Background: an optimization exercise with open tools, aiming at small area and a short achievable clock period. Do not read the settings as production practice. The RTL was checked by simulation tests, not by an equivalence proof against the original design. Not every run is shown, and edits may drop behaviour that the tests do not exercise.

==> flow/design.v <==
module imm(
  input  [15:0] imm16,
  input  c_imm_zse,
  output [31:0] imm32,
  output [1:0]  lbu_byte
  );
parameter SPR_JRA   = 5'd31;  
parameter SPR_Z     = 5'd0;
parameter ZERO_DATA =   32'd0;
parameter DMEM_READ  = 2'b10;
parameter DMEM_WRITE = 2'b01;
parameter DMEM_NOP   = 2'b00;
parameter MUX_JADDR = 1'd0;
parameter MUX_JRA   = 1'd1;
parameter MUX_RD = 2'd0;
parameter MUX_RT = 2'd1;
parameter MUX_RA = 2'd2;
parameter MUX_DBYTE = 2'd3;
parameter MUX_JALRA = 2'd2;
parameter MUX_DWORD = 2'd1;
parameter MUX_ALU_R = 2'd0;
parameter MUX_IMM = 1'd1;
parameter MUX_RFB = 1'd0;
parameter MUX_ZE = 1'd0;
parameter MUX_SE = 1'd1;
parameter R_TYPE = 6'h00;
parameter J      = 6'h02;
parameter JAL    = 6'h03;
parameter BEQ    = 6'h04;
parameter BNE    = 6'h05;
parameter ADDIU  = 6'h09;
parameter SLTI   = 6'h0a;
parameter SLTIU  = 6'h0b;
parameter ANDI   = 6'h0c;
parameter ORI    = 6'h0d;
parameter LUI    = 6'h0f;
parameter LW     = 6'h23;
parameter LBU    = 6'h24;
parameter SW     = 6'h2b;
parameter SLL    = 6'h00;
parameter SRL    = 6'h02;
parameter SLLV   = 6'h04;
parameter SRLV   = 6'h06;
parameter JR     = 6'h08;
parameter JALR   = 6'h09;
parameter MOVZ   = 6'h0a;
parameter MULLO  = 6'h10;
parameter MULHI  = 6'h11;
parameter ADDU   = 6'h21;
parameter SUBU   = 6'h23;
parameter AND    = 6'h24;
parameter OR     = 6'h25;
parameter XOR    = 6'h26;
parameter NOR    = 6'h27;
parameter SLT    = 6'h2a;
parameter SLTU   = 6'h2b;
parameter F_LSHIFT  = 6'h00;
parameter F_RSHIFT  = 6'h02;
parameter F_LSHIFTV = 6'h04;
parameter F_RSHIFTV = 6'h06;
parameter F_MULLO   = 6'h10;  
parameter F_MULHI   = 6'h11;  
parameter F_ADD     = 6'h21;
parameter F_SUB     = 6'h23;
parameter F_AND     = 6'h24;
parameter F_OR      = 6'h25;
parameter F_XOR     = 6'h26;
parameter F_NOR     = 6'h27;
parameter F_CMP_S   = 6'h2a;  
parameter F_CMP_U   = 6'h2b;  
parameter F_NEQ     = 6'h3a;  
parameter F_EQ      = 6'h3b;  
wire [15:0] extension;
assign extension = (c_imm_zse == MUX_SE) ? {16{imm16[15]}} : 16'b0;
assign imm32 = { extension, imm16 };
assign lbu_byte = imm16[1:0];  
endmodule
module control(
  input       stall,
  input [5:0] opcode,
  input [4:0] shamt,
  input [5:0] func,
  input [4:0] shamtv,
  output       func_movz,
  output [5:0] alu_func,
  output [4:0] alu_shamt,
  output       c_imm_zse, 
  output       c_jjr,     
  output       c_b,       
  output       c_j,       
  output       c_rf_we,   
  output       c_aluy_src,
  output [1:0] c_wb_dest, 
  output [1:0] c_wb_src,  
  output [1:0] c_dmem_rw 
  );
parameter SPR_JRA   = 5'd31;  
parameter SPR_Z     = 5'd0;
parameter ZERO_DATA =   32'd0;
parameter DMEM_READ  = 2'b10;
parameter DMEM_WRITE = 2'b01;
parameter DMEM_NOP   = 2'b00;
parameter MUX_JADDR = 1'd0;
parameter MUX_JRA   = 1'd1;
parameter MUX_RD = 2'd0;
parameter MUX_RT = 2'd1;
parameter MUX_RA = 2'd2;
parameter MUX_DBYTE = 2'd3;
parameter MUX_JALRA = 2'd2;
parameter MUX_DWORD = 2'd1;
parameter MUX_ALU_R = 2'd0;
parameter MUX_IMM = 1'd1;
parameter MUX_RFB = 1'd0;
parameter MUX_ZE = 1'd0;
parameter MUX_SE = 1'd1;
parameter R_TYPE = 6'h00;
parameter J      = 6'h02;
parameter JAL    = 6'h03;
parameter BEQ    = 6'h04;
parameter BNE    = 6'h05;
parameter ADDIU  = 6'h09;
parameter SLTI   = 6'h0a;
parameter SLTIU  = 6'h0b;
parameter ANDI   = 6'h0c;
parameter ORI    = 6'h0d;
parameter LUI    = 6'h0f;
parameter LW     = 6'h23;
parameter LBU    = 6'h24;
parameter SW     = 6'h2b;
parameter SLL    = 6'h00;
parameter SRL    = 6'h02;
parameter SLLV   = 6'h04;
parameter SRLV   = 6'h06;
parameter JR     = 6'h08;
parameter JALR   = 6'h09;
parameter MOVZ   = 6'h0a;
parameter MULLO  = 6'h10;
parameter MULHI  = 6'h11;
parameter ADDU   = 6'h21;
parameter SUBU   = 6'h23;
parameter AND    = 6'h24;
parameter OR     = 6'h25;
parameter XOR    = 6'h26;
parameter NOR    = 6'h27;
parameter SLT    = 6'h2a;
parameter SLTU   = 6'h2b;
parameter F_LSHIFT  = 6'h00;
parameter F_RSHIFT  = 6'h02;
parameter F_LSHIFTV = 6'h04;
parameter F_RSHIFTV = 6'h06;
parameter F_MULLO   = 6'h10;  
parameter F_MULHI   = 6'h11;  
parameter F_ADD     = 6'h21;
parameter F_SUB     = 6'h23;
parameter F_AND     = 6'h24;
parameter F_OR      = 6'h25;
parameter F_XOR     = 6'h26;
parameter F_NOR     = 6'h27;
parameter F_CMP_S   = 6'h2a;  
parameter F_CMP_U   = 6'h2b;  
parameter F_NEQ     = 6'h3a;  
parameter F_EQ      = 6'h3b;  
assign alu_func =
  (opcode==R_TYPE) ?
    ( (func==MOVZ) ? F_OR : func ) :
  (opcode==BEQ   ) ? F_NEQ :
  (opcode==BNE   ) ? F_EQ  :
  (opcode==ADDIU ) ? F_ADD :
  (opcode==SLTI  ) ? F_CMP_S :
  (opcode==SLTIU ) ? F_CMP_U :
  (opcode==ANDI  ) ? F_AND :
  (opcode==ORI   ) ? F_OR :
  (opcode==LUI   ) ? F_LSHIFT :
  (opcode==LW    ) ? F_ADD :
  (opcode==LBU   ) ? F_ADD :
  (opcode==SW    ) ? F_ADD : 
                     F_LSHIFT;
assign alu_shamt =
  (opcode==R_TYPE &&
    (func == SRLV || func == SLLV)) ? shamtv :
  (opcode==LUI) ? 5'd16 :
                  shamt;
assign func_movz = (opcode == R_TYPE && func == MOVZ);
assign c_rf_we =
  ( opcode==J   ||
    opcode==BEQ || 
    opcode==BNE ||
    opcode==SW  || 
    stall ) ? 1'b0
            : 1'b1;
assign c_wb_dest =
  (opcode==JAL   ) ? MUX_RA :
  (opcode==R_TYPE) ? MUX_RD :
                     MUX_RT ;
assign c_imm_zse =
  (opcode==ANDI || 
   opcode==ORI) ? 1'b0 :
                  1'b1 ;
assign c_aluy_src =
  (opcode==R_TYPE || 
   opcode==BEQ   || 
   opcode==BNE)  ? MUX_RFB :
                   MUX_SE  ;
assign c_dmem_rw = 
  (opcode==SW )               ? DMEM_WRITE:
  (opcode==LW || opcode==LBU) ? DMEM_READ:
                                DMEM_NOP;
assign c_wb_src = 
  (opcode==LW   ) ? MUX_DWORD:
  (opcode==JAL || 
    (opcode==R_TYPE && func==JALR)
                ) ? MUX_JALRA:
  (opcode==LBU  ) ? MUX_DBYTE:
                    MUX_ALU_R;
assign c_b = (opcode==BEQ || opcode==BNE);
assign c_j = 
  (opcode==J    ||
   opcode==JAL  || 
    (opcode== R_TYPE && 
      (func==JR || func==JALR)
    )
  );
assign c_jjr =
 (opcode== R_TYPE && 
      (func==JR || func==JALR) ) ? MUX_JRA:
  (opcode==J || opcode==JAL) ? MUX_JADDR : MUX_JADDR; 
endmodule
module alu(
  input  [32-1:0] rfa,
  input  [32-1:0] rfb,
  input  [31:0]        imm32,
  input                c_aluy_src,
  input  [5:0]         alu_func,
  input  [4:0]         alu_shamt,
  output               alu_r_z,
  output [32-1:0] alu_r
  );
parameter SPR_JRA   = 5'd31;  
parameter SPR_Z     = 5'd0;
parameter ZERO_DATA =   32'd0;
parameter DMEM_READ  = 2'b10;
parameter DMEM_WRITE = 2'b01;
parameter DMEM_NOP   = 2'b00;
parameter MUX_JADDR = 1'd0;
parameter MUX_JRA   = 1'd1;
parameter MUX_RD = 2'd0;
parameter MUX_RT = 2'd1;
parameter MUX_RA = 2'd2;
parameter MUX_DBYTE = 2'd3;
parameter MUX_JALRA = 2'd2;
parameter MUX_DWORD = 2'd1;
parameter MUX_ALU_R = 2'd0;
parameter MUX_IMM = 1'd1;
parameter MUX_RFB = 1'd0;
parameter MUX_ZE = 1'd0;
parameter MUX_SE = 1'd1;
parameter R_TYPE = 6'h00;
parameter J      = 6'h02;
parameter JAL    = 6'h03;
parameter BEQ    = 6'h04;
parameter BNE    = 6'h05;
parameter ADDIU  = 6'h09;
parameter SLTI   = 6'h0a;
parameter SLTIU  = 6'h0b;
parameter ANDI   = 6'h0c;
parameter ORI    = 6'h0d;
parameter LUI    = 6'h0f;
parameter LW     = 6'h23;
parameter LBU    = 6'h24;
parameter SW     = 6'h2b;
parameter SLL    = 6'h00;
parameter SRL    = 6'h02;
parameter SLLV   = 6'h04;
parameter SRLV   = 6'h06;
parameter JR     = 6'h08;
parameter JALR   = 6'h09;
parameter MOVZ   = 6'h0a;
parameter MULLO  = 6'h10;
parameter MULHI  = 6'h11;
parameter ADDU   = 6'h21;
parameter SUBU   = 6'h23;
parameter AND    = 6'h24;
parameter OR     = 6'h25;
parameter XOR    = 6'h26;
parameter NOR    = 6'h27;
parameter SLT    = 6'h2a;
parameter SLTU   = 6'h2b;
parameter F_LSHIFT  = 6'h00;
parameter F_RSHIFT  = 6'h02;
parameter F_LSHIFTV = 6'h04;
parameter F_RSHIFTV = 6'h06;
parameter F_MULLO   = 6'h10;  
parameter F_MULHI   = 6'h11;  
parameter F_ADD     = 6'h21;
parameter F_SUB     = 6'h23;
parameter F_AND     = 6'h24;
parameter F_OR      = 6'h25;
parameter F_XOR     = 6'h26;
parameter F_NOR     = 6'h27;
parameter F_CMP_S   = 6'h2a;  
parameter F_CMP_U   = 6'h2b;  
parameter F_NEQ     = 6'h3a;  
parameter F_EQ      = 6'h3b;  
wire  [32-1:0] y;
wire  [32-1:0] x;
wire  signed [63:0] mul64;
assign y = (c_aluy_src==MUX_RFB) ? rfb : imm32;
assign x = rfa;
assign mul64 = $signed(x) * $signed(y);
assign alu_r =
(alu_func==F_LSHIFT ||
 alu_func==F_LSHIFTV) ? y << alu_shamt:
(alu_func==F_RSHIFT ||
 alu_func==F_RSHIFTV) ? y >> alu_shamt:
(alu_func==F_MULLO  ) ? mul64[32-1:0]:
(alu_func==F_MULHI  ) ? mul64[32*2-1:32]:
(alu_func==F_ADD    ) ? x + y:
(alu_func==F_SUB    ) ? x - y:
(alu_func==F_AND    ) ? x & y: 
(alu_func==F_OR     ) ? x | y:
(alu_func==F_XOR    ) ? x ^ y:
(alu_func==F_NOR    ) ? ~( x | y ):
(alu_func==F_CMP_S  ) ? $signed(x) < $signed(y):
(alu_func==F_CMP_U  ) ? x < y:
(alu_func==F_NEQ    ) ? x != y:
(alu_func==F_EQ     ) ? x == y:
                        ZERO_DATA;  
assign alu_r_z = ~|alu_r;
endmodule
module rf(
  input  clk,
  input  func_movz,
  input  [1:0] c_wb_dest,
  input  c_rf_we,
  input  [5-1:0]  rs,
  input  [5-1:0]  rt,
  input  [5-1:0]  rd,
  input  [32-1:0]  wb_data,
  output [32-1:0]  rfa,
  output [32-1:0]  rfb
  );
parameter SPR_JRA   = 5'd31;  
parameter SPR_Z     = 5'd0;
parameter ZERO_DATA =   32'd0;
parameter DMEM_READ  = 2'b10;
parameter DMEM_WRITE = 2'b01;
parameter DMEM_NOP   = 2'b00;
parameter MUX_JADDR = 1'd0;
parameter MUX_JRA   = 1'd1;
parameter MUX_RD = 2'd0;
parameter MUX_RT = 2'd1;
parameter MUX_RA = 2'd2;
parameter MUX_DBYTE = 2'd3;
parameter MUX_JALRA = 2'd2;
parameter MUX_DWORD = 2'd1;
parameter MUX_ALU_R = 2'd0;
parameter MUX_IMM = 1'd1;
parameter MUX_RFB = 1'd0;
parameter MUX_ZE = 1'd0;
parameter MUX_SE = 1'd1;
parameter R_TYPE = 6'h00;
parameter J      = 6'h02;
parameter JAL    = 6'h03;
parameter BEQ    = 6'h04;
parameter BNE    = 6'h05;
parameter ADDIU  = 6'h09;
parameter SLTI   = 6'h0a;
parameter SLTIU  = 6'h0b;
parameter ANDI   = 6'h0c;
parameter ORI    = 6'h0d;
parameter LUI    = 6'h0f;
parameter LW     = 6'h23;
parameter LBU    = 6'h24;
parameter SW     = 6'h2b;
parameter SLL    = 6'h00;
parameter SRL    = 6'h02;
parameter SLLV   = 6'h04;
parameter SRLV   = 6'h06;
parameter JR     = 6'h08;
parameter JALR   = 6'h09;
parameter MOVZ   = 6'h0a;
parameter MULLO  = 6'h10;
parameter MULHI  = 6'h11;
parameter ADDU   = 6'h21;
parameter SUBU   = 6'h23;
parameter AND    = 6'h24;
parameter OR     = 6'h25;
parameter XOR    = 6'h26;
parameter NOR    = 6'h27;
parameter SLT    = 6'h2a;
parameter SLTU   = 6'h2b;
parameter F_LSHIFT  = 6'h00;
parameter F_RSHIFT  = 6'h02;
parameter F_LSHIFTV = 6'h04;
parameter F_RSHIFTV = 6'h06;
parameter F_MULLO   = 6'h10;  
parameter F_MULHI   = 6'h11;  
parameter F_ADD     = 6'h21;
parameter F_SUB     = 6'h23;
parameter F_AND     = 6'h24;
parameter F_OR      = 6'h25;
parameter F_XOR     = 6'h26;
parameter F_NOR     = 6'h27;
parameter F_CMP_S   = 6'h2a;  
parameter F_CMP_U   = 6'h2b;  
parameter F_NEQ     = 6'h3a;  
parameter F_EQ      = 6'h3b;  
reg  [32-1:0] rf [32-1:1];
wire we;                                              
wire [5-1:0] wr;                              
wire rfb_z; 
assign rfb_z = (rt == SPR_Z) ? 1'b1 : ~|rf[rt];                              
assign we = (func_movz ? (rfb_z) : 1) && c_rf_we;     
assign wr =                                           
  (c_wb_dest == MUX_RD) ? rd :                        
  (c_wb_dest == MUX_RT) ? rt :                        
  (c_wb_dest == MUX_RA) ? SPR_JRA :
                          SPR_Z;
assign rfa = (rs == SPR_Z) ? ZERO_DATA : rf[rs];      
assign rfb = (rt == SPR_Z) ? ZERO_DATA : rf[rt];      
always @(negedge clk)
begin
  if (we && wr != SPR_Z)   
  begin                    
    rf[wr] <= wb_data;
  end
end
endmodule
module pc(
  input  clk,
  input                 stall,
  input  [29:0]         imm30,
  input  [32-1:0]  jra,
  input  [26-1:0] jaddr26,
  input  c_jjr,
  input  c_b,
  input  c_j,
  input  alu_r_z,
  output [32-1:0] imem_addr,
  output [32-1:0] jalra,
  input  rst
  );
parameter SPR_JRA   = 5'd31;  
parameter SPR_Z     = 5'd0;
parameter ZERO_DATA =   32'd0;
parameter DMEM_READ  = 2'b10;
parameter DMEM_WRITE = 2'b01;
parameter DMEM_NOP   = 2'b00;
parameter MUX_JADDR = 1'd0;
parameter MUX_JRA   = 1'd1;
parameter MUX_RD = 2'd0;
parameter MUX_RT = 2'd1;
parameter MUX_RA = 2'd2;
parameter MUX_DBYTE = 2'd3;
parameter MUX_JALRA = 2'd2;
parameter MUX_DWORD = 2'd1;
parameter MUX_ALU_R = 2'd0;
parameter MUX_IMM = 1'd1;
parameter MUX_RFB = 1'd0;
parameter MUX_ZE = 1'd0;
parameter MUX_SE = 1'd1;
parameter R_TYPE = 6'h00;
parameter J      = 6'h02;
parameter JAL    = 6'h03;
parameter BEQ    = 6'h04;
parameter BNE    = 6'h05;
parameter ADDIU  = 6'h09;
parameter SLTI   = 6'h0a;
parameter SLTIU  = 6'h0b;
parameter ANDI   = 6'h0c;
parameter ORI    = 6'h0d;
parameter LUI    = 6'h0f;
parameter LW     = 6'h23;
parameter LBU    = 6'h24;
parameter SW     = 6'h2b;
parameter SLL    = 6'h00;
parameter SRL    = 6'h02;
parameter SLLV   = 6'h04;
parameter SRLV   = 6'h06;
parameter JR     = 6'h08;
parameter JALR   = 6'h09;
parameter MOVZ   = 6'h0a;
parameter MULLO  = 6'h10;
parameter MULHI  = 6'h11;
parameter ADDU   = 6'h21;
parameter SUBU   = 6'h23;
parameter AND    = 6'h24;
parameter OR     = 6'h25;
parameter XOR    = 6'h26;
parameter NOR    = 6'h27;
parameter SLT    = 6'h2a;
parameter SLTU   = 6'h2b;
parameter F_LSHIFT  = 6'h00;
parameter F_RSHIFT  = 6'h02;
parameter F_LSHIFTV = 6'h04;
parameter F_RSHIFTV = 6'h06;
parameter F_MULLO   = 6'h10;  
parameter F_MULHI   = 6'h11;  
parameter F_ADD     = 6'h21;
parameter F_SUB     = 6'h23;
parameter F_AND     = 6'h24;
parameter F_OR      = 6'h25;
parameter F_XOR     = 6'h26;
parameter F_NOR     = 6'h27;
parameter F_CMP_S   = 6'h2a;  
parameter F_CMP_U   = 6'h2b;  
parameter F_NEQ     = 6'h3a;  
parameter F_EQ      = 6'h3b;  
reg  [32-1:0] pc;
wire [32-1:0] next_pc;
wire [32-1:0] pc_4;
wire [32-1:0] baddr;
wire [32-1:0] jaddr;
wire [32-1:0] jaddr_concat;
assign pc_4  = pc + 4;
assign jalra = pc + 8;
assign baddr = {imm30, 2'b00} + pc_4;
assign jaddr_concat = {pc_4[31:28], jaddr26, 2'b00};
assign jaddr =
  (c_jjr == MUX_JADDR) ? jaddr_concat:
  (c_jjr == MUX_JRA  ) ? jra :
                         jaddr_concat;
assign next_pc =
  (c_b && alu_r_z) ? baddr :
  (c_j) ? jaddr :
          pc_4  ;
assign imem_addr = pc;
always @(posedge clk or posedge rst)
begin
  if (rst) begin
    pc <= 0;
	 end else if (!stall) begin
    pc <= next_pc;
  end
end
endmodule
module wb(
 input        [32-1:0]     data_word,
 input        [32-1:0]     jalra,
 input        [32-1:0]     alu_r,
 input        [1:0]             lbu_byte,
 input        [1:0]             c_wb_src,
 output        [32-1:0]    wb_data
);
parameter SPR_JRA   = 5'd31;  
parameter SPR_Z     = 5'd0;
parameter ZERO_DATA =   32'd0;
parameter DMEM_READ  = 2'b10;
parameter DMEM_WRITE = 2'b01;
parameter DMEM_NOP   = 2'b00;
parameter MUX_JADDR = 1'd0;
parameter MUX_JRA   = 1'd1;
parameter MUX_RD = 2'd0;
parameter MUX_RT = 2'd1;
parameter MUX_RA = 2'd2;
parameter MUX_DBYTE = 2'd3;
parameter MUX_JALRA = 2'd2;
parameter MUX_DWORD = 2'd1;
parameter MUX_ALU_R = 2'd0;
parameter MUX_IMM = 1'd1;
parameter MUX_RFB = 1'd0;
parameter MUX_ZE = 1'd0;
parameter MUX_SE = 1'd1;
parameter R_TYPE = 6'h00;
parameter J      = 6'h02;
parameter JAL    = 6'h03;
parameter BEQ    = 6'h04;
parameter BNE    = 6'h05;
parameter ADDIU  = 6'h09;
parameter SLTI   = 6'h0a;
parameter SLTIU  = 6'h0b;
parameter ANDI   = 6'h0c;
parameter ORI    = 6'h0d;
parameter LUI    = 6'h0f;
parameter LW     = 6'h23;
parameter LBU    = 6'h24;
parameter SW     = 6'h2b;
parameter SLL    = 6'h00;
parameter SRL    = 6'h02;
parameter SLLV   = 6'h04;
parameter SRLV   = 6'h06;
parameter JR     = 6'h08;
parameter JALR   = 6'h09;
parameter MOVZ   = 6'h0a;
parameter MULLO  = 6'h10;
parameter MULHI  = 6'h11;
parameter ADDU   = 6'h21;
parameter SUBU   = 6'h23;
parameter AND    = 6'h24;
parameter OR     = 6'h25;
parameter XOR    = 6'h26;
parameter NOR    = 6'h27;
parameter SLT    = 6'h2a;
parameter SLTU   = 6'h2b;
parameter F_LSHIFT  = 6'h00;
parameter F_RSHIFT  = 6'h02;
parameter F_LSHIFTV = 6'h04;
parameter F_RSHIFTV = 6'h06;
parameter F_MULLO   = 6'h10;  
parameter F_MULHI   = 6'h11;  
parameter F_ADD     = 6'h21;
parameter F_SUB     = 6'h23;
parameter F_AND     = 6'h24;
parameter F_OR      = 6'h25;
parameter F_XOR     = 6'h26;
parameter F_NOR     = 6'h27;
parameter F_CMP_S   = 6'h2a;  
parameter F_CMP_U   = 6'h2b;  
parameter F_NEQ     = 6'h3a;  
parameter F_EQ      = 6'h3b;  
wire [7:0] data_byte;
wire [32-1:0] data_byte_ze;
assign data_byte =
  (lbu_byte== 2'd0) ? data_word[7:0]:
  (lbu_byte== 2'd1) ? data_word[15:8]:
  (lbu_byte== 2'd2) ? data_word[23:16]:
  (lbu_byte== 2'd3) ? data_word[31:24]:
                      data_word[7:0];
assign data_byte_ze = {24'b0, data_byte};  
assign wb_data =
 (c_wb_src== MUX_DBYTE) ? data_byte_ze:
 (c_wb_src== MUX_JALRA) ? jalra:
 (c_wb_src== MUX_DWORD) ? data_word:
 (c_wb_src== MUX_ALU_R) ? alu_r:
                          ZERO_DATA;
endmodule
module cpu(
  input                clk,
  input                i_cpu_stall,   
  output [32-1:0] o_data_addr,   
  output [32-1:0] o_data,        
  input  [32-1:0] i_data,        
  output [1:0]         o_data_rw,     
  output [32-1:0] o_inst_addr,   
  input  [32-1:0] i_inst,        
  input                rst            
  );
parameter SPR_JRA   = 5'd31;  
parameter SPR_Z     = 5'd0;
parameter ZERO_DATA =   32'd0;
parameter DMEM_READ  = 2'b10;
parameter DMEM_WRITE = 2'b01;
parameter DMEM_NOP   = 2'b00;
parameter MUX_JADDR = 1'd0;
parameter MUX_JRA   = 1'd1;
parameter MUX_RD = 2'd0;
parameter MUX_RT = 2'd1;
parameter MUX_RA = 2'd2;
parameter MUX_DBYTE = 2'd3;
parameter MUX_JALRA = 2'd2;
parameter MUX_DWORD = 2'd1;
parameter MUX_ALU_R = 2'd0;
parameter MUX_IMM = 1'd1;
parameter MUX_RFB = 1'd0;
parameter MUX_ZE = 1'd0;
parameter MUX_SE = 1'd1;
parameter R_TYPE = 6'h00;
parameter J      = 6'h02;
parameter JAL    = 6'h03;
parameter BEQ    = 6'h04;
parameter BNE    = 6'h05;
parameter ADDIU  = 6'h09;
parameter SLTI   = 6'h0a;
parameter SLTIU  = 6'h0b;
parameter ANDI   = 6'h0c;
parameter ORI    = 6'h0d;
parameter LUI    = 6'h0f;
parameter LW     = 6'h23;
parameter LBU    = 6'h24;
parameter SW     = 6'h2b;
parameter SLL    = 6'h00;
parameter SRL    = 6'h02;
parameter SLLV   = 6'h04;
parameter SRLV   = 6'h06;
parameter JR     = 6'h08;
parameter JALR   = 6'h09;
parameter MOVZ   = 6'h0a;
parameter MULLO  = 6'h10;
parameter MULHI  = 6'h11;
parameter ADDU   = 6'h21;
parameter SUBU   = 6'h23;
parameter AND    = 6'h24;
parameter OR     = 6'h25;
parameter XOR    = 6'h26;
parameter NOR    = 6'h27;
parameter SLT    = 6'h2a;
parameter SLTU   = 6'h2b;
parameter F_LSHIFT  = 6'h00;
parameter F_RSHIFT  = 6'h02;
parameter F_LSHIFTV = 6'h04;
parameter F_RSHIFTV = 6'h06;
parameter F_MULLO   = 6'h10;  
parameter F_MULHI   = 6'h11;  
parameter F_ADD     = 6'h21;
parameter F_SUB     = 6'h23;
parameter F_AND     = 6'h24;
parameter F_OR      = 6'h25;
parameter F_XOR     = 6'h26;
parameter F_NOR     = 6'h27;
parameter F_CMP_S   = 6'h2a;  
parameter F_CMP_U   = 6'h2b;  
parameter F_NEQ     = 6'h3a;  
parameter F_EQ      = 6'h3b;  
wire               stall = i_cpu_stall;
wire [32-1:0] dmem_in = i_data;
wire [32-1:0] imem_addr;
wire [31:0]        imm32;
wire [1:0]         lbu_byte;
wire [32-1:0] rfa;
wire [32-1:0] rfb;
wire [32-1:0] alu_r;
wire [4:0]         shamtv;
wire [5:0]         alu_func;
wire [4:0]         alu_shamt;
wire [32-1:0] wb_data;
wire               func_movz;
wire               alu_r_z;
wire [32-1:0] jalra;
wire [5:0]  opcode = i_inst[31:26];
wire [4:0]  rs     = i_inst[25:21];
wire [4:0]  rt     = i_inst[20:16];
wire [4:0]  rd     = i_inst[15:11];
wire [4:0]  shamt  = i_inst[10: 6];
wire [5:0]  func   = i_inst[ 5: 0];
wire [15:0] imm16  = i_inst[15: 0];
wire [25:0] jaddr  = i_inst[25: 0];
wire       c_rf_we;       
wire [1:0] c_wb_dest;     
wire       c_imm_zse;     
wire       c_aluy_src;    
wire [1:0] c_dmem_rw;     
wire       c_jjr;         
wire       c_b;           
wire       c_j;           
wire [1:0] c_wb_src;      
assign shamtv = rfa[4:0];
assign o_inst_addr = imem_addr;
assign o_data_addr = {alu_r[31:2],2'b00};  
assign o_data      = rfb;
assign o_data_rw   = c_dmem_rw;
imm imm(
  .imm16(imm16),
  .c_imm_zse(c_imm_zse),
  .imm32(imm32),
  .lbu_byte(lbu_byte)
  );
control control(
  .stall(stall),
  .opcode(opcode),
  .shamt(shamt),
  .func(func),
  .shamtv(shamtv),
  .alu_func(alu_func),
  .alu_shamt(alu_shamt),
  .func_movz(func_movz),
  .c_rf_we(c_rf_we),
  .c_wb_dest(c_wb_dest),
  .c_imm_zse(c_imm_zse),
  .c_aluy_src(c_aluy_src),
  .c_dmem_rw(c_dmem_rw),
  .c_jjr(c_jjr),
  .c_b(c_b),
  .c_j(c_j),
  .c_wb_src(c_wb_src)
  );
alu alu(
  .rfa(rfa),
  .rfb(rfb),
  .imm32(imm32),
  .c_aluy_src(c_aluy_src),
  .alu_func(alu_func),
  .alu_shamt(alu_shamt),
  .alu_r_z(alu_r_z),
  .alu_r(alu_r)
  );
rf rf(
  .clk(clk),
  .rs(rs),
  .rt(rt),
  .rd(rd),
  .wb_data(wb_data),
  .func_movz(func_movz),
  .c_wb_dest(c_wb_dest),
  .c_rf_we(c_rf_we),
  .rfa(rfa),
  .rfb(rfb)
  );
pc pc(
  .clk(clk),
  .imm30(imm32[29:0]),
  .jra(rfa),
  .jaddr26(jaddr),
  .stall(stall),
  .c_jjr(c_jjr),
  .c_b(c_b),
  .c_j(c_j),
  .alu_r_z(alu_r_z),
  .imem_addr(imem_addr),
  .jalra(jalra),
  .rst(rst)
  );
wb wb(
  .data_word(dmem_in),
  .jalra(jalra),
  .alu_r(alu_r),
  .lbu_byte(lbu_byte),
  .c_wb_src(c_wb_src),
  .wb_data(wb_data)
  );
endmodule
==> flow/run.sh <==
#!/bin/bash
# synth_recipe.tcl (not shown) runs the flow's synth.tcl, then flattens the netlist and writes it again
# the make line also repeats each setting of config.mk as NAME=value (left out here)
make -C /OpenROAD-flow-scripts/flow DESIGN_CONFIG=/design/flow/config.mk WORK_HOME=/design/flow/orfs CLKGATE_MAP_FILE= SYNTH_SCRIPT=/design/flow/synth_recipe.tcl finish
==> flow/config.mk <==
export PLATFORM = sky130hd
export DESIGN_NAME = cpu
export DESIGN_NICKNAME = cpu
export VERILOG_FILES = /design/flow/design.v
export SDC_FILE = /design/flow/constraint.sdc
export NUM_CORES = 4
export LEC_CHECK = 0
export CAP_MARGIN = 20
export CORE_MARGIN = 2
export CORE_UTILIZATION = 40
export SETUP_SLACK_MARGIN = 0.5
export SLEW_MARGIN = 20
==> flow/constraint.sdc <==
create_clock -name core_clock -period 42.0 [get_ports {clk}]
set_input_delay 8.4000 -clock core_clock [delete_from_list [all_inputs] [get_ports {clk}]]
set_output_delay 8.4000 -clock core_clock [all_outputs]
set_load 0.01 [all_outputs]
Figure 1. PDN straps and rails (run 1).
Pins as bars on the die edge. Tap cells in grey.
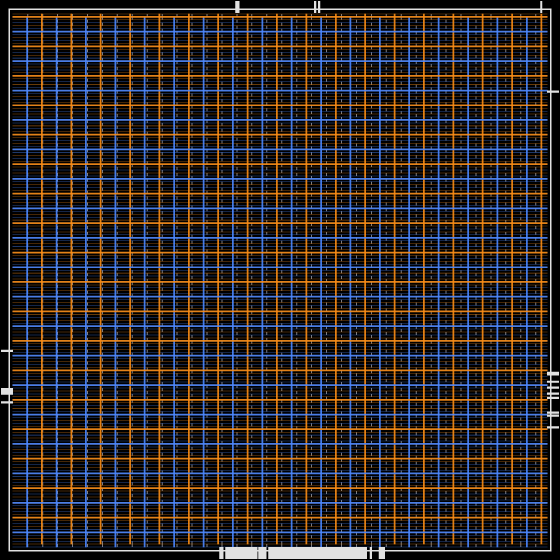
Key: blue = VSS; orange = VDD
The core has 181 rows. 3202 tap cells. 182 met1 rails follow the rows. 165 signal pins sit on the boundary.

Figure 2. Placement by cell class (run 1).
The bar under the picture is 100 microns long.
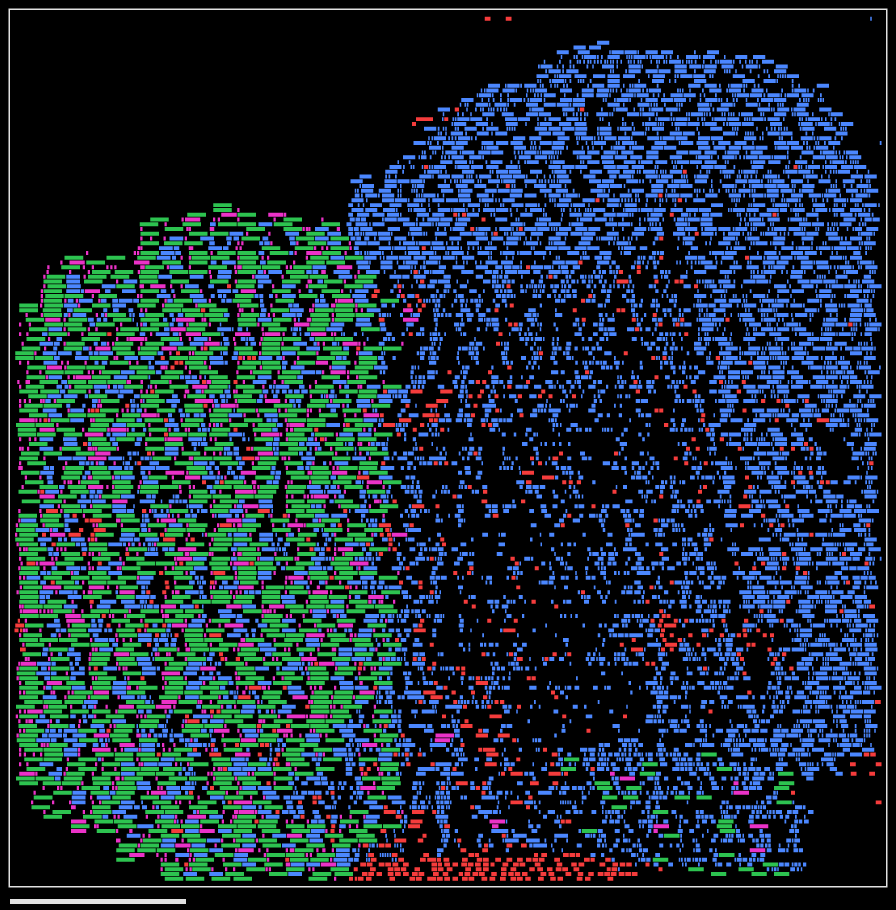
Key: blue = combinational and other logic [cells 7259, share of their area 59%]; green = sequential cells [cells 1024, share of their area 28%]; red = remaining buffers and delay cells [cells 705, share of their area 5.8%]; magenta = clock drivers and dummy loads [cells 1193, share of their area 6.8%]

==> flow_summary.yaml, run 1 <==
worst_setup_path:
  path_depth: 31
  crit_type: "flip-flop to output pin"
  crit_required_ns: 33.60
  crit_path_end: "o_data_addr[28]"
  worstReg2RegStart: "rf.rf[10][11]"
  cp-startpoint: "rf.rf[24][18]"
  crit_arrival_ns: 32.99
  cp_num_buf_inv: 6
  cp_slowest_cell: "fa_1"
  path_max_fanout: 14
  ff2ff_path_depth: 35
  start_kind: "flip-flop"
status:
  status: "no timing/DRC/antenna violations"
place:
  hpwl_mm: 325
  dp_slack_ns: -0.327
  numPortBuffers: 162
  routabilityCongestion: 1.10
timing:
  hold-worst-slack_ns: 0.652
  worst_pin_slew_ns: 1.25
  rsz0062_at_grt: "yes"
  fin_setup_tns_ns: 0
  final_max_slew_viol_count: 0
yosys:
  async_flop_share_pct: 3.13
  yosys_warnings: 2
  synth.distinct_cells: 122
  synthFlopType: "edfxtp_1"
  synthTopCellsByArea: "edfxtp_1 (30%), fa_1 (22%), mux4_2 (9.0%)"
  synth_most_common_cell: "inv_1"
  synth_top_area_share_pct: 30.4
  synth-compound-area-share_pct: 9.77
  synth_fa_ha_area_share_pct: 26.0
  synth_top_family_by_area: "adder cells"
  syn_avg_cell_area_sq_um: 11.0
  yosys.area_share.simple_pct: 10.4
  yosys.area.top_type: "edfxtp_1"
  synth_xor_xnor_area_share_pct: 1.62
flow_run:
  cap_violations: 0
die:
  io_pins: 165
  tap_cells: 3202
  die_h_microns: 499
  fp-row-count: 181
  dieArea_sq_um: 249000
  fp.coreArea_sq_um: 243000
drt:
  routed_wl_mm: 440
  routed.top_layer: "met5"
  met2WireLength_mm: 201
  drc_errors: 0
  drt-initial-drc-count: 10400
cells_and_area:
  layout-drive-gt1-share_pct: 13.5
  area_growth_pct: 16.2
  stdcell_area_sq_um: 114000
  final-clk-cell-share_pct: 6.56
  n_all_inverters: 1173
  n_antenna_cell: 14
  regArea_sq_um: 30600
  layout_common_cells: "inv_1 (2162), fa_1 (1085), edfxtp_1 (992)"
  multi_input_area_share_pct: 53.5
  nFillCells: 22600
  largest_reg_flops: 992
  fin_util_pct: 46.8
  buf_share_pct: 5.62
  multi_input_area_sq_um: 60900
  clkbuf_count: 110
global_routing:
  antenna_found_initial: 15
  grt_max_degree: 75
  busiest_layer: "met2"
  grt_pass1_wl_mm: 617
  grtUsageMet2_pct: 54.4
clock_tree:
  clock_sinks: 1024
  cts_setup_buffers: 0
  cts_root_buf: "clkbuf_16"
  clockBufferDepth: 3
hold_path:
  hold_class: "flip-flop to flip-flop"
  hp-start: "pc.pc[1]"
Figure 3. Clock distribution (run 1).
The bar under the picture is 100 microns long.
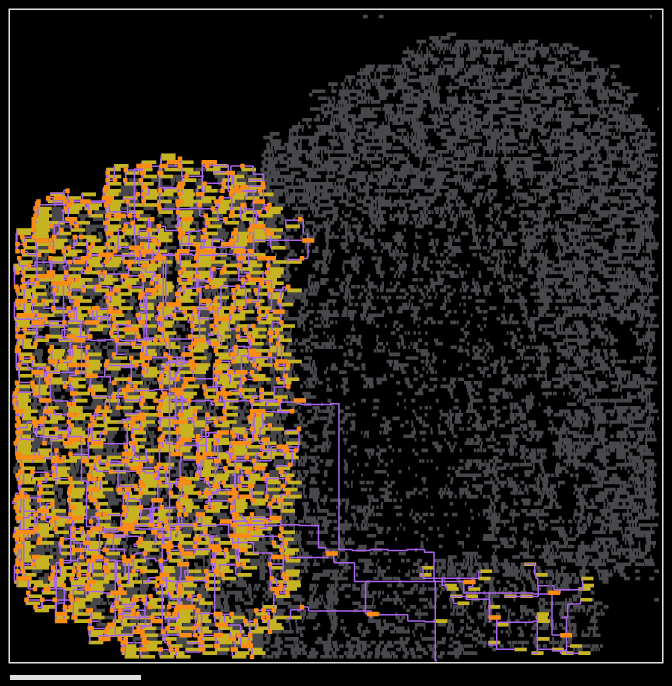
Key: yellow = flip-flops [count 1024]; purple = clock wires [length 17500 microns]; orange = clock drivers [count 1102]
There are 1103 routed clock nets.

==> run 2: too many edits to list; what changed since run 1 <==
flow/design.v: 810 -> 1458 lines; modules unchanged: 0
  add32: new, 7 lines
  add64: new, 7 lines
  fa: new, 4 lines
  ha: new, 4 lines
  cpu: edited, 184 -> 1436 lines
  removed: imm, control, alu, rf, pc, wb
==> module ha as of run 2 <==
module ha(input a, input b, output s, output co);
assign s = a ^ b;
assign co = a & b;
endmodule
==> module add64 as of run 2 <==
module add64(
  input  [63:0] a,
  input  [63:0] b,
  output [63:0] s
  );
assign s = a + b;
endmodule
==> module fa as of run 2 <==
module fa(input a, input b, input c, output s, output co);
assign s = a ^ b ^ c;
assign co = (a & b) | (a & c) | (b & c);
endmodule
==> module add32 as of run 2 <==
module add32(
  input  [31:0] a,
  input  [31:0] b,
  output [31:0] s
  );
assign s = a + b;
endmodule
==> flow/flow/run.sh (new file) <==
#!/bin/bash
set -euo pipefail
bash standard.sh SETUP_SLACK_MARGIN=21 "BUFFER_PORTS_ARGS=-buffer_cell sky130_fd_sc_hd__buf_4" finish > standard_finish.log 2>&1
==> flow/standard.sh (new file) <==
#!/bin/bash
# synth_recipe.tcl (not shown) runs the flow's synth.tcl, then flattens the netlist and writes it again
# the make line also repeats each setting of config.mk as NAME=value (left out here)
make -C /OpenROAD-flow-scripts/flow DESIGN_CONFIG=/design/flow/config.mk WORK_HOME=/design/flow/orfs CLKGATE_MAP_FILE= SYNTH_SCRIPT=/design/flow/synth_recipe.tcl "${@:-finish}"
==> flow/config.mk (replaced) <==
export PLATFORM = sky130hd
export DESIGN_NAME = cpu
export DESIGN_NICKNAME = cpu
export VERILOG_FILES = /design/flow/design.v
export SDC_FILE = /design/flow/constraint.sdc
export NUM_CORES = 4
export LEC_CHECK = 0
export CAP_MARGIN = 35
export CORE_MARGIN = 2
export CORE_UTILIZATION = 50
export CTS_BUF_LIST = sky130_fd_sc_hd__clkbuf_8
export CTS_CLUSTER_SIZE = 24
export SLEW_MARGIN = 35
export SYNTH_HIERARCHICAL = 1
export SYNTH_MINIMUM_KEEP_SIZE = 0
removed: flow/run.sh
==> flow_summary.yaml, run 2 <==
clock_tree:
  clockBufferDepth: 3
  cts_root_buf: "clkbuf_8"
  clock_sinks: 1024
  cts_setup_buffers: 48
yosys:
  synthTopCellsByArea: "edfxtp_1 (37%), fa_1 (11%), xnor2_1 (6.0%)"
  yosysSeqAreaShare_pct: 37.5
  synth_top_area_share_pct: 36.6
  yosys.area_share.simple_pct: 12.5
  synth_xor_xnor_area_share_pct: 6.82
  synthFlopType: "edfxtp_1"
  yosys.area.top_type: "edfxtp_1"
  synth-compound-area-share_pct: 20.3
  synth.distinct_cells: 130
  syn_avg_cell_area_sq_um: 10.5
  synth_top_family_by_area: "compound AO/OA/AOI/OAI gates"
die:
  die_h_microns: 408
  dieArea_sq_um: 166000
  fp-row-count: 148
  fp.coreArea_sq_um: 162000
  tap_cells: 2175
worst_setup_path:
  cp_slowest_cell: "o21ai_0"
  crit_path_end: "rg[5].q[8]"
  ff2ff_path_depth: 32
  cp-startpoint: "i_inst[17]"
  path_depth: 37
  critPathCaptureType: "flip-flop"
  worstReg2RegStart: "rg[6].q[1]"
  path_max_fanout: 40
  crit_required_ns: 42.60
  crit_arrival_ns: 21.87
global_routing:
  grtUsageMet2_pct: 73.6
  grt_max_degree: 64
  antenna_found_initial: 46
  busiest_layer: "met2"
  grt_pass1_wl_mm: 620
flow_run:
  cap_violations: 0
cells_and_area:
  nFillCells: 14000
  multi_input_area_sq_um: 49300
  layout-drive-gt1-share_pct: 15.9
  largest_reg_flops: 992
  n_all_inverters: 211
  regArea_sq_um: 30600
  multi_input_area_share_pct: 53.6
  layout_common_cells: "edfxtp_1 (992), a22oi_1 (580), xnor2_1 (554)"
  fin_util_pct: 56.6
  final-clk-cell-share_pct: 3.40
  stdcell_area_sq_um: 91800
place:
  hpwl_mm: 299
  routabilityCongestion: 1.05
  numPortBuffers: 162
  dp_slack_ns: 19.00
timing:
  hold-worst-slack_ns: 0.637
  fin_setup_tns_ns: 0
  max_slew_margin_pct: 27.0
  final_max_slew_viol_count: 0
  rsz0062_at_grt: "yes"
drt:
  routed.top_layer: "met5"
  num_vias: 81100
  routed_wl_mm: 462
  drc_errors: 0
  met2WireLength_mm: 182
  drt-initial-drc-count: 17300
hold_path:
  hp-start: "pc_r[6]"
  hold_class: "flip-flop to flip-flop"
status:
  status: "no timing/DRC/antenna violations"
Figure 4. Placement by cell class (run 2).
The bar under the picture is 100 microns long.
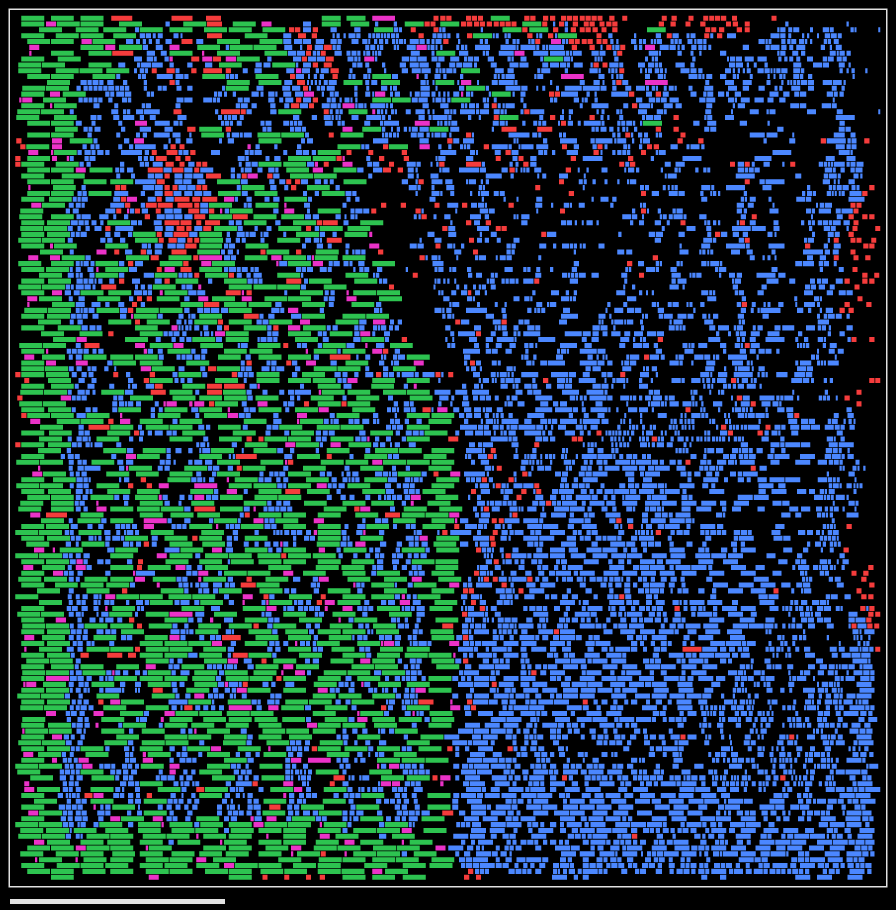
Key: red = remaining buffers and delay cells [cells 576, share of their area 5.9%]; green = sequential cells [cells 1024, share of their area 34%]; magenta = clock drivers and dummy loads [cells 288, share of their area 3.5%]; blue = combinational and other logic [cells 6039, share of their area 56%]

Figure 5. Routed metal, one colour a layer (run 2).
Only two layers are drawn.
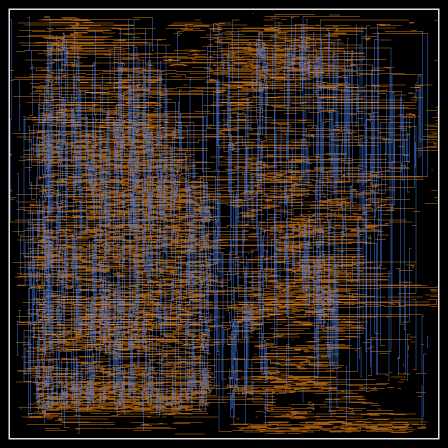
Key: blue = metal 4 [wire length 50.4 mm]; orange = metal 3 [wire length 81.3 mm]

Figure 6. PDN straps and rails (run 2).
Pins as bars on the die edge. Tap cells in grey.
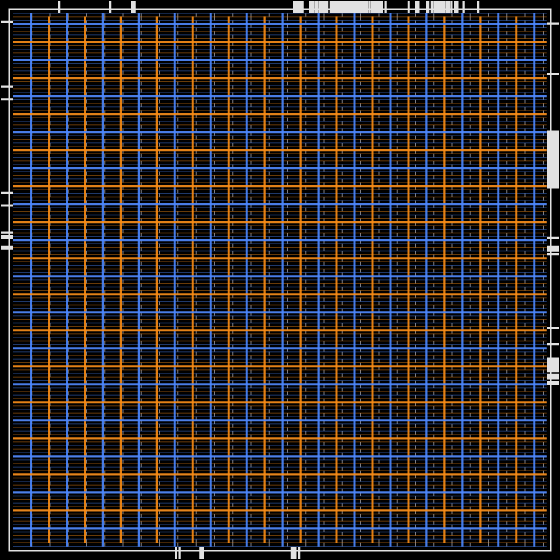
Key: orange = VDD; blue = VSS
149 met1 rails follow the rows. 29 straps on met5. 2175 tap cells.

==> run 2 -> run 3 <==
--- a/flow/design.v
+++ b/flow/design.v
@@ -20,6 +20,15 @@
 assign s = a ^ b;
 assign co = a & b;
 endmodule
+module dec32(
+  input  [4:0]  a,
+  output [31:0] y
+  );
+genvar g;
+generate for (g = 0; g < 32; g = g + 1) begin : d
+  assign y[g] = (a == g);
+end endgenerate
+endmodule
 module cpu(
   input         clk,
   input         i_cpu_stall,
@@ -84,6 +93,9 @@
 wire [31:0] rfa, rfb, wb_data;
 wire [4:0]  wr = op_jal ? 5'd31 : r ? rd : rt;
 wire        we = c_we & (~c_movz | ~|rfb);
+wire [31:0] sel_a, sel_b;
+dec32 dec_a(.a(rs), .y(sel_a));
+dec32 dec_b(.a(rt), .y(sel_b));
 wire [32*32-1:0] ta, tb;
 assign ta[31:0] = 32'd0;
 assign tb[31:0] = 32'd0;
@@ -93,8 +105,8 @@
   always @(posedge clk)
     if (we && wr == g)
       q <= wb_data;
-  assign ta[32*g+31:32*g] = ta[32*g-1:32*g-32] | ({32{rs == g}} & q);
-  assign tb[32*g+31:32*g] = tb[32*g-1:32*g-32] | ({32{rt == g}} & q);
+  assign ta[32*g+31:32*g] = ta[32*g-1:32*g-32] | ({32{sel_a[g]}} & q);
+  assign tb[32*g+31:32*g] = tb[32*g-1:32*g-32] | ({32{sel_b[g]}} & q);
 end endgenerate
 assign rfa = ta[32*31+31:32*31];
 assign rfb = tb[32*31+31:32*31];
==> flow_summary.yaml, run 3 <==
worst_setup_path:
  critPathCaptureType: "output pin"
  crit_path_end: "o_data_addr[31]"
  cp-startpoint: "i_inst[25]"
  cp_slowest_cell: "or4_4"
  cp_num_buf_inv: 6
  ff2ff_path_depth: 30
  slowest_delay_ns: 0.64
  crit_required_ns: 33.60
  crit_type: "input port to output pin"
  start_kind: "input port"
  path_depth: 18
  crit_arrival_ns: 12.64
  worstReg2RegStart: "rg[5].q[6]"
  cpMostUsedCell: "buf_4"
  path_max_fanout: 10
cells_and_area:
  stdcell_area_sq_um: 90200
  largest_reg_flops: 992
  layout-drive-gt1-share_pct: 16.2
  seq_share_pct: 33.9
  nFillCells: 13300
  area_growth_pct: 13.8
  multi_input_area_sq_um: 47400
  layout_commonest_cell: "edfxtp_1"
  reg_top3: "rg.q: 992 flops, pc_r: 32 flops"
  n_all_inverters: 180
  buf_share_pct: 6.07
  fin_util_pct: 57.1
  regArea_sq_um: 30600
  clkbuf_count: 166
  layout_common_cells: "edfxtp_1 (992), a22oi_1 (648), xnor2_1 (577)"
  nets: 8116
  multi_input_area_share_pct: 52.6
  final-clk-cell-share_pct: 3.70
  nNonClkBuffers: 557
  n_antenna_cell: 24
drt:
  ant_nets: 0
  drtPass1Iterations: 16
  routed_wl_mm: 445
  num_vias: 77300
  routed.top_layer: "met5"
  drc_errors: 0
  via_per_inst: 8.11
  wl_per_cell_microns: 46.7
  drt-initial-drc-count: 16800
  met2WireLength_mm: 172
global_routing:
  grt_use_met3_pct: 26.2
  grt_pass1_wl_mm: 595
  antenna_found_initial: 31
  grt_max_degree: 56
  grt_pass1_vias: 72000
  grtUsageMet2_pct: 72.1
  grt-ovfl-total: 0
  busiest_layer: "met2"
  grt_use_met1_pct: 63.7
flow_run:
  cap_violations: 0
timing:
  finalHoldViolCount: 0
  fin_setup_tns_ns: 0
  fin_skew_ns: 0.0975
  final_max_slew_viol_count: 0
  hold-worst-slack_ns: 0.629
  min_period_over_period_pct: 50.1
  clock.fmax_mhz: 47.5
  rsz0062_at_grt: "yes"
  worst_pin_slew_ns: 1.12
  max_slew_margin_pct: 25.5
place:
  dp_slack_ns: 19.62
  place_inst: 9096
  place_area_sq_um: 84000
  numPortBuffers: 162
  routabilityCongestion: 1.07
  hpwl_mm: 277
clock_tree:
  clk_latency_ns: 0.98
  clkTransAtPathRegs_ns: 0.05
  cts_setup_buffers: 57
  clockBufferDepth: 3
  hold_buffers: 0
  cts_tree: "yes"
die:
  fp-row-count: 146
  dieArea_sq_um: 162000
  fp.coreArea_sq_um: 158000
  die_h_microns: 402
  io_pins: 165
  die_w_microns: 402
  tap_cells: 2072
hold_path:
  whs_path_depth: 2
  worstHoldEndpoint: "pc_r[7]"
  hp-start: "pc_r[7]"
  hold_class: "flip-flop to flip-flop"
yosys:
  netlist_instances: 7206
  yosys_warnings: 7
  syn_avg_cell_area_sq_um: 11.0
  syn_area_sq_um: 79200
status:
  status: "no timing/DRC/antenna violations"
Figure 7. The clock tree on the layout (run 3).
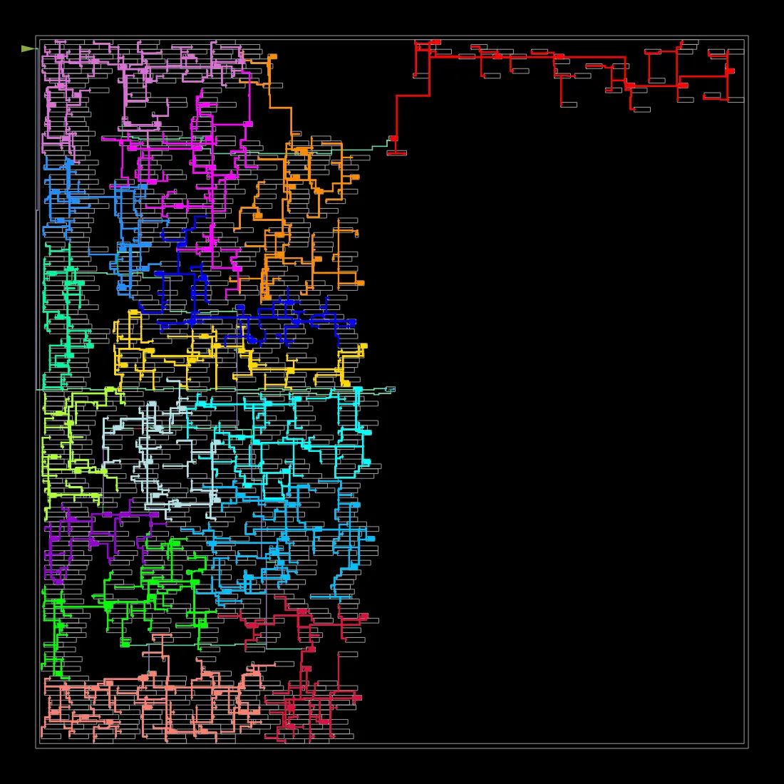
CTS Buf Count: 166
H-tree levels: 4
final sequential cell count: 1024
clock sinks: 1024
CTS root buf: clkbuf_8

Figure 8. Placement by cell class (run 3).
The bar under the picture is 100 microns long.
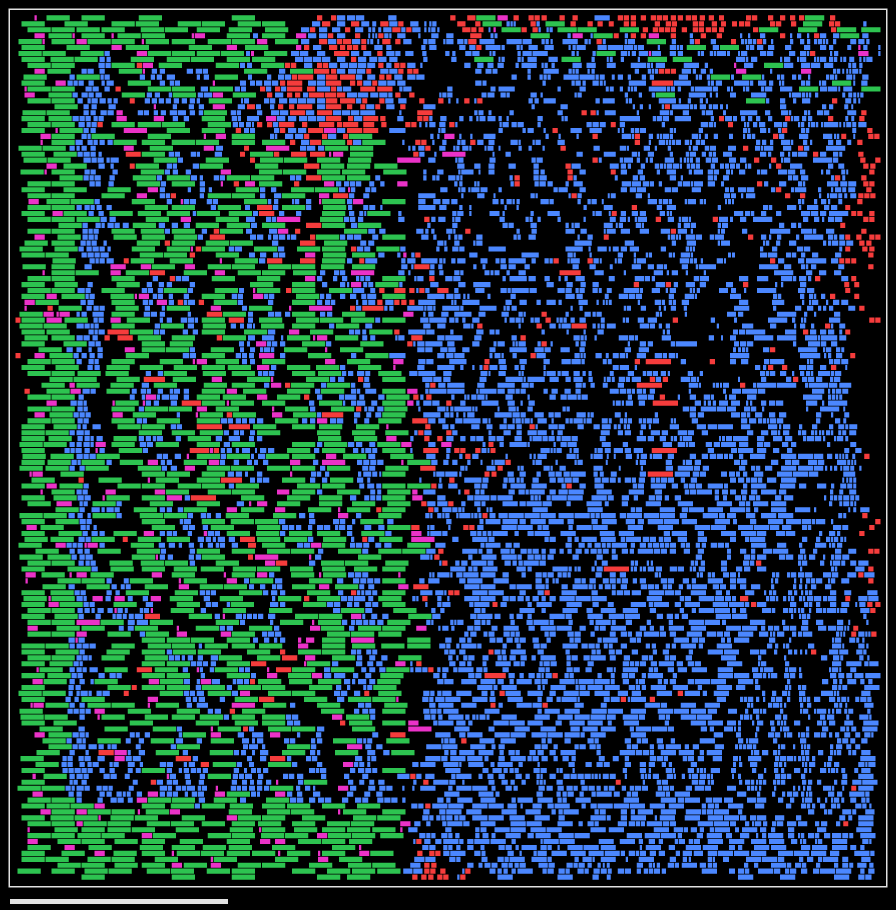
Key: green = sequential cells [cells 1024, share of their area 35%]; magenta = clock drivers and dummy loads [cells 295, share of their area 3.8%]; red = remaining buffers and delay cells [cells 557, share of their area 6.3%]; blue = combinational and other logic [cells 5555, share of their area 55%]

Figure 9. PDN straps and rails (run 3).
Pins as bars on the die edge. Tap cells in grey.
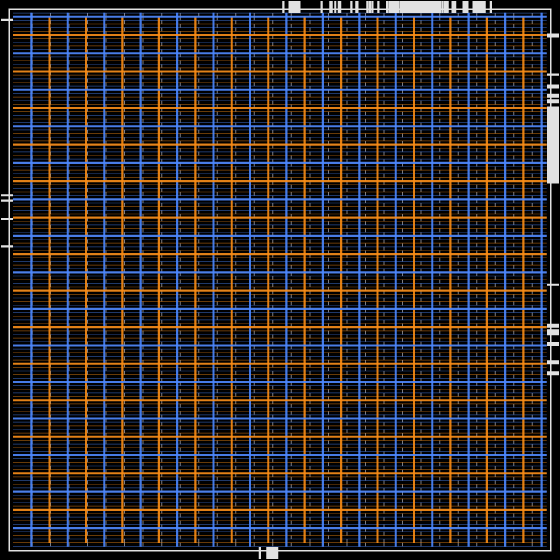
Key: orange = VDD; blue = VSS
165 signal pins sit on the boundary. 2072 tap cells. 147 met1 rails follow the rows.

==> run 3 -> run 4 <==
--- a/flow/design.v
+++ b/flow/design.v
@@ -29,6 +29,35 @@
   assign y[g] = (a == g);
 end endgenerate
 endmodule
+module shift32(
+  input  [31:0] y,
+  input  [4:0]  sa,
+  input         right,
+  output [31:0] r
+  );
+reg  [31:0] y_rev, sh_rev;
+integer i;
+always @* begin
+  for (i = 0; i < 32; i = i + 1) y_rev[i] = y[31-i];
+end
+wire [31:0] sh_in  = right ? y_rev : y;
+wire [31:0] sh_out = sh_in << sa;
+always @* begin
+  for (i = 0; i < 32; i = i + 1) sh_rev[i] = sh_out[31-i];
+end
+assign r = right ? sh_rev : sh_out;
+endmodule
+module wbsel(
+  input  [31:0] lo,
+  input  [31:0] hi,
+  input  [31:0] other,
+  input         sel_lo,
+  input         sel_hi,
+  input         sel_other,
+  output [31:0] d
+  );
+assign d = ({32{sel_lo}} & lo) | ({32{sel_hi}} & hi) | ({32{sel_other}} & other);
+endmodule
 module cpu(
   input         clk,
   input         i_cpu_stall,
@@ -119,17 +148,8 @@
 wire [31:0] xy = x ^ y;
 wire        eq = ~|xy;
 wire [4:0]  sa = c_shift_v ? x[4:0] : shamt;
-reg  [31:0] y_rev, sh_rev;
-integer i;
-always @* begin
-  for (i = 0; i < 32; i = i + 1) y_rev[i] = y[31-i];
-end
-wire [31:0] sh_in  = c_shift_r ? y_rev : y;
-wire [31:0] sh_out = sh_in << sa;
-always @* begin
-  for (i = 0; i < 32; i = i + 1) sh_rev[i] = sh_out[31-i];
-end
-wire [31:0] shift_r = c_shift_r ? sh_rev : sh_out;
+wire [31:0] shift_r;
+shift32 shifter(.y(y), .sa(sa), .right(c_shift_r), .r(shift_r));
 wire [63:0] mul64;
 wire [32:0] m_xe = {x[31], x};
 wire [32:0] m_xn = ~m_xe;
@@ -1398,14 +1418,12 @@
 assign m_r0[63] = 1'b1;
 assign m_r1[63] = m_c1006;
 add64 mul_add(.a(m_r0), .b(m_r1), .s(mul64));
-wire [31:0] mul_r = c_mul_hi ? mul64[63:32] : mul64[31:0];
 wire        neg  = c_sub | c_slt | c_sltu;
 wire [32:0] diff = {1'b0, x} + {1'b0, y ^ {32{neg}}} + {32'b0, neg};
 wire lt_u = ~diff[32];
 wire lt_s = (x[31] ^ y[31]) ? x[31] : diff[31];
 wire [31:0] alu_r =
   ({32{c_shift}}         & shift_r) |
-  ({32{c_mul}}           & mul_r) |
   ({32{c_add}}           & addr_sum) |
   ({32{c_addu | c_sub}}  & diff[31:0]) |
   ({32{c_slt}}           & {31'b0, lt_s}) |
@@ -1463,8 +1481,11 @@
     pc_r <= next_pc;
 end
 wire [7:0] data_byte = i_data >> {imm16[1:0], 3'b000};
-assign wb_data = op_lw     ? i_data :
-                 op_lbu    ? {24'b0, data_byte} :
-                 c_wb_link ? pc8 :
-                             alu_r;
+wire [31:0] wb_other = op_lw     ? i_data :
+                      op_lbu    ? {24'b0, data_byte} :
+                      c_wb_link ? pc8 :
+                                  alu_r;
+wbsel wbsel(.lo(mul64[31:0]), .hi(mul64[63:32]), .other(wb_other),
+            .sel_lo(c_mul & ~c_mul_hi), .sel_hi(c_mul & c_mul_hi), .sel_other(~c_mul),
+            .d(wb_data));
 endmodule
==> flow/flow/run.sh (replaced) <==
#!/bin/bash
set -euo pipefail
bash standard.sh SETUP_SLACK_MARGIN=21 "BUFFER_PORTS_ARGS=-buffer_cell sky130_fd_sc_hd__buf_2" finish > standard_finish.log 2>&1
==> flow_summary.yaml, run 4 <==
drt:
  wl_per_cell_microns: 45.1
  drtPass1Iterations: 14
  met2WireLength_mm: 175
  drt-initial-drc-count: 15700
  num_vias: 74700
  ant_nets: 0
  via_per_inst: 7.95
clock_tree:
  cts_tree: "yes"
  clock_sinks: 1024
  clkTransAtPathRegs_ns: 0.06
  hold_buffers: 0
  clockBufferDepth: 3
  cts_root_buf: "clkbuf_8"
place:
  place_inst: 8985
  hpwl_mm: 272
  numPortBuffers: 162
  place_area_sq_um: 82300
  dp_slack_ns: 19.27
  routabilityCongestion: 1.08
worst_setup_path:
  crit_path_end: "o_data_addr[31]"
  path_depth: 18
  crit_required_ns: 33.60
  ff2ff_path_depth: 27
  cp_num_buf_inv: 5
  cp-startpoint: "i_inst[25]"
  crit_arrival_ns: 12.66
  critPathCaptureType: "output pin"
  cpMostUsedCell: "buf_12"
  slowest_delay_ns: 0.64
global_routing:
  grt_max_degree: 61
  grt_pass1_vias: 70600
  grt_use_met3_pct: 20.4
cells_and_area:
  nets: 8019
  n_all_inverters: 233
  n_antenna_cell: 17
  seq_share_pct: 34.8
  buf_share_pct: 5.55
  nFillCells: 13300
  fin_util_pct: 56.5
  largest_reg_flops: 992
  nFlopsAndLatches: 1024
  final-clk-cell-share_pct: 3.30
  clkbuf_count: 146
  multi_input_area_sq_um: 46100
  multi_input_area_share_pct: 52.4
  nNonClkBuffers: 570
timing:
  rsz0062_at_grt: "yes"
  worst_pin_slew_ns: 1.08
  hold-worst-slack_ns: 0.647
  min_period_over_period_pct: 50.1
yosys:
  yosys_warnings: 8
  syn_avg_cell_area_sq_um: 11.0
  netlist_instances: 7104
hold_path:
  worstHoldEndpoint: "pc_r[26]"
  hold_class: "flip-flop to flip-flop"
die:
  dieArea_sq_um: 160000
  fp-row-count: 145
  io_pins: 165
  fp.coreArea_sq_um: 156000
status:
  status: "no timing/DRC/antenna violations"
Figure 10. Clock distribution (run 4).
The bar under the picture is 100 microns long.
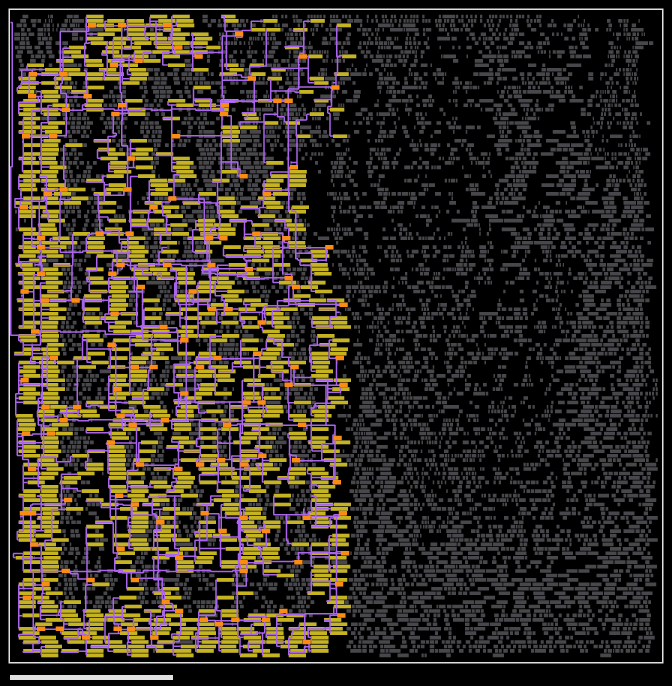
Key: yellow = flip-flops [count 1024]; orange = clock drivers [count 142]; purple = clock wires [length 12200 microns]
There are 143 routed clock nets.

Figure 11. Placement by cell class (run 4).
The bar under the picture is 100 microns long.
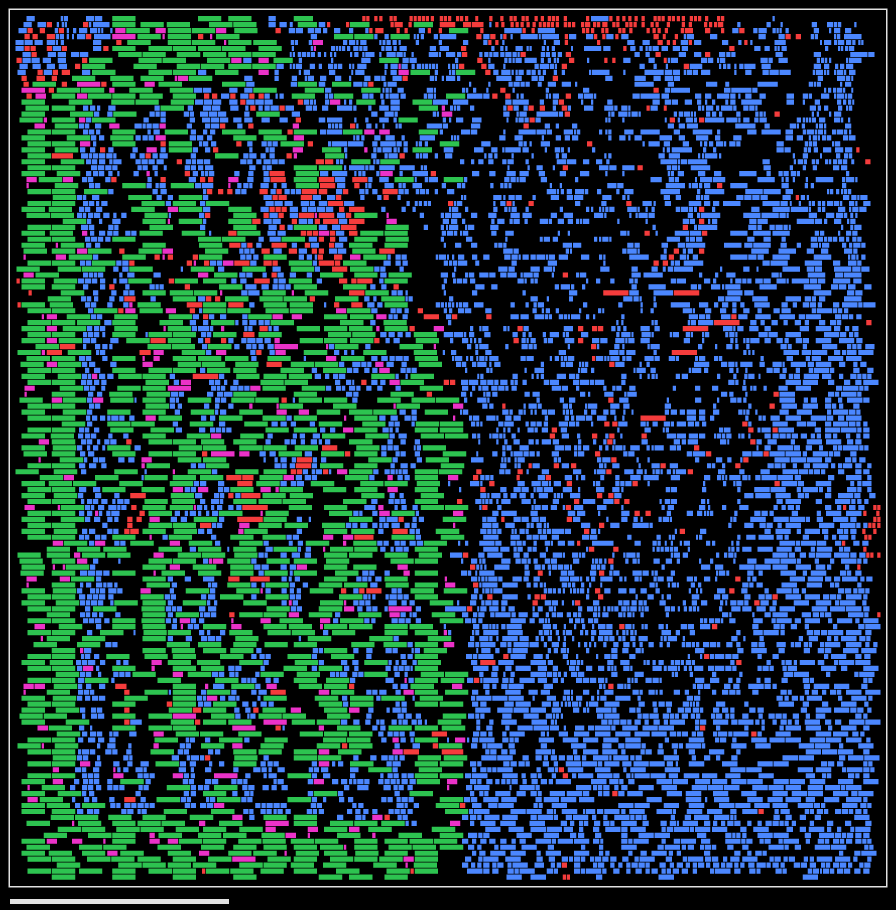
Key: red = remaining buffers and delay cells [cells 570, share of their area 5.7%]; green = sequential cells [cells 1024, share of their area 36%]; blue = combinational and other logic [cells 5469, share of their area 55%]; magenta = clock drivers and dummy loads [cells 259, share of their area 3.4%]

Figure 12. PDN straps and rails (run 4).
Pins as bars on the die edge. Tap cells in grey.
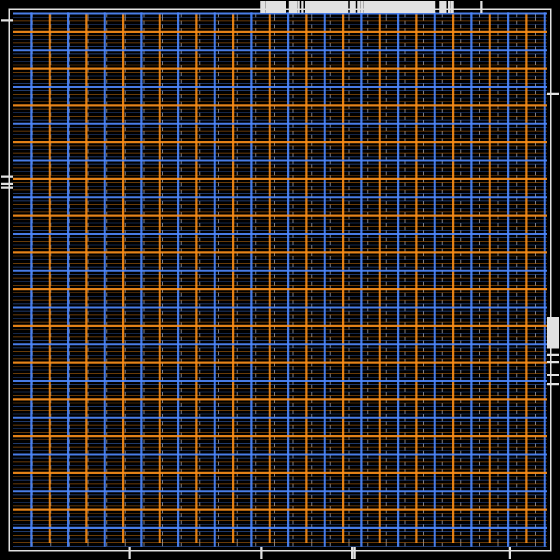
Key: blue = VSS; orange = VDD
29 straps on met4. 2058 tap cells.


==> layout pictures side by side <==
The clock tree on the layout.
shot_01.png
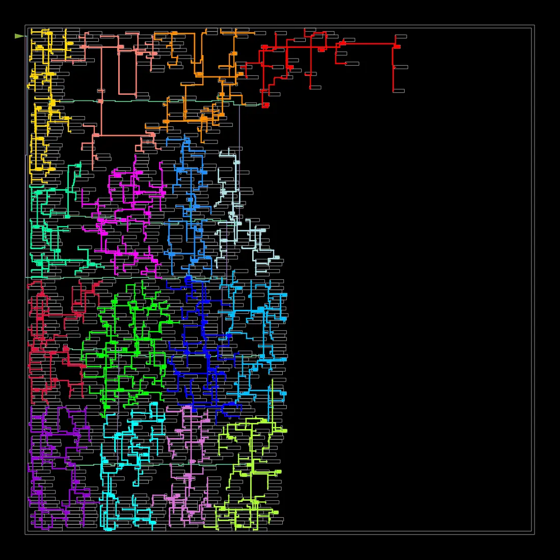
shot_02.png
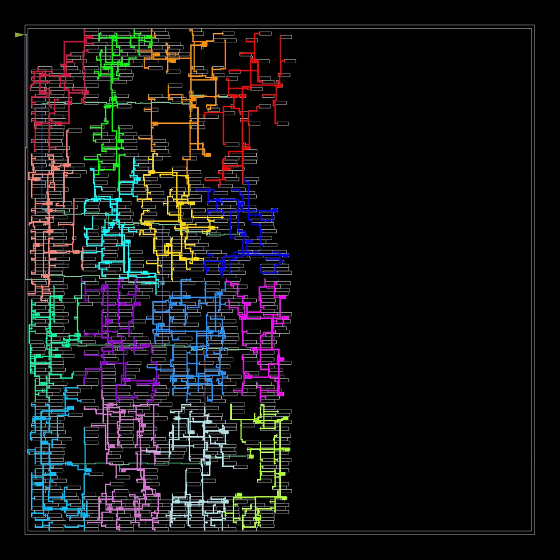
shot_03.png
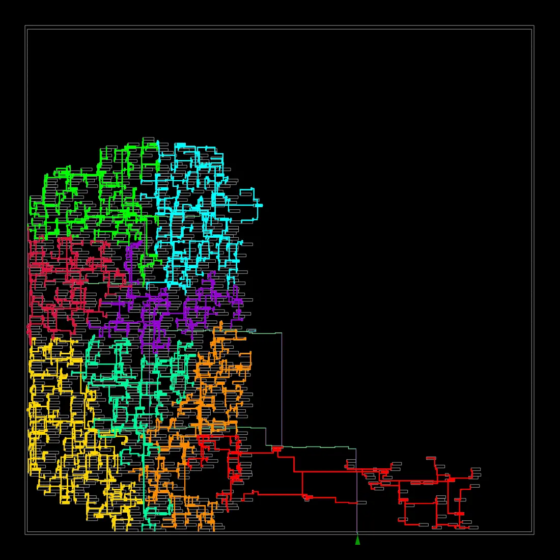
- shot_03.png = run 1
- shot_01.png = run 2
- shot_02.png = run 4


==> layout pictures side by side <==
Routed metal, one colour a layer.
Only two layers are drawn.
picture 1
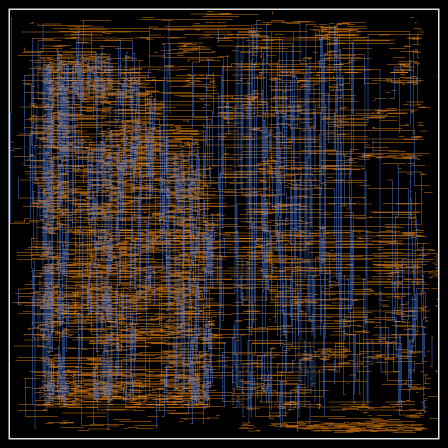
picture 2
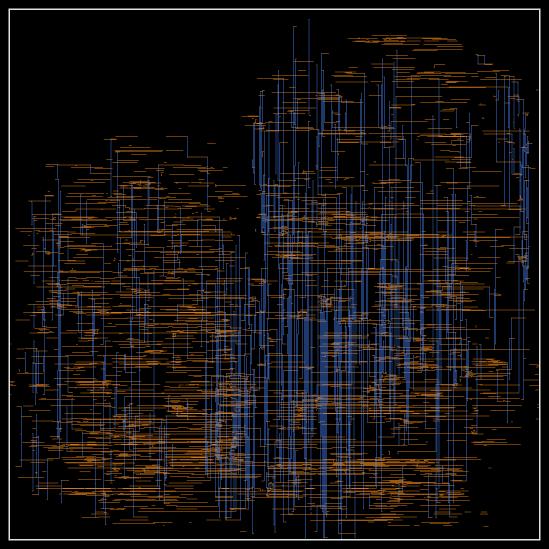
picture 3
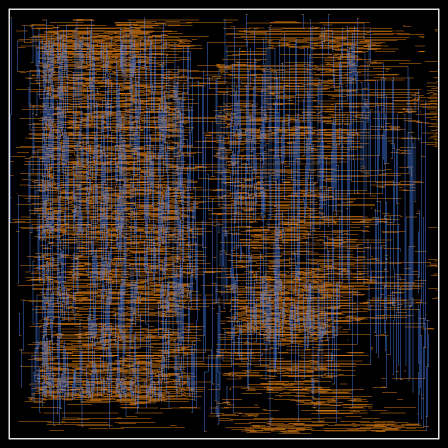
Run 3 is picture 3.
Run 1 is picture 2.
Run 4 is picture 1.

Key to picture 1:
Key: blue = metal 4 [wire length 43.5 mm]; orange = metal 3 [wire length 65.6 mm]

## afterwards: timing with drivers on the ports
No port has a modelled driver above. Below, the same layouts with a new extraction and two added sets of constraints.
Step 1 (the two cells are an assumption about what drives the block):
set clk [get_ports {clk}]
set_driving_cell -lib_cell sky130_fd_sc_hd__clkbuf_16 $clk
set_driving_cell -lib_cell sky130_fd_sc_hd__buf_2 [delete_from_list [all_inputs] $clk]
Step 2 times the ports against the registers' clock, not the clock port: input delays grow and output delays shrink by t, the midpoint of the rising clock arrivals with the driver on.
Three values: ideal, step 1, step 2; two values: the first two.
run	t (ns)	slack for setup (ns)	worst register clock-pin slew, ns
run 2	0.994	20.735 / 20.790 / 19.796	0.08 / 0.08
run 3	1.010	20.961 / 20.921 / 20.112	0.07 / 0.07
run 4	0.935	20.945 / 20.894 / 20.894	0.08 / 0.08
After both steps setup and hold are still met in every run listed. For run 2, which loses most, drivers alone change the setup slack by +0.055 ns; drivers and shift together by -0.939 ns.
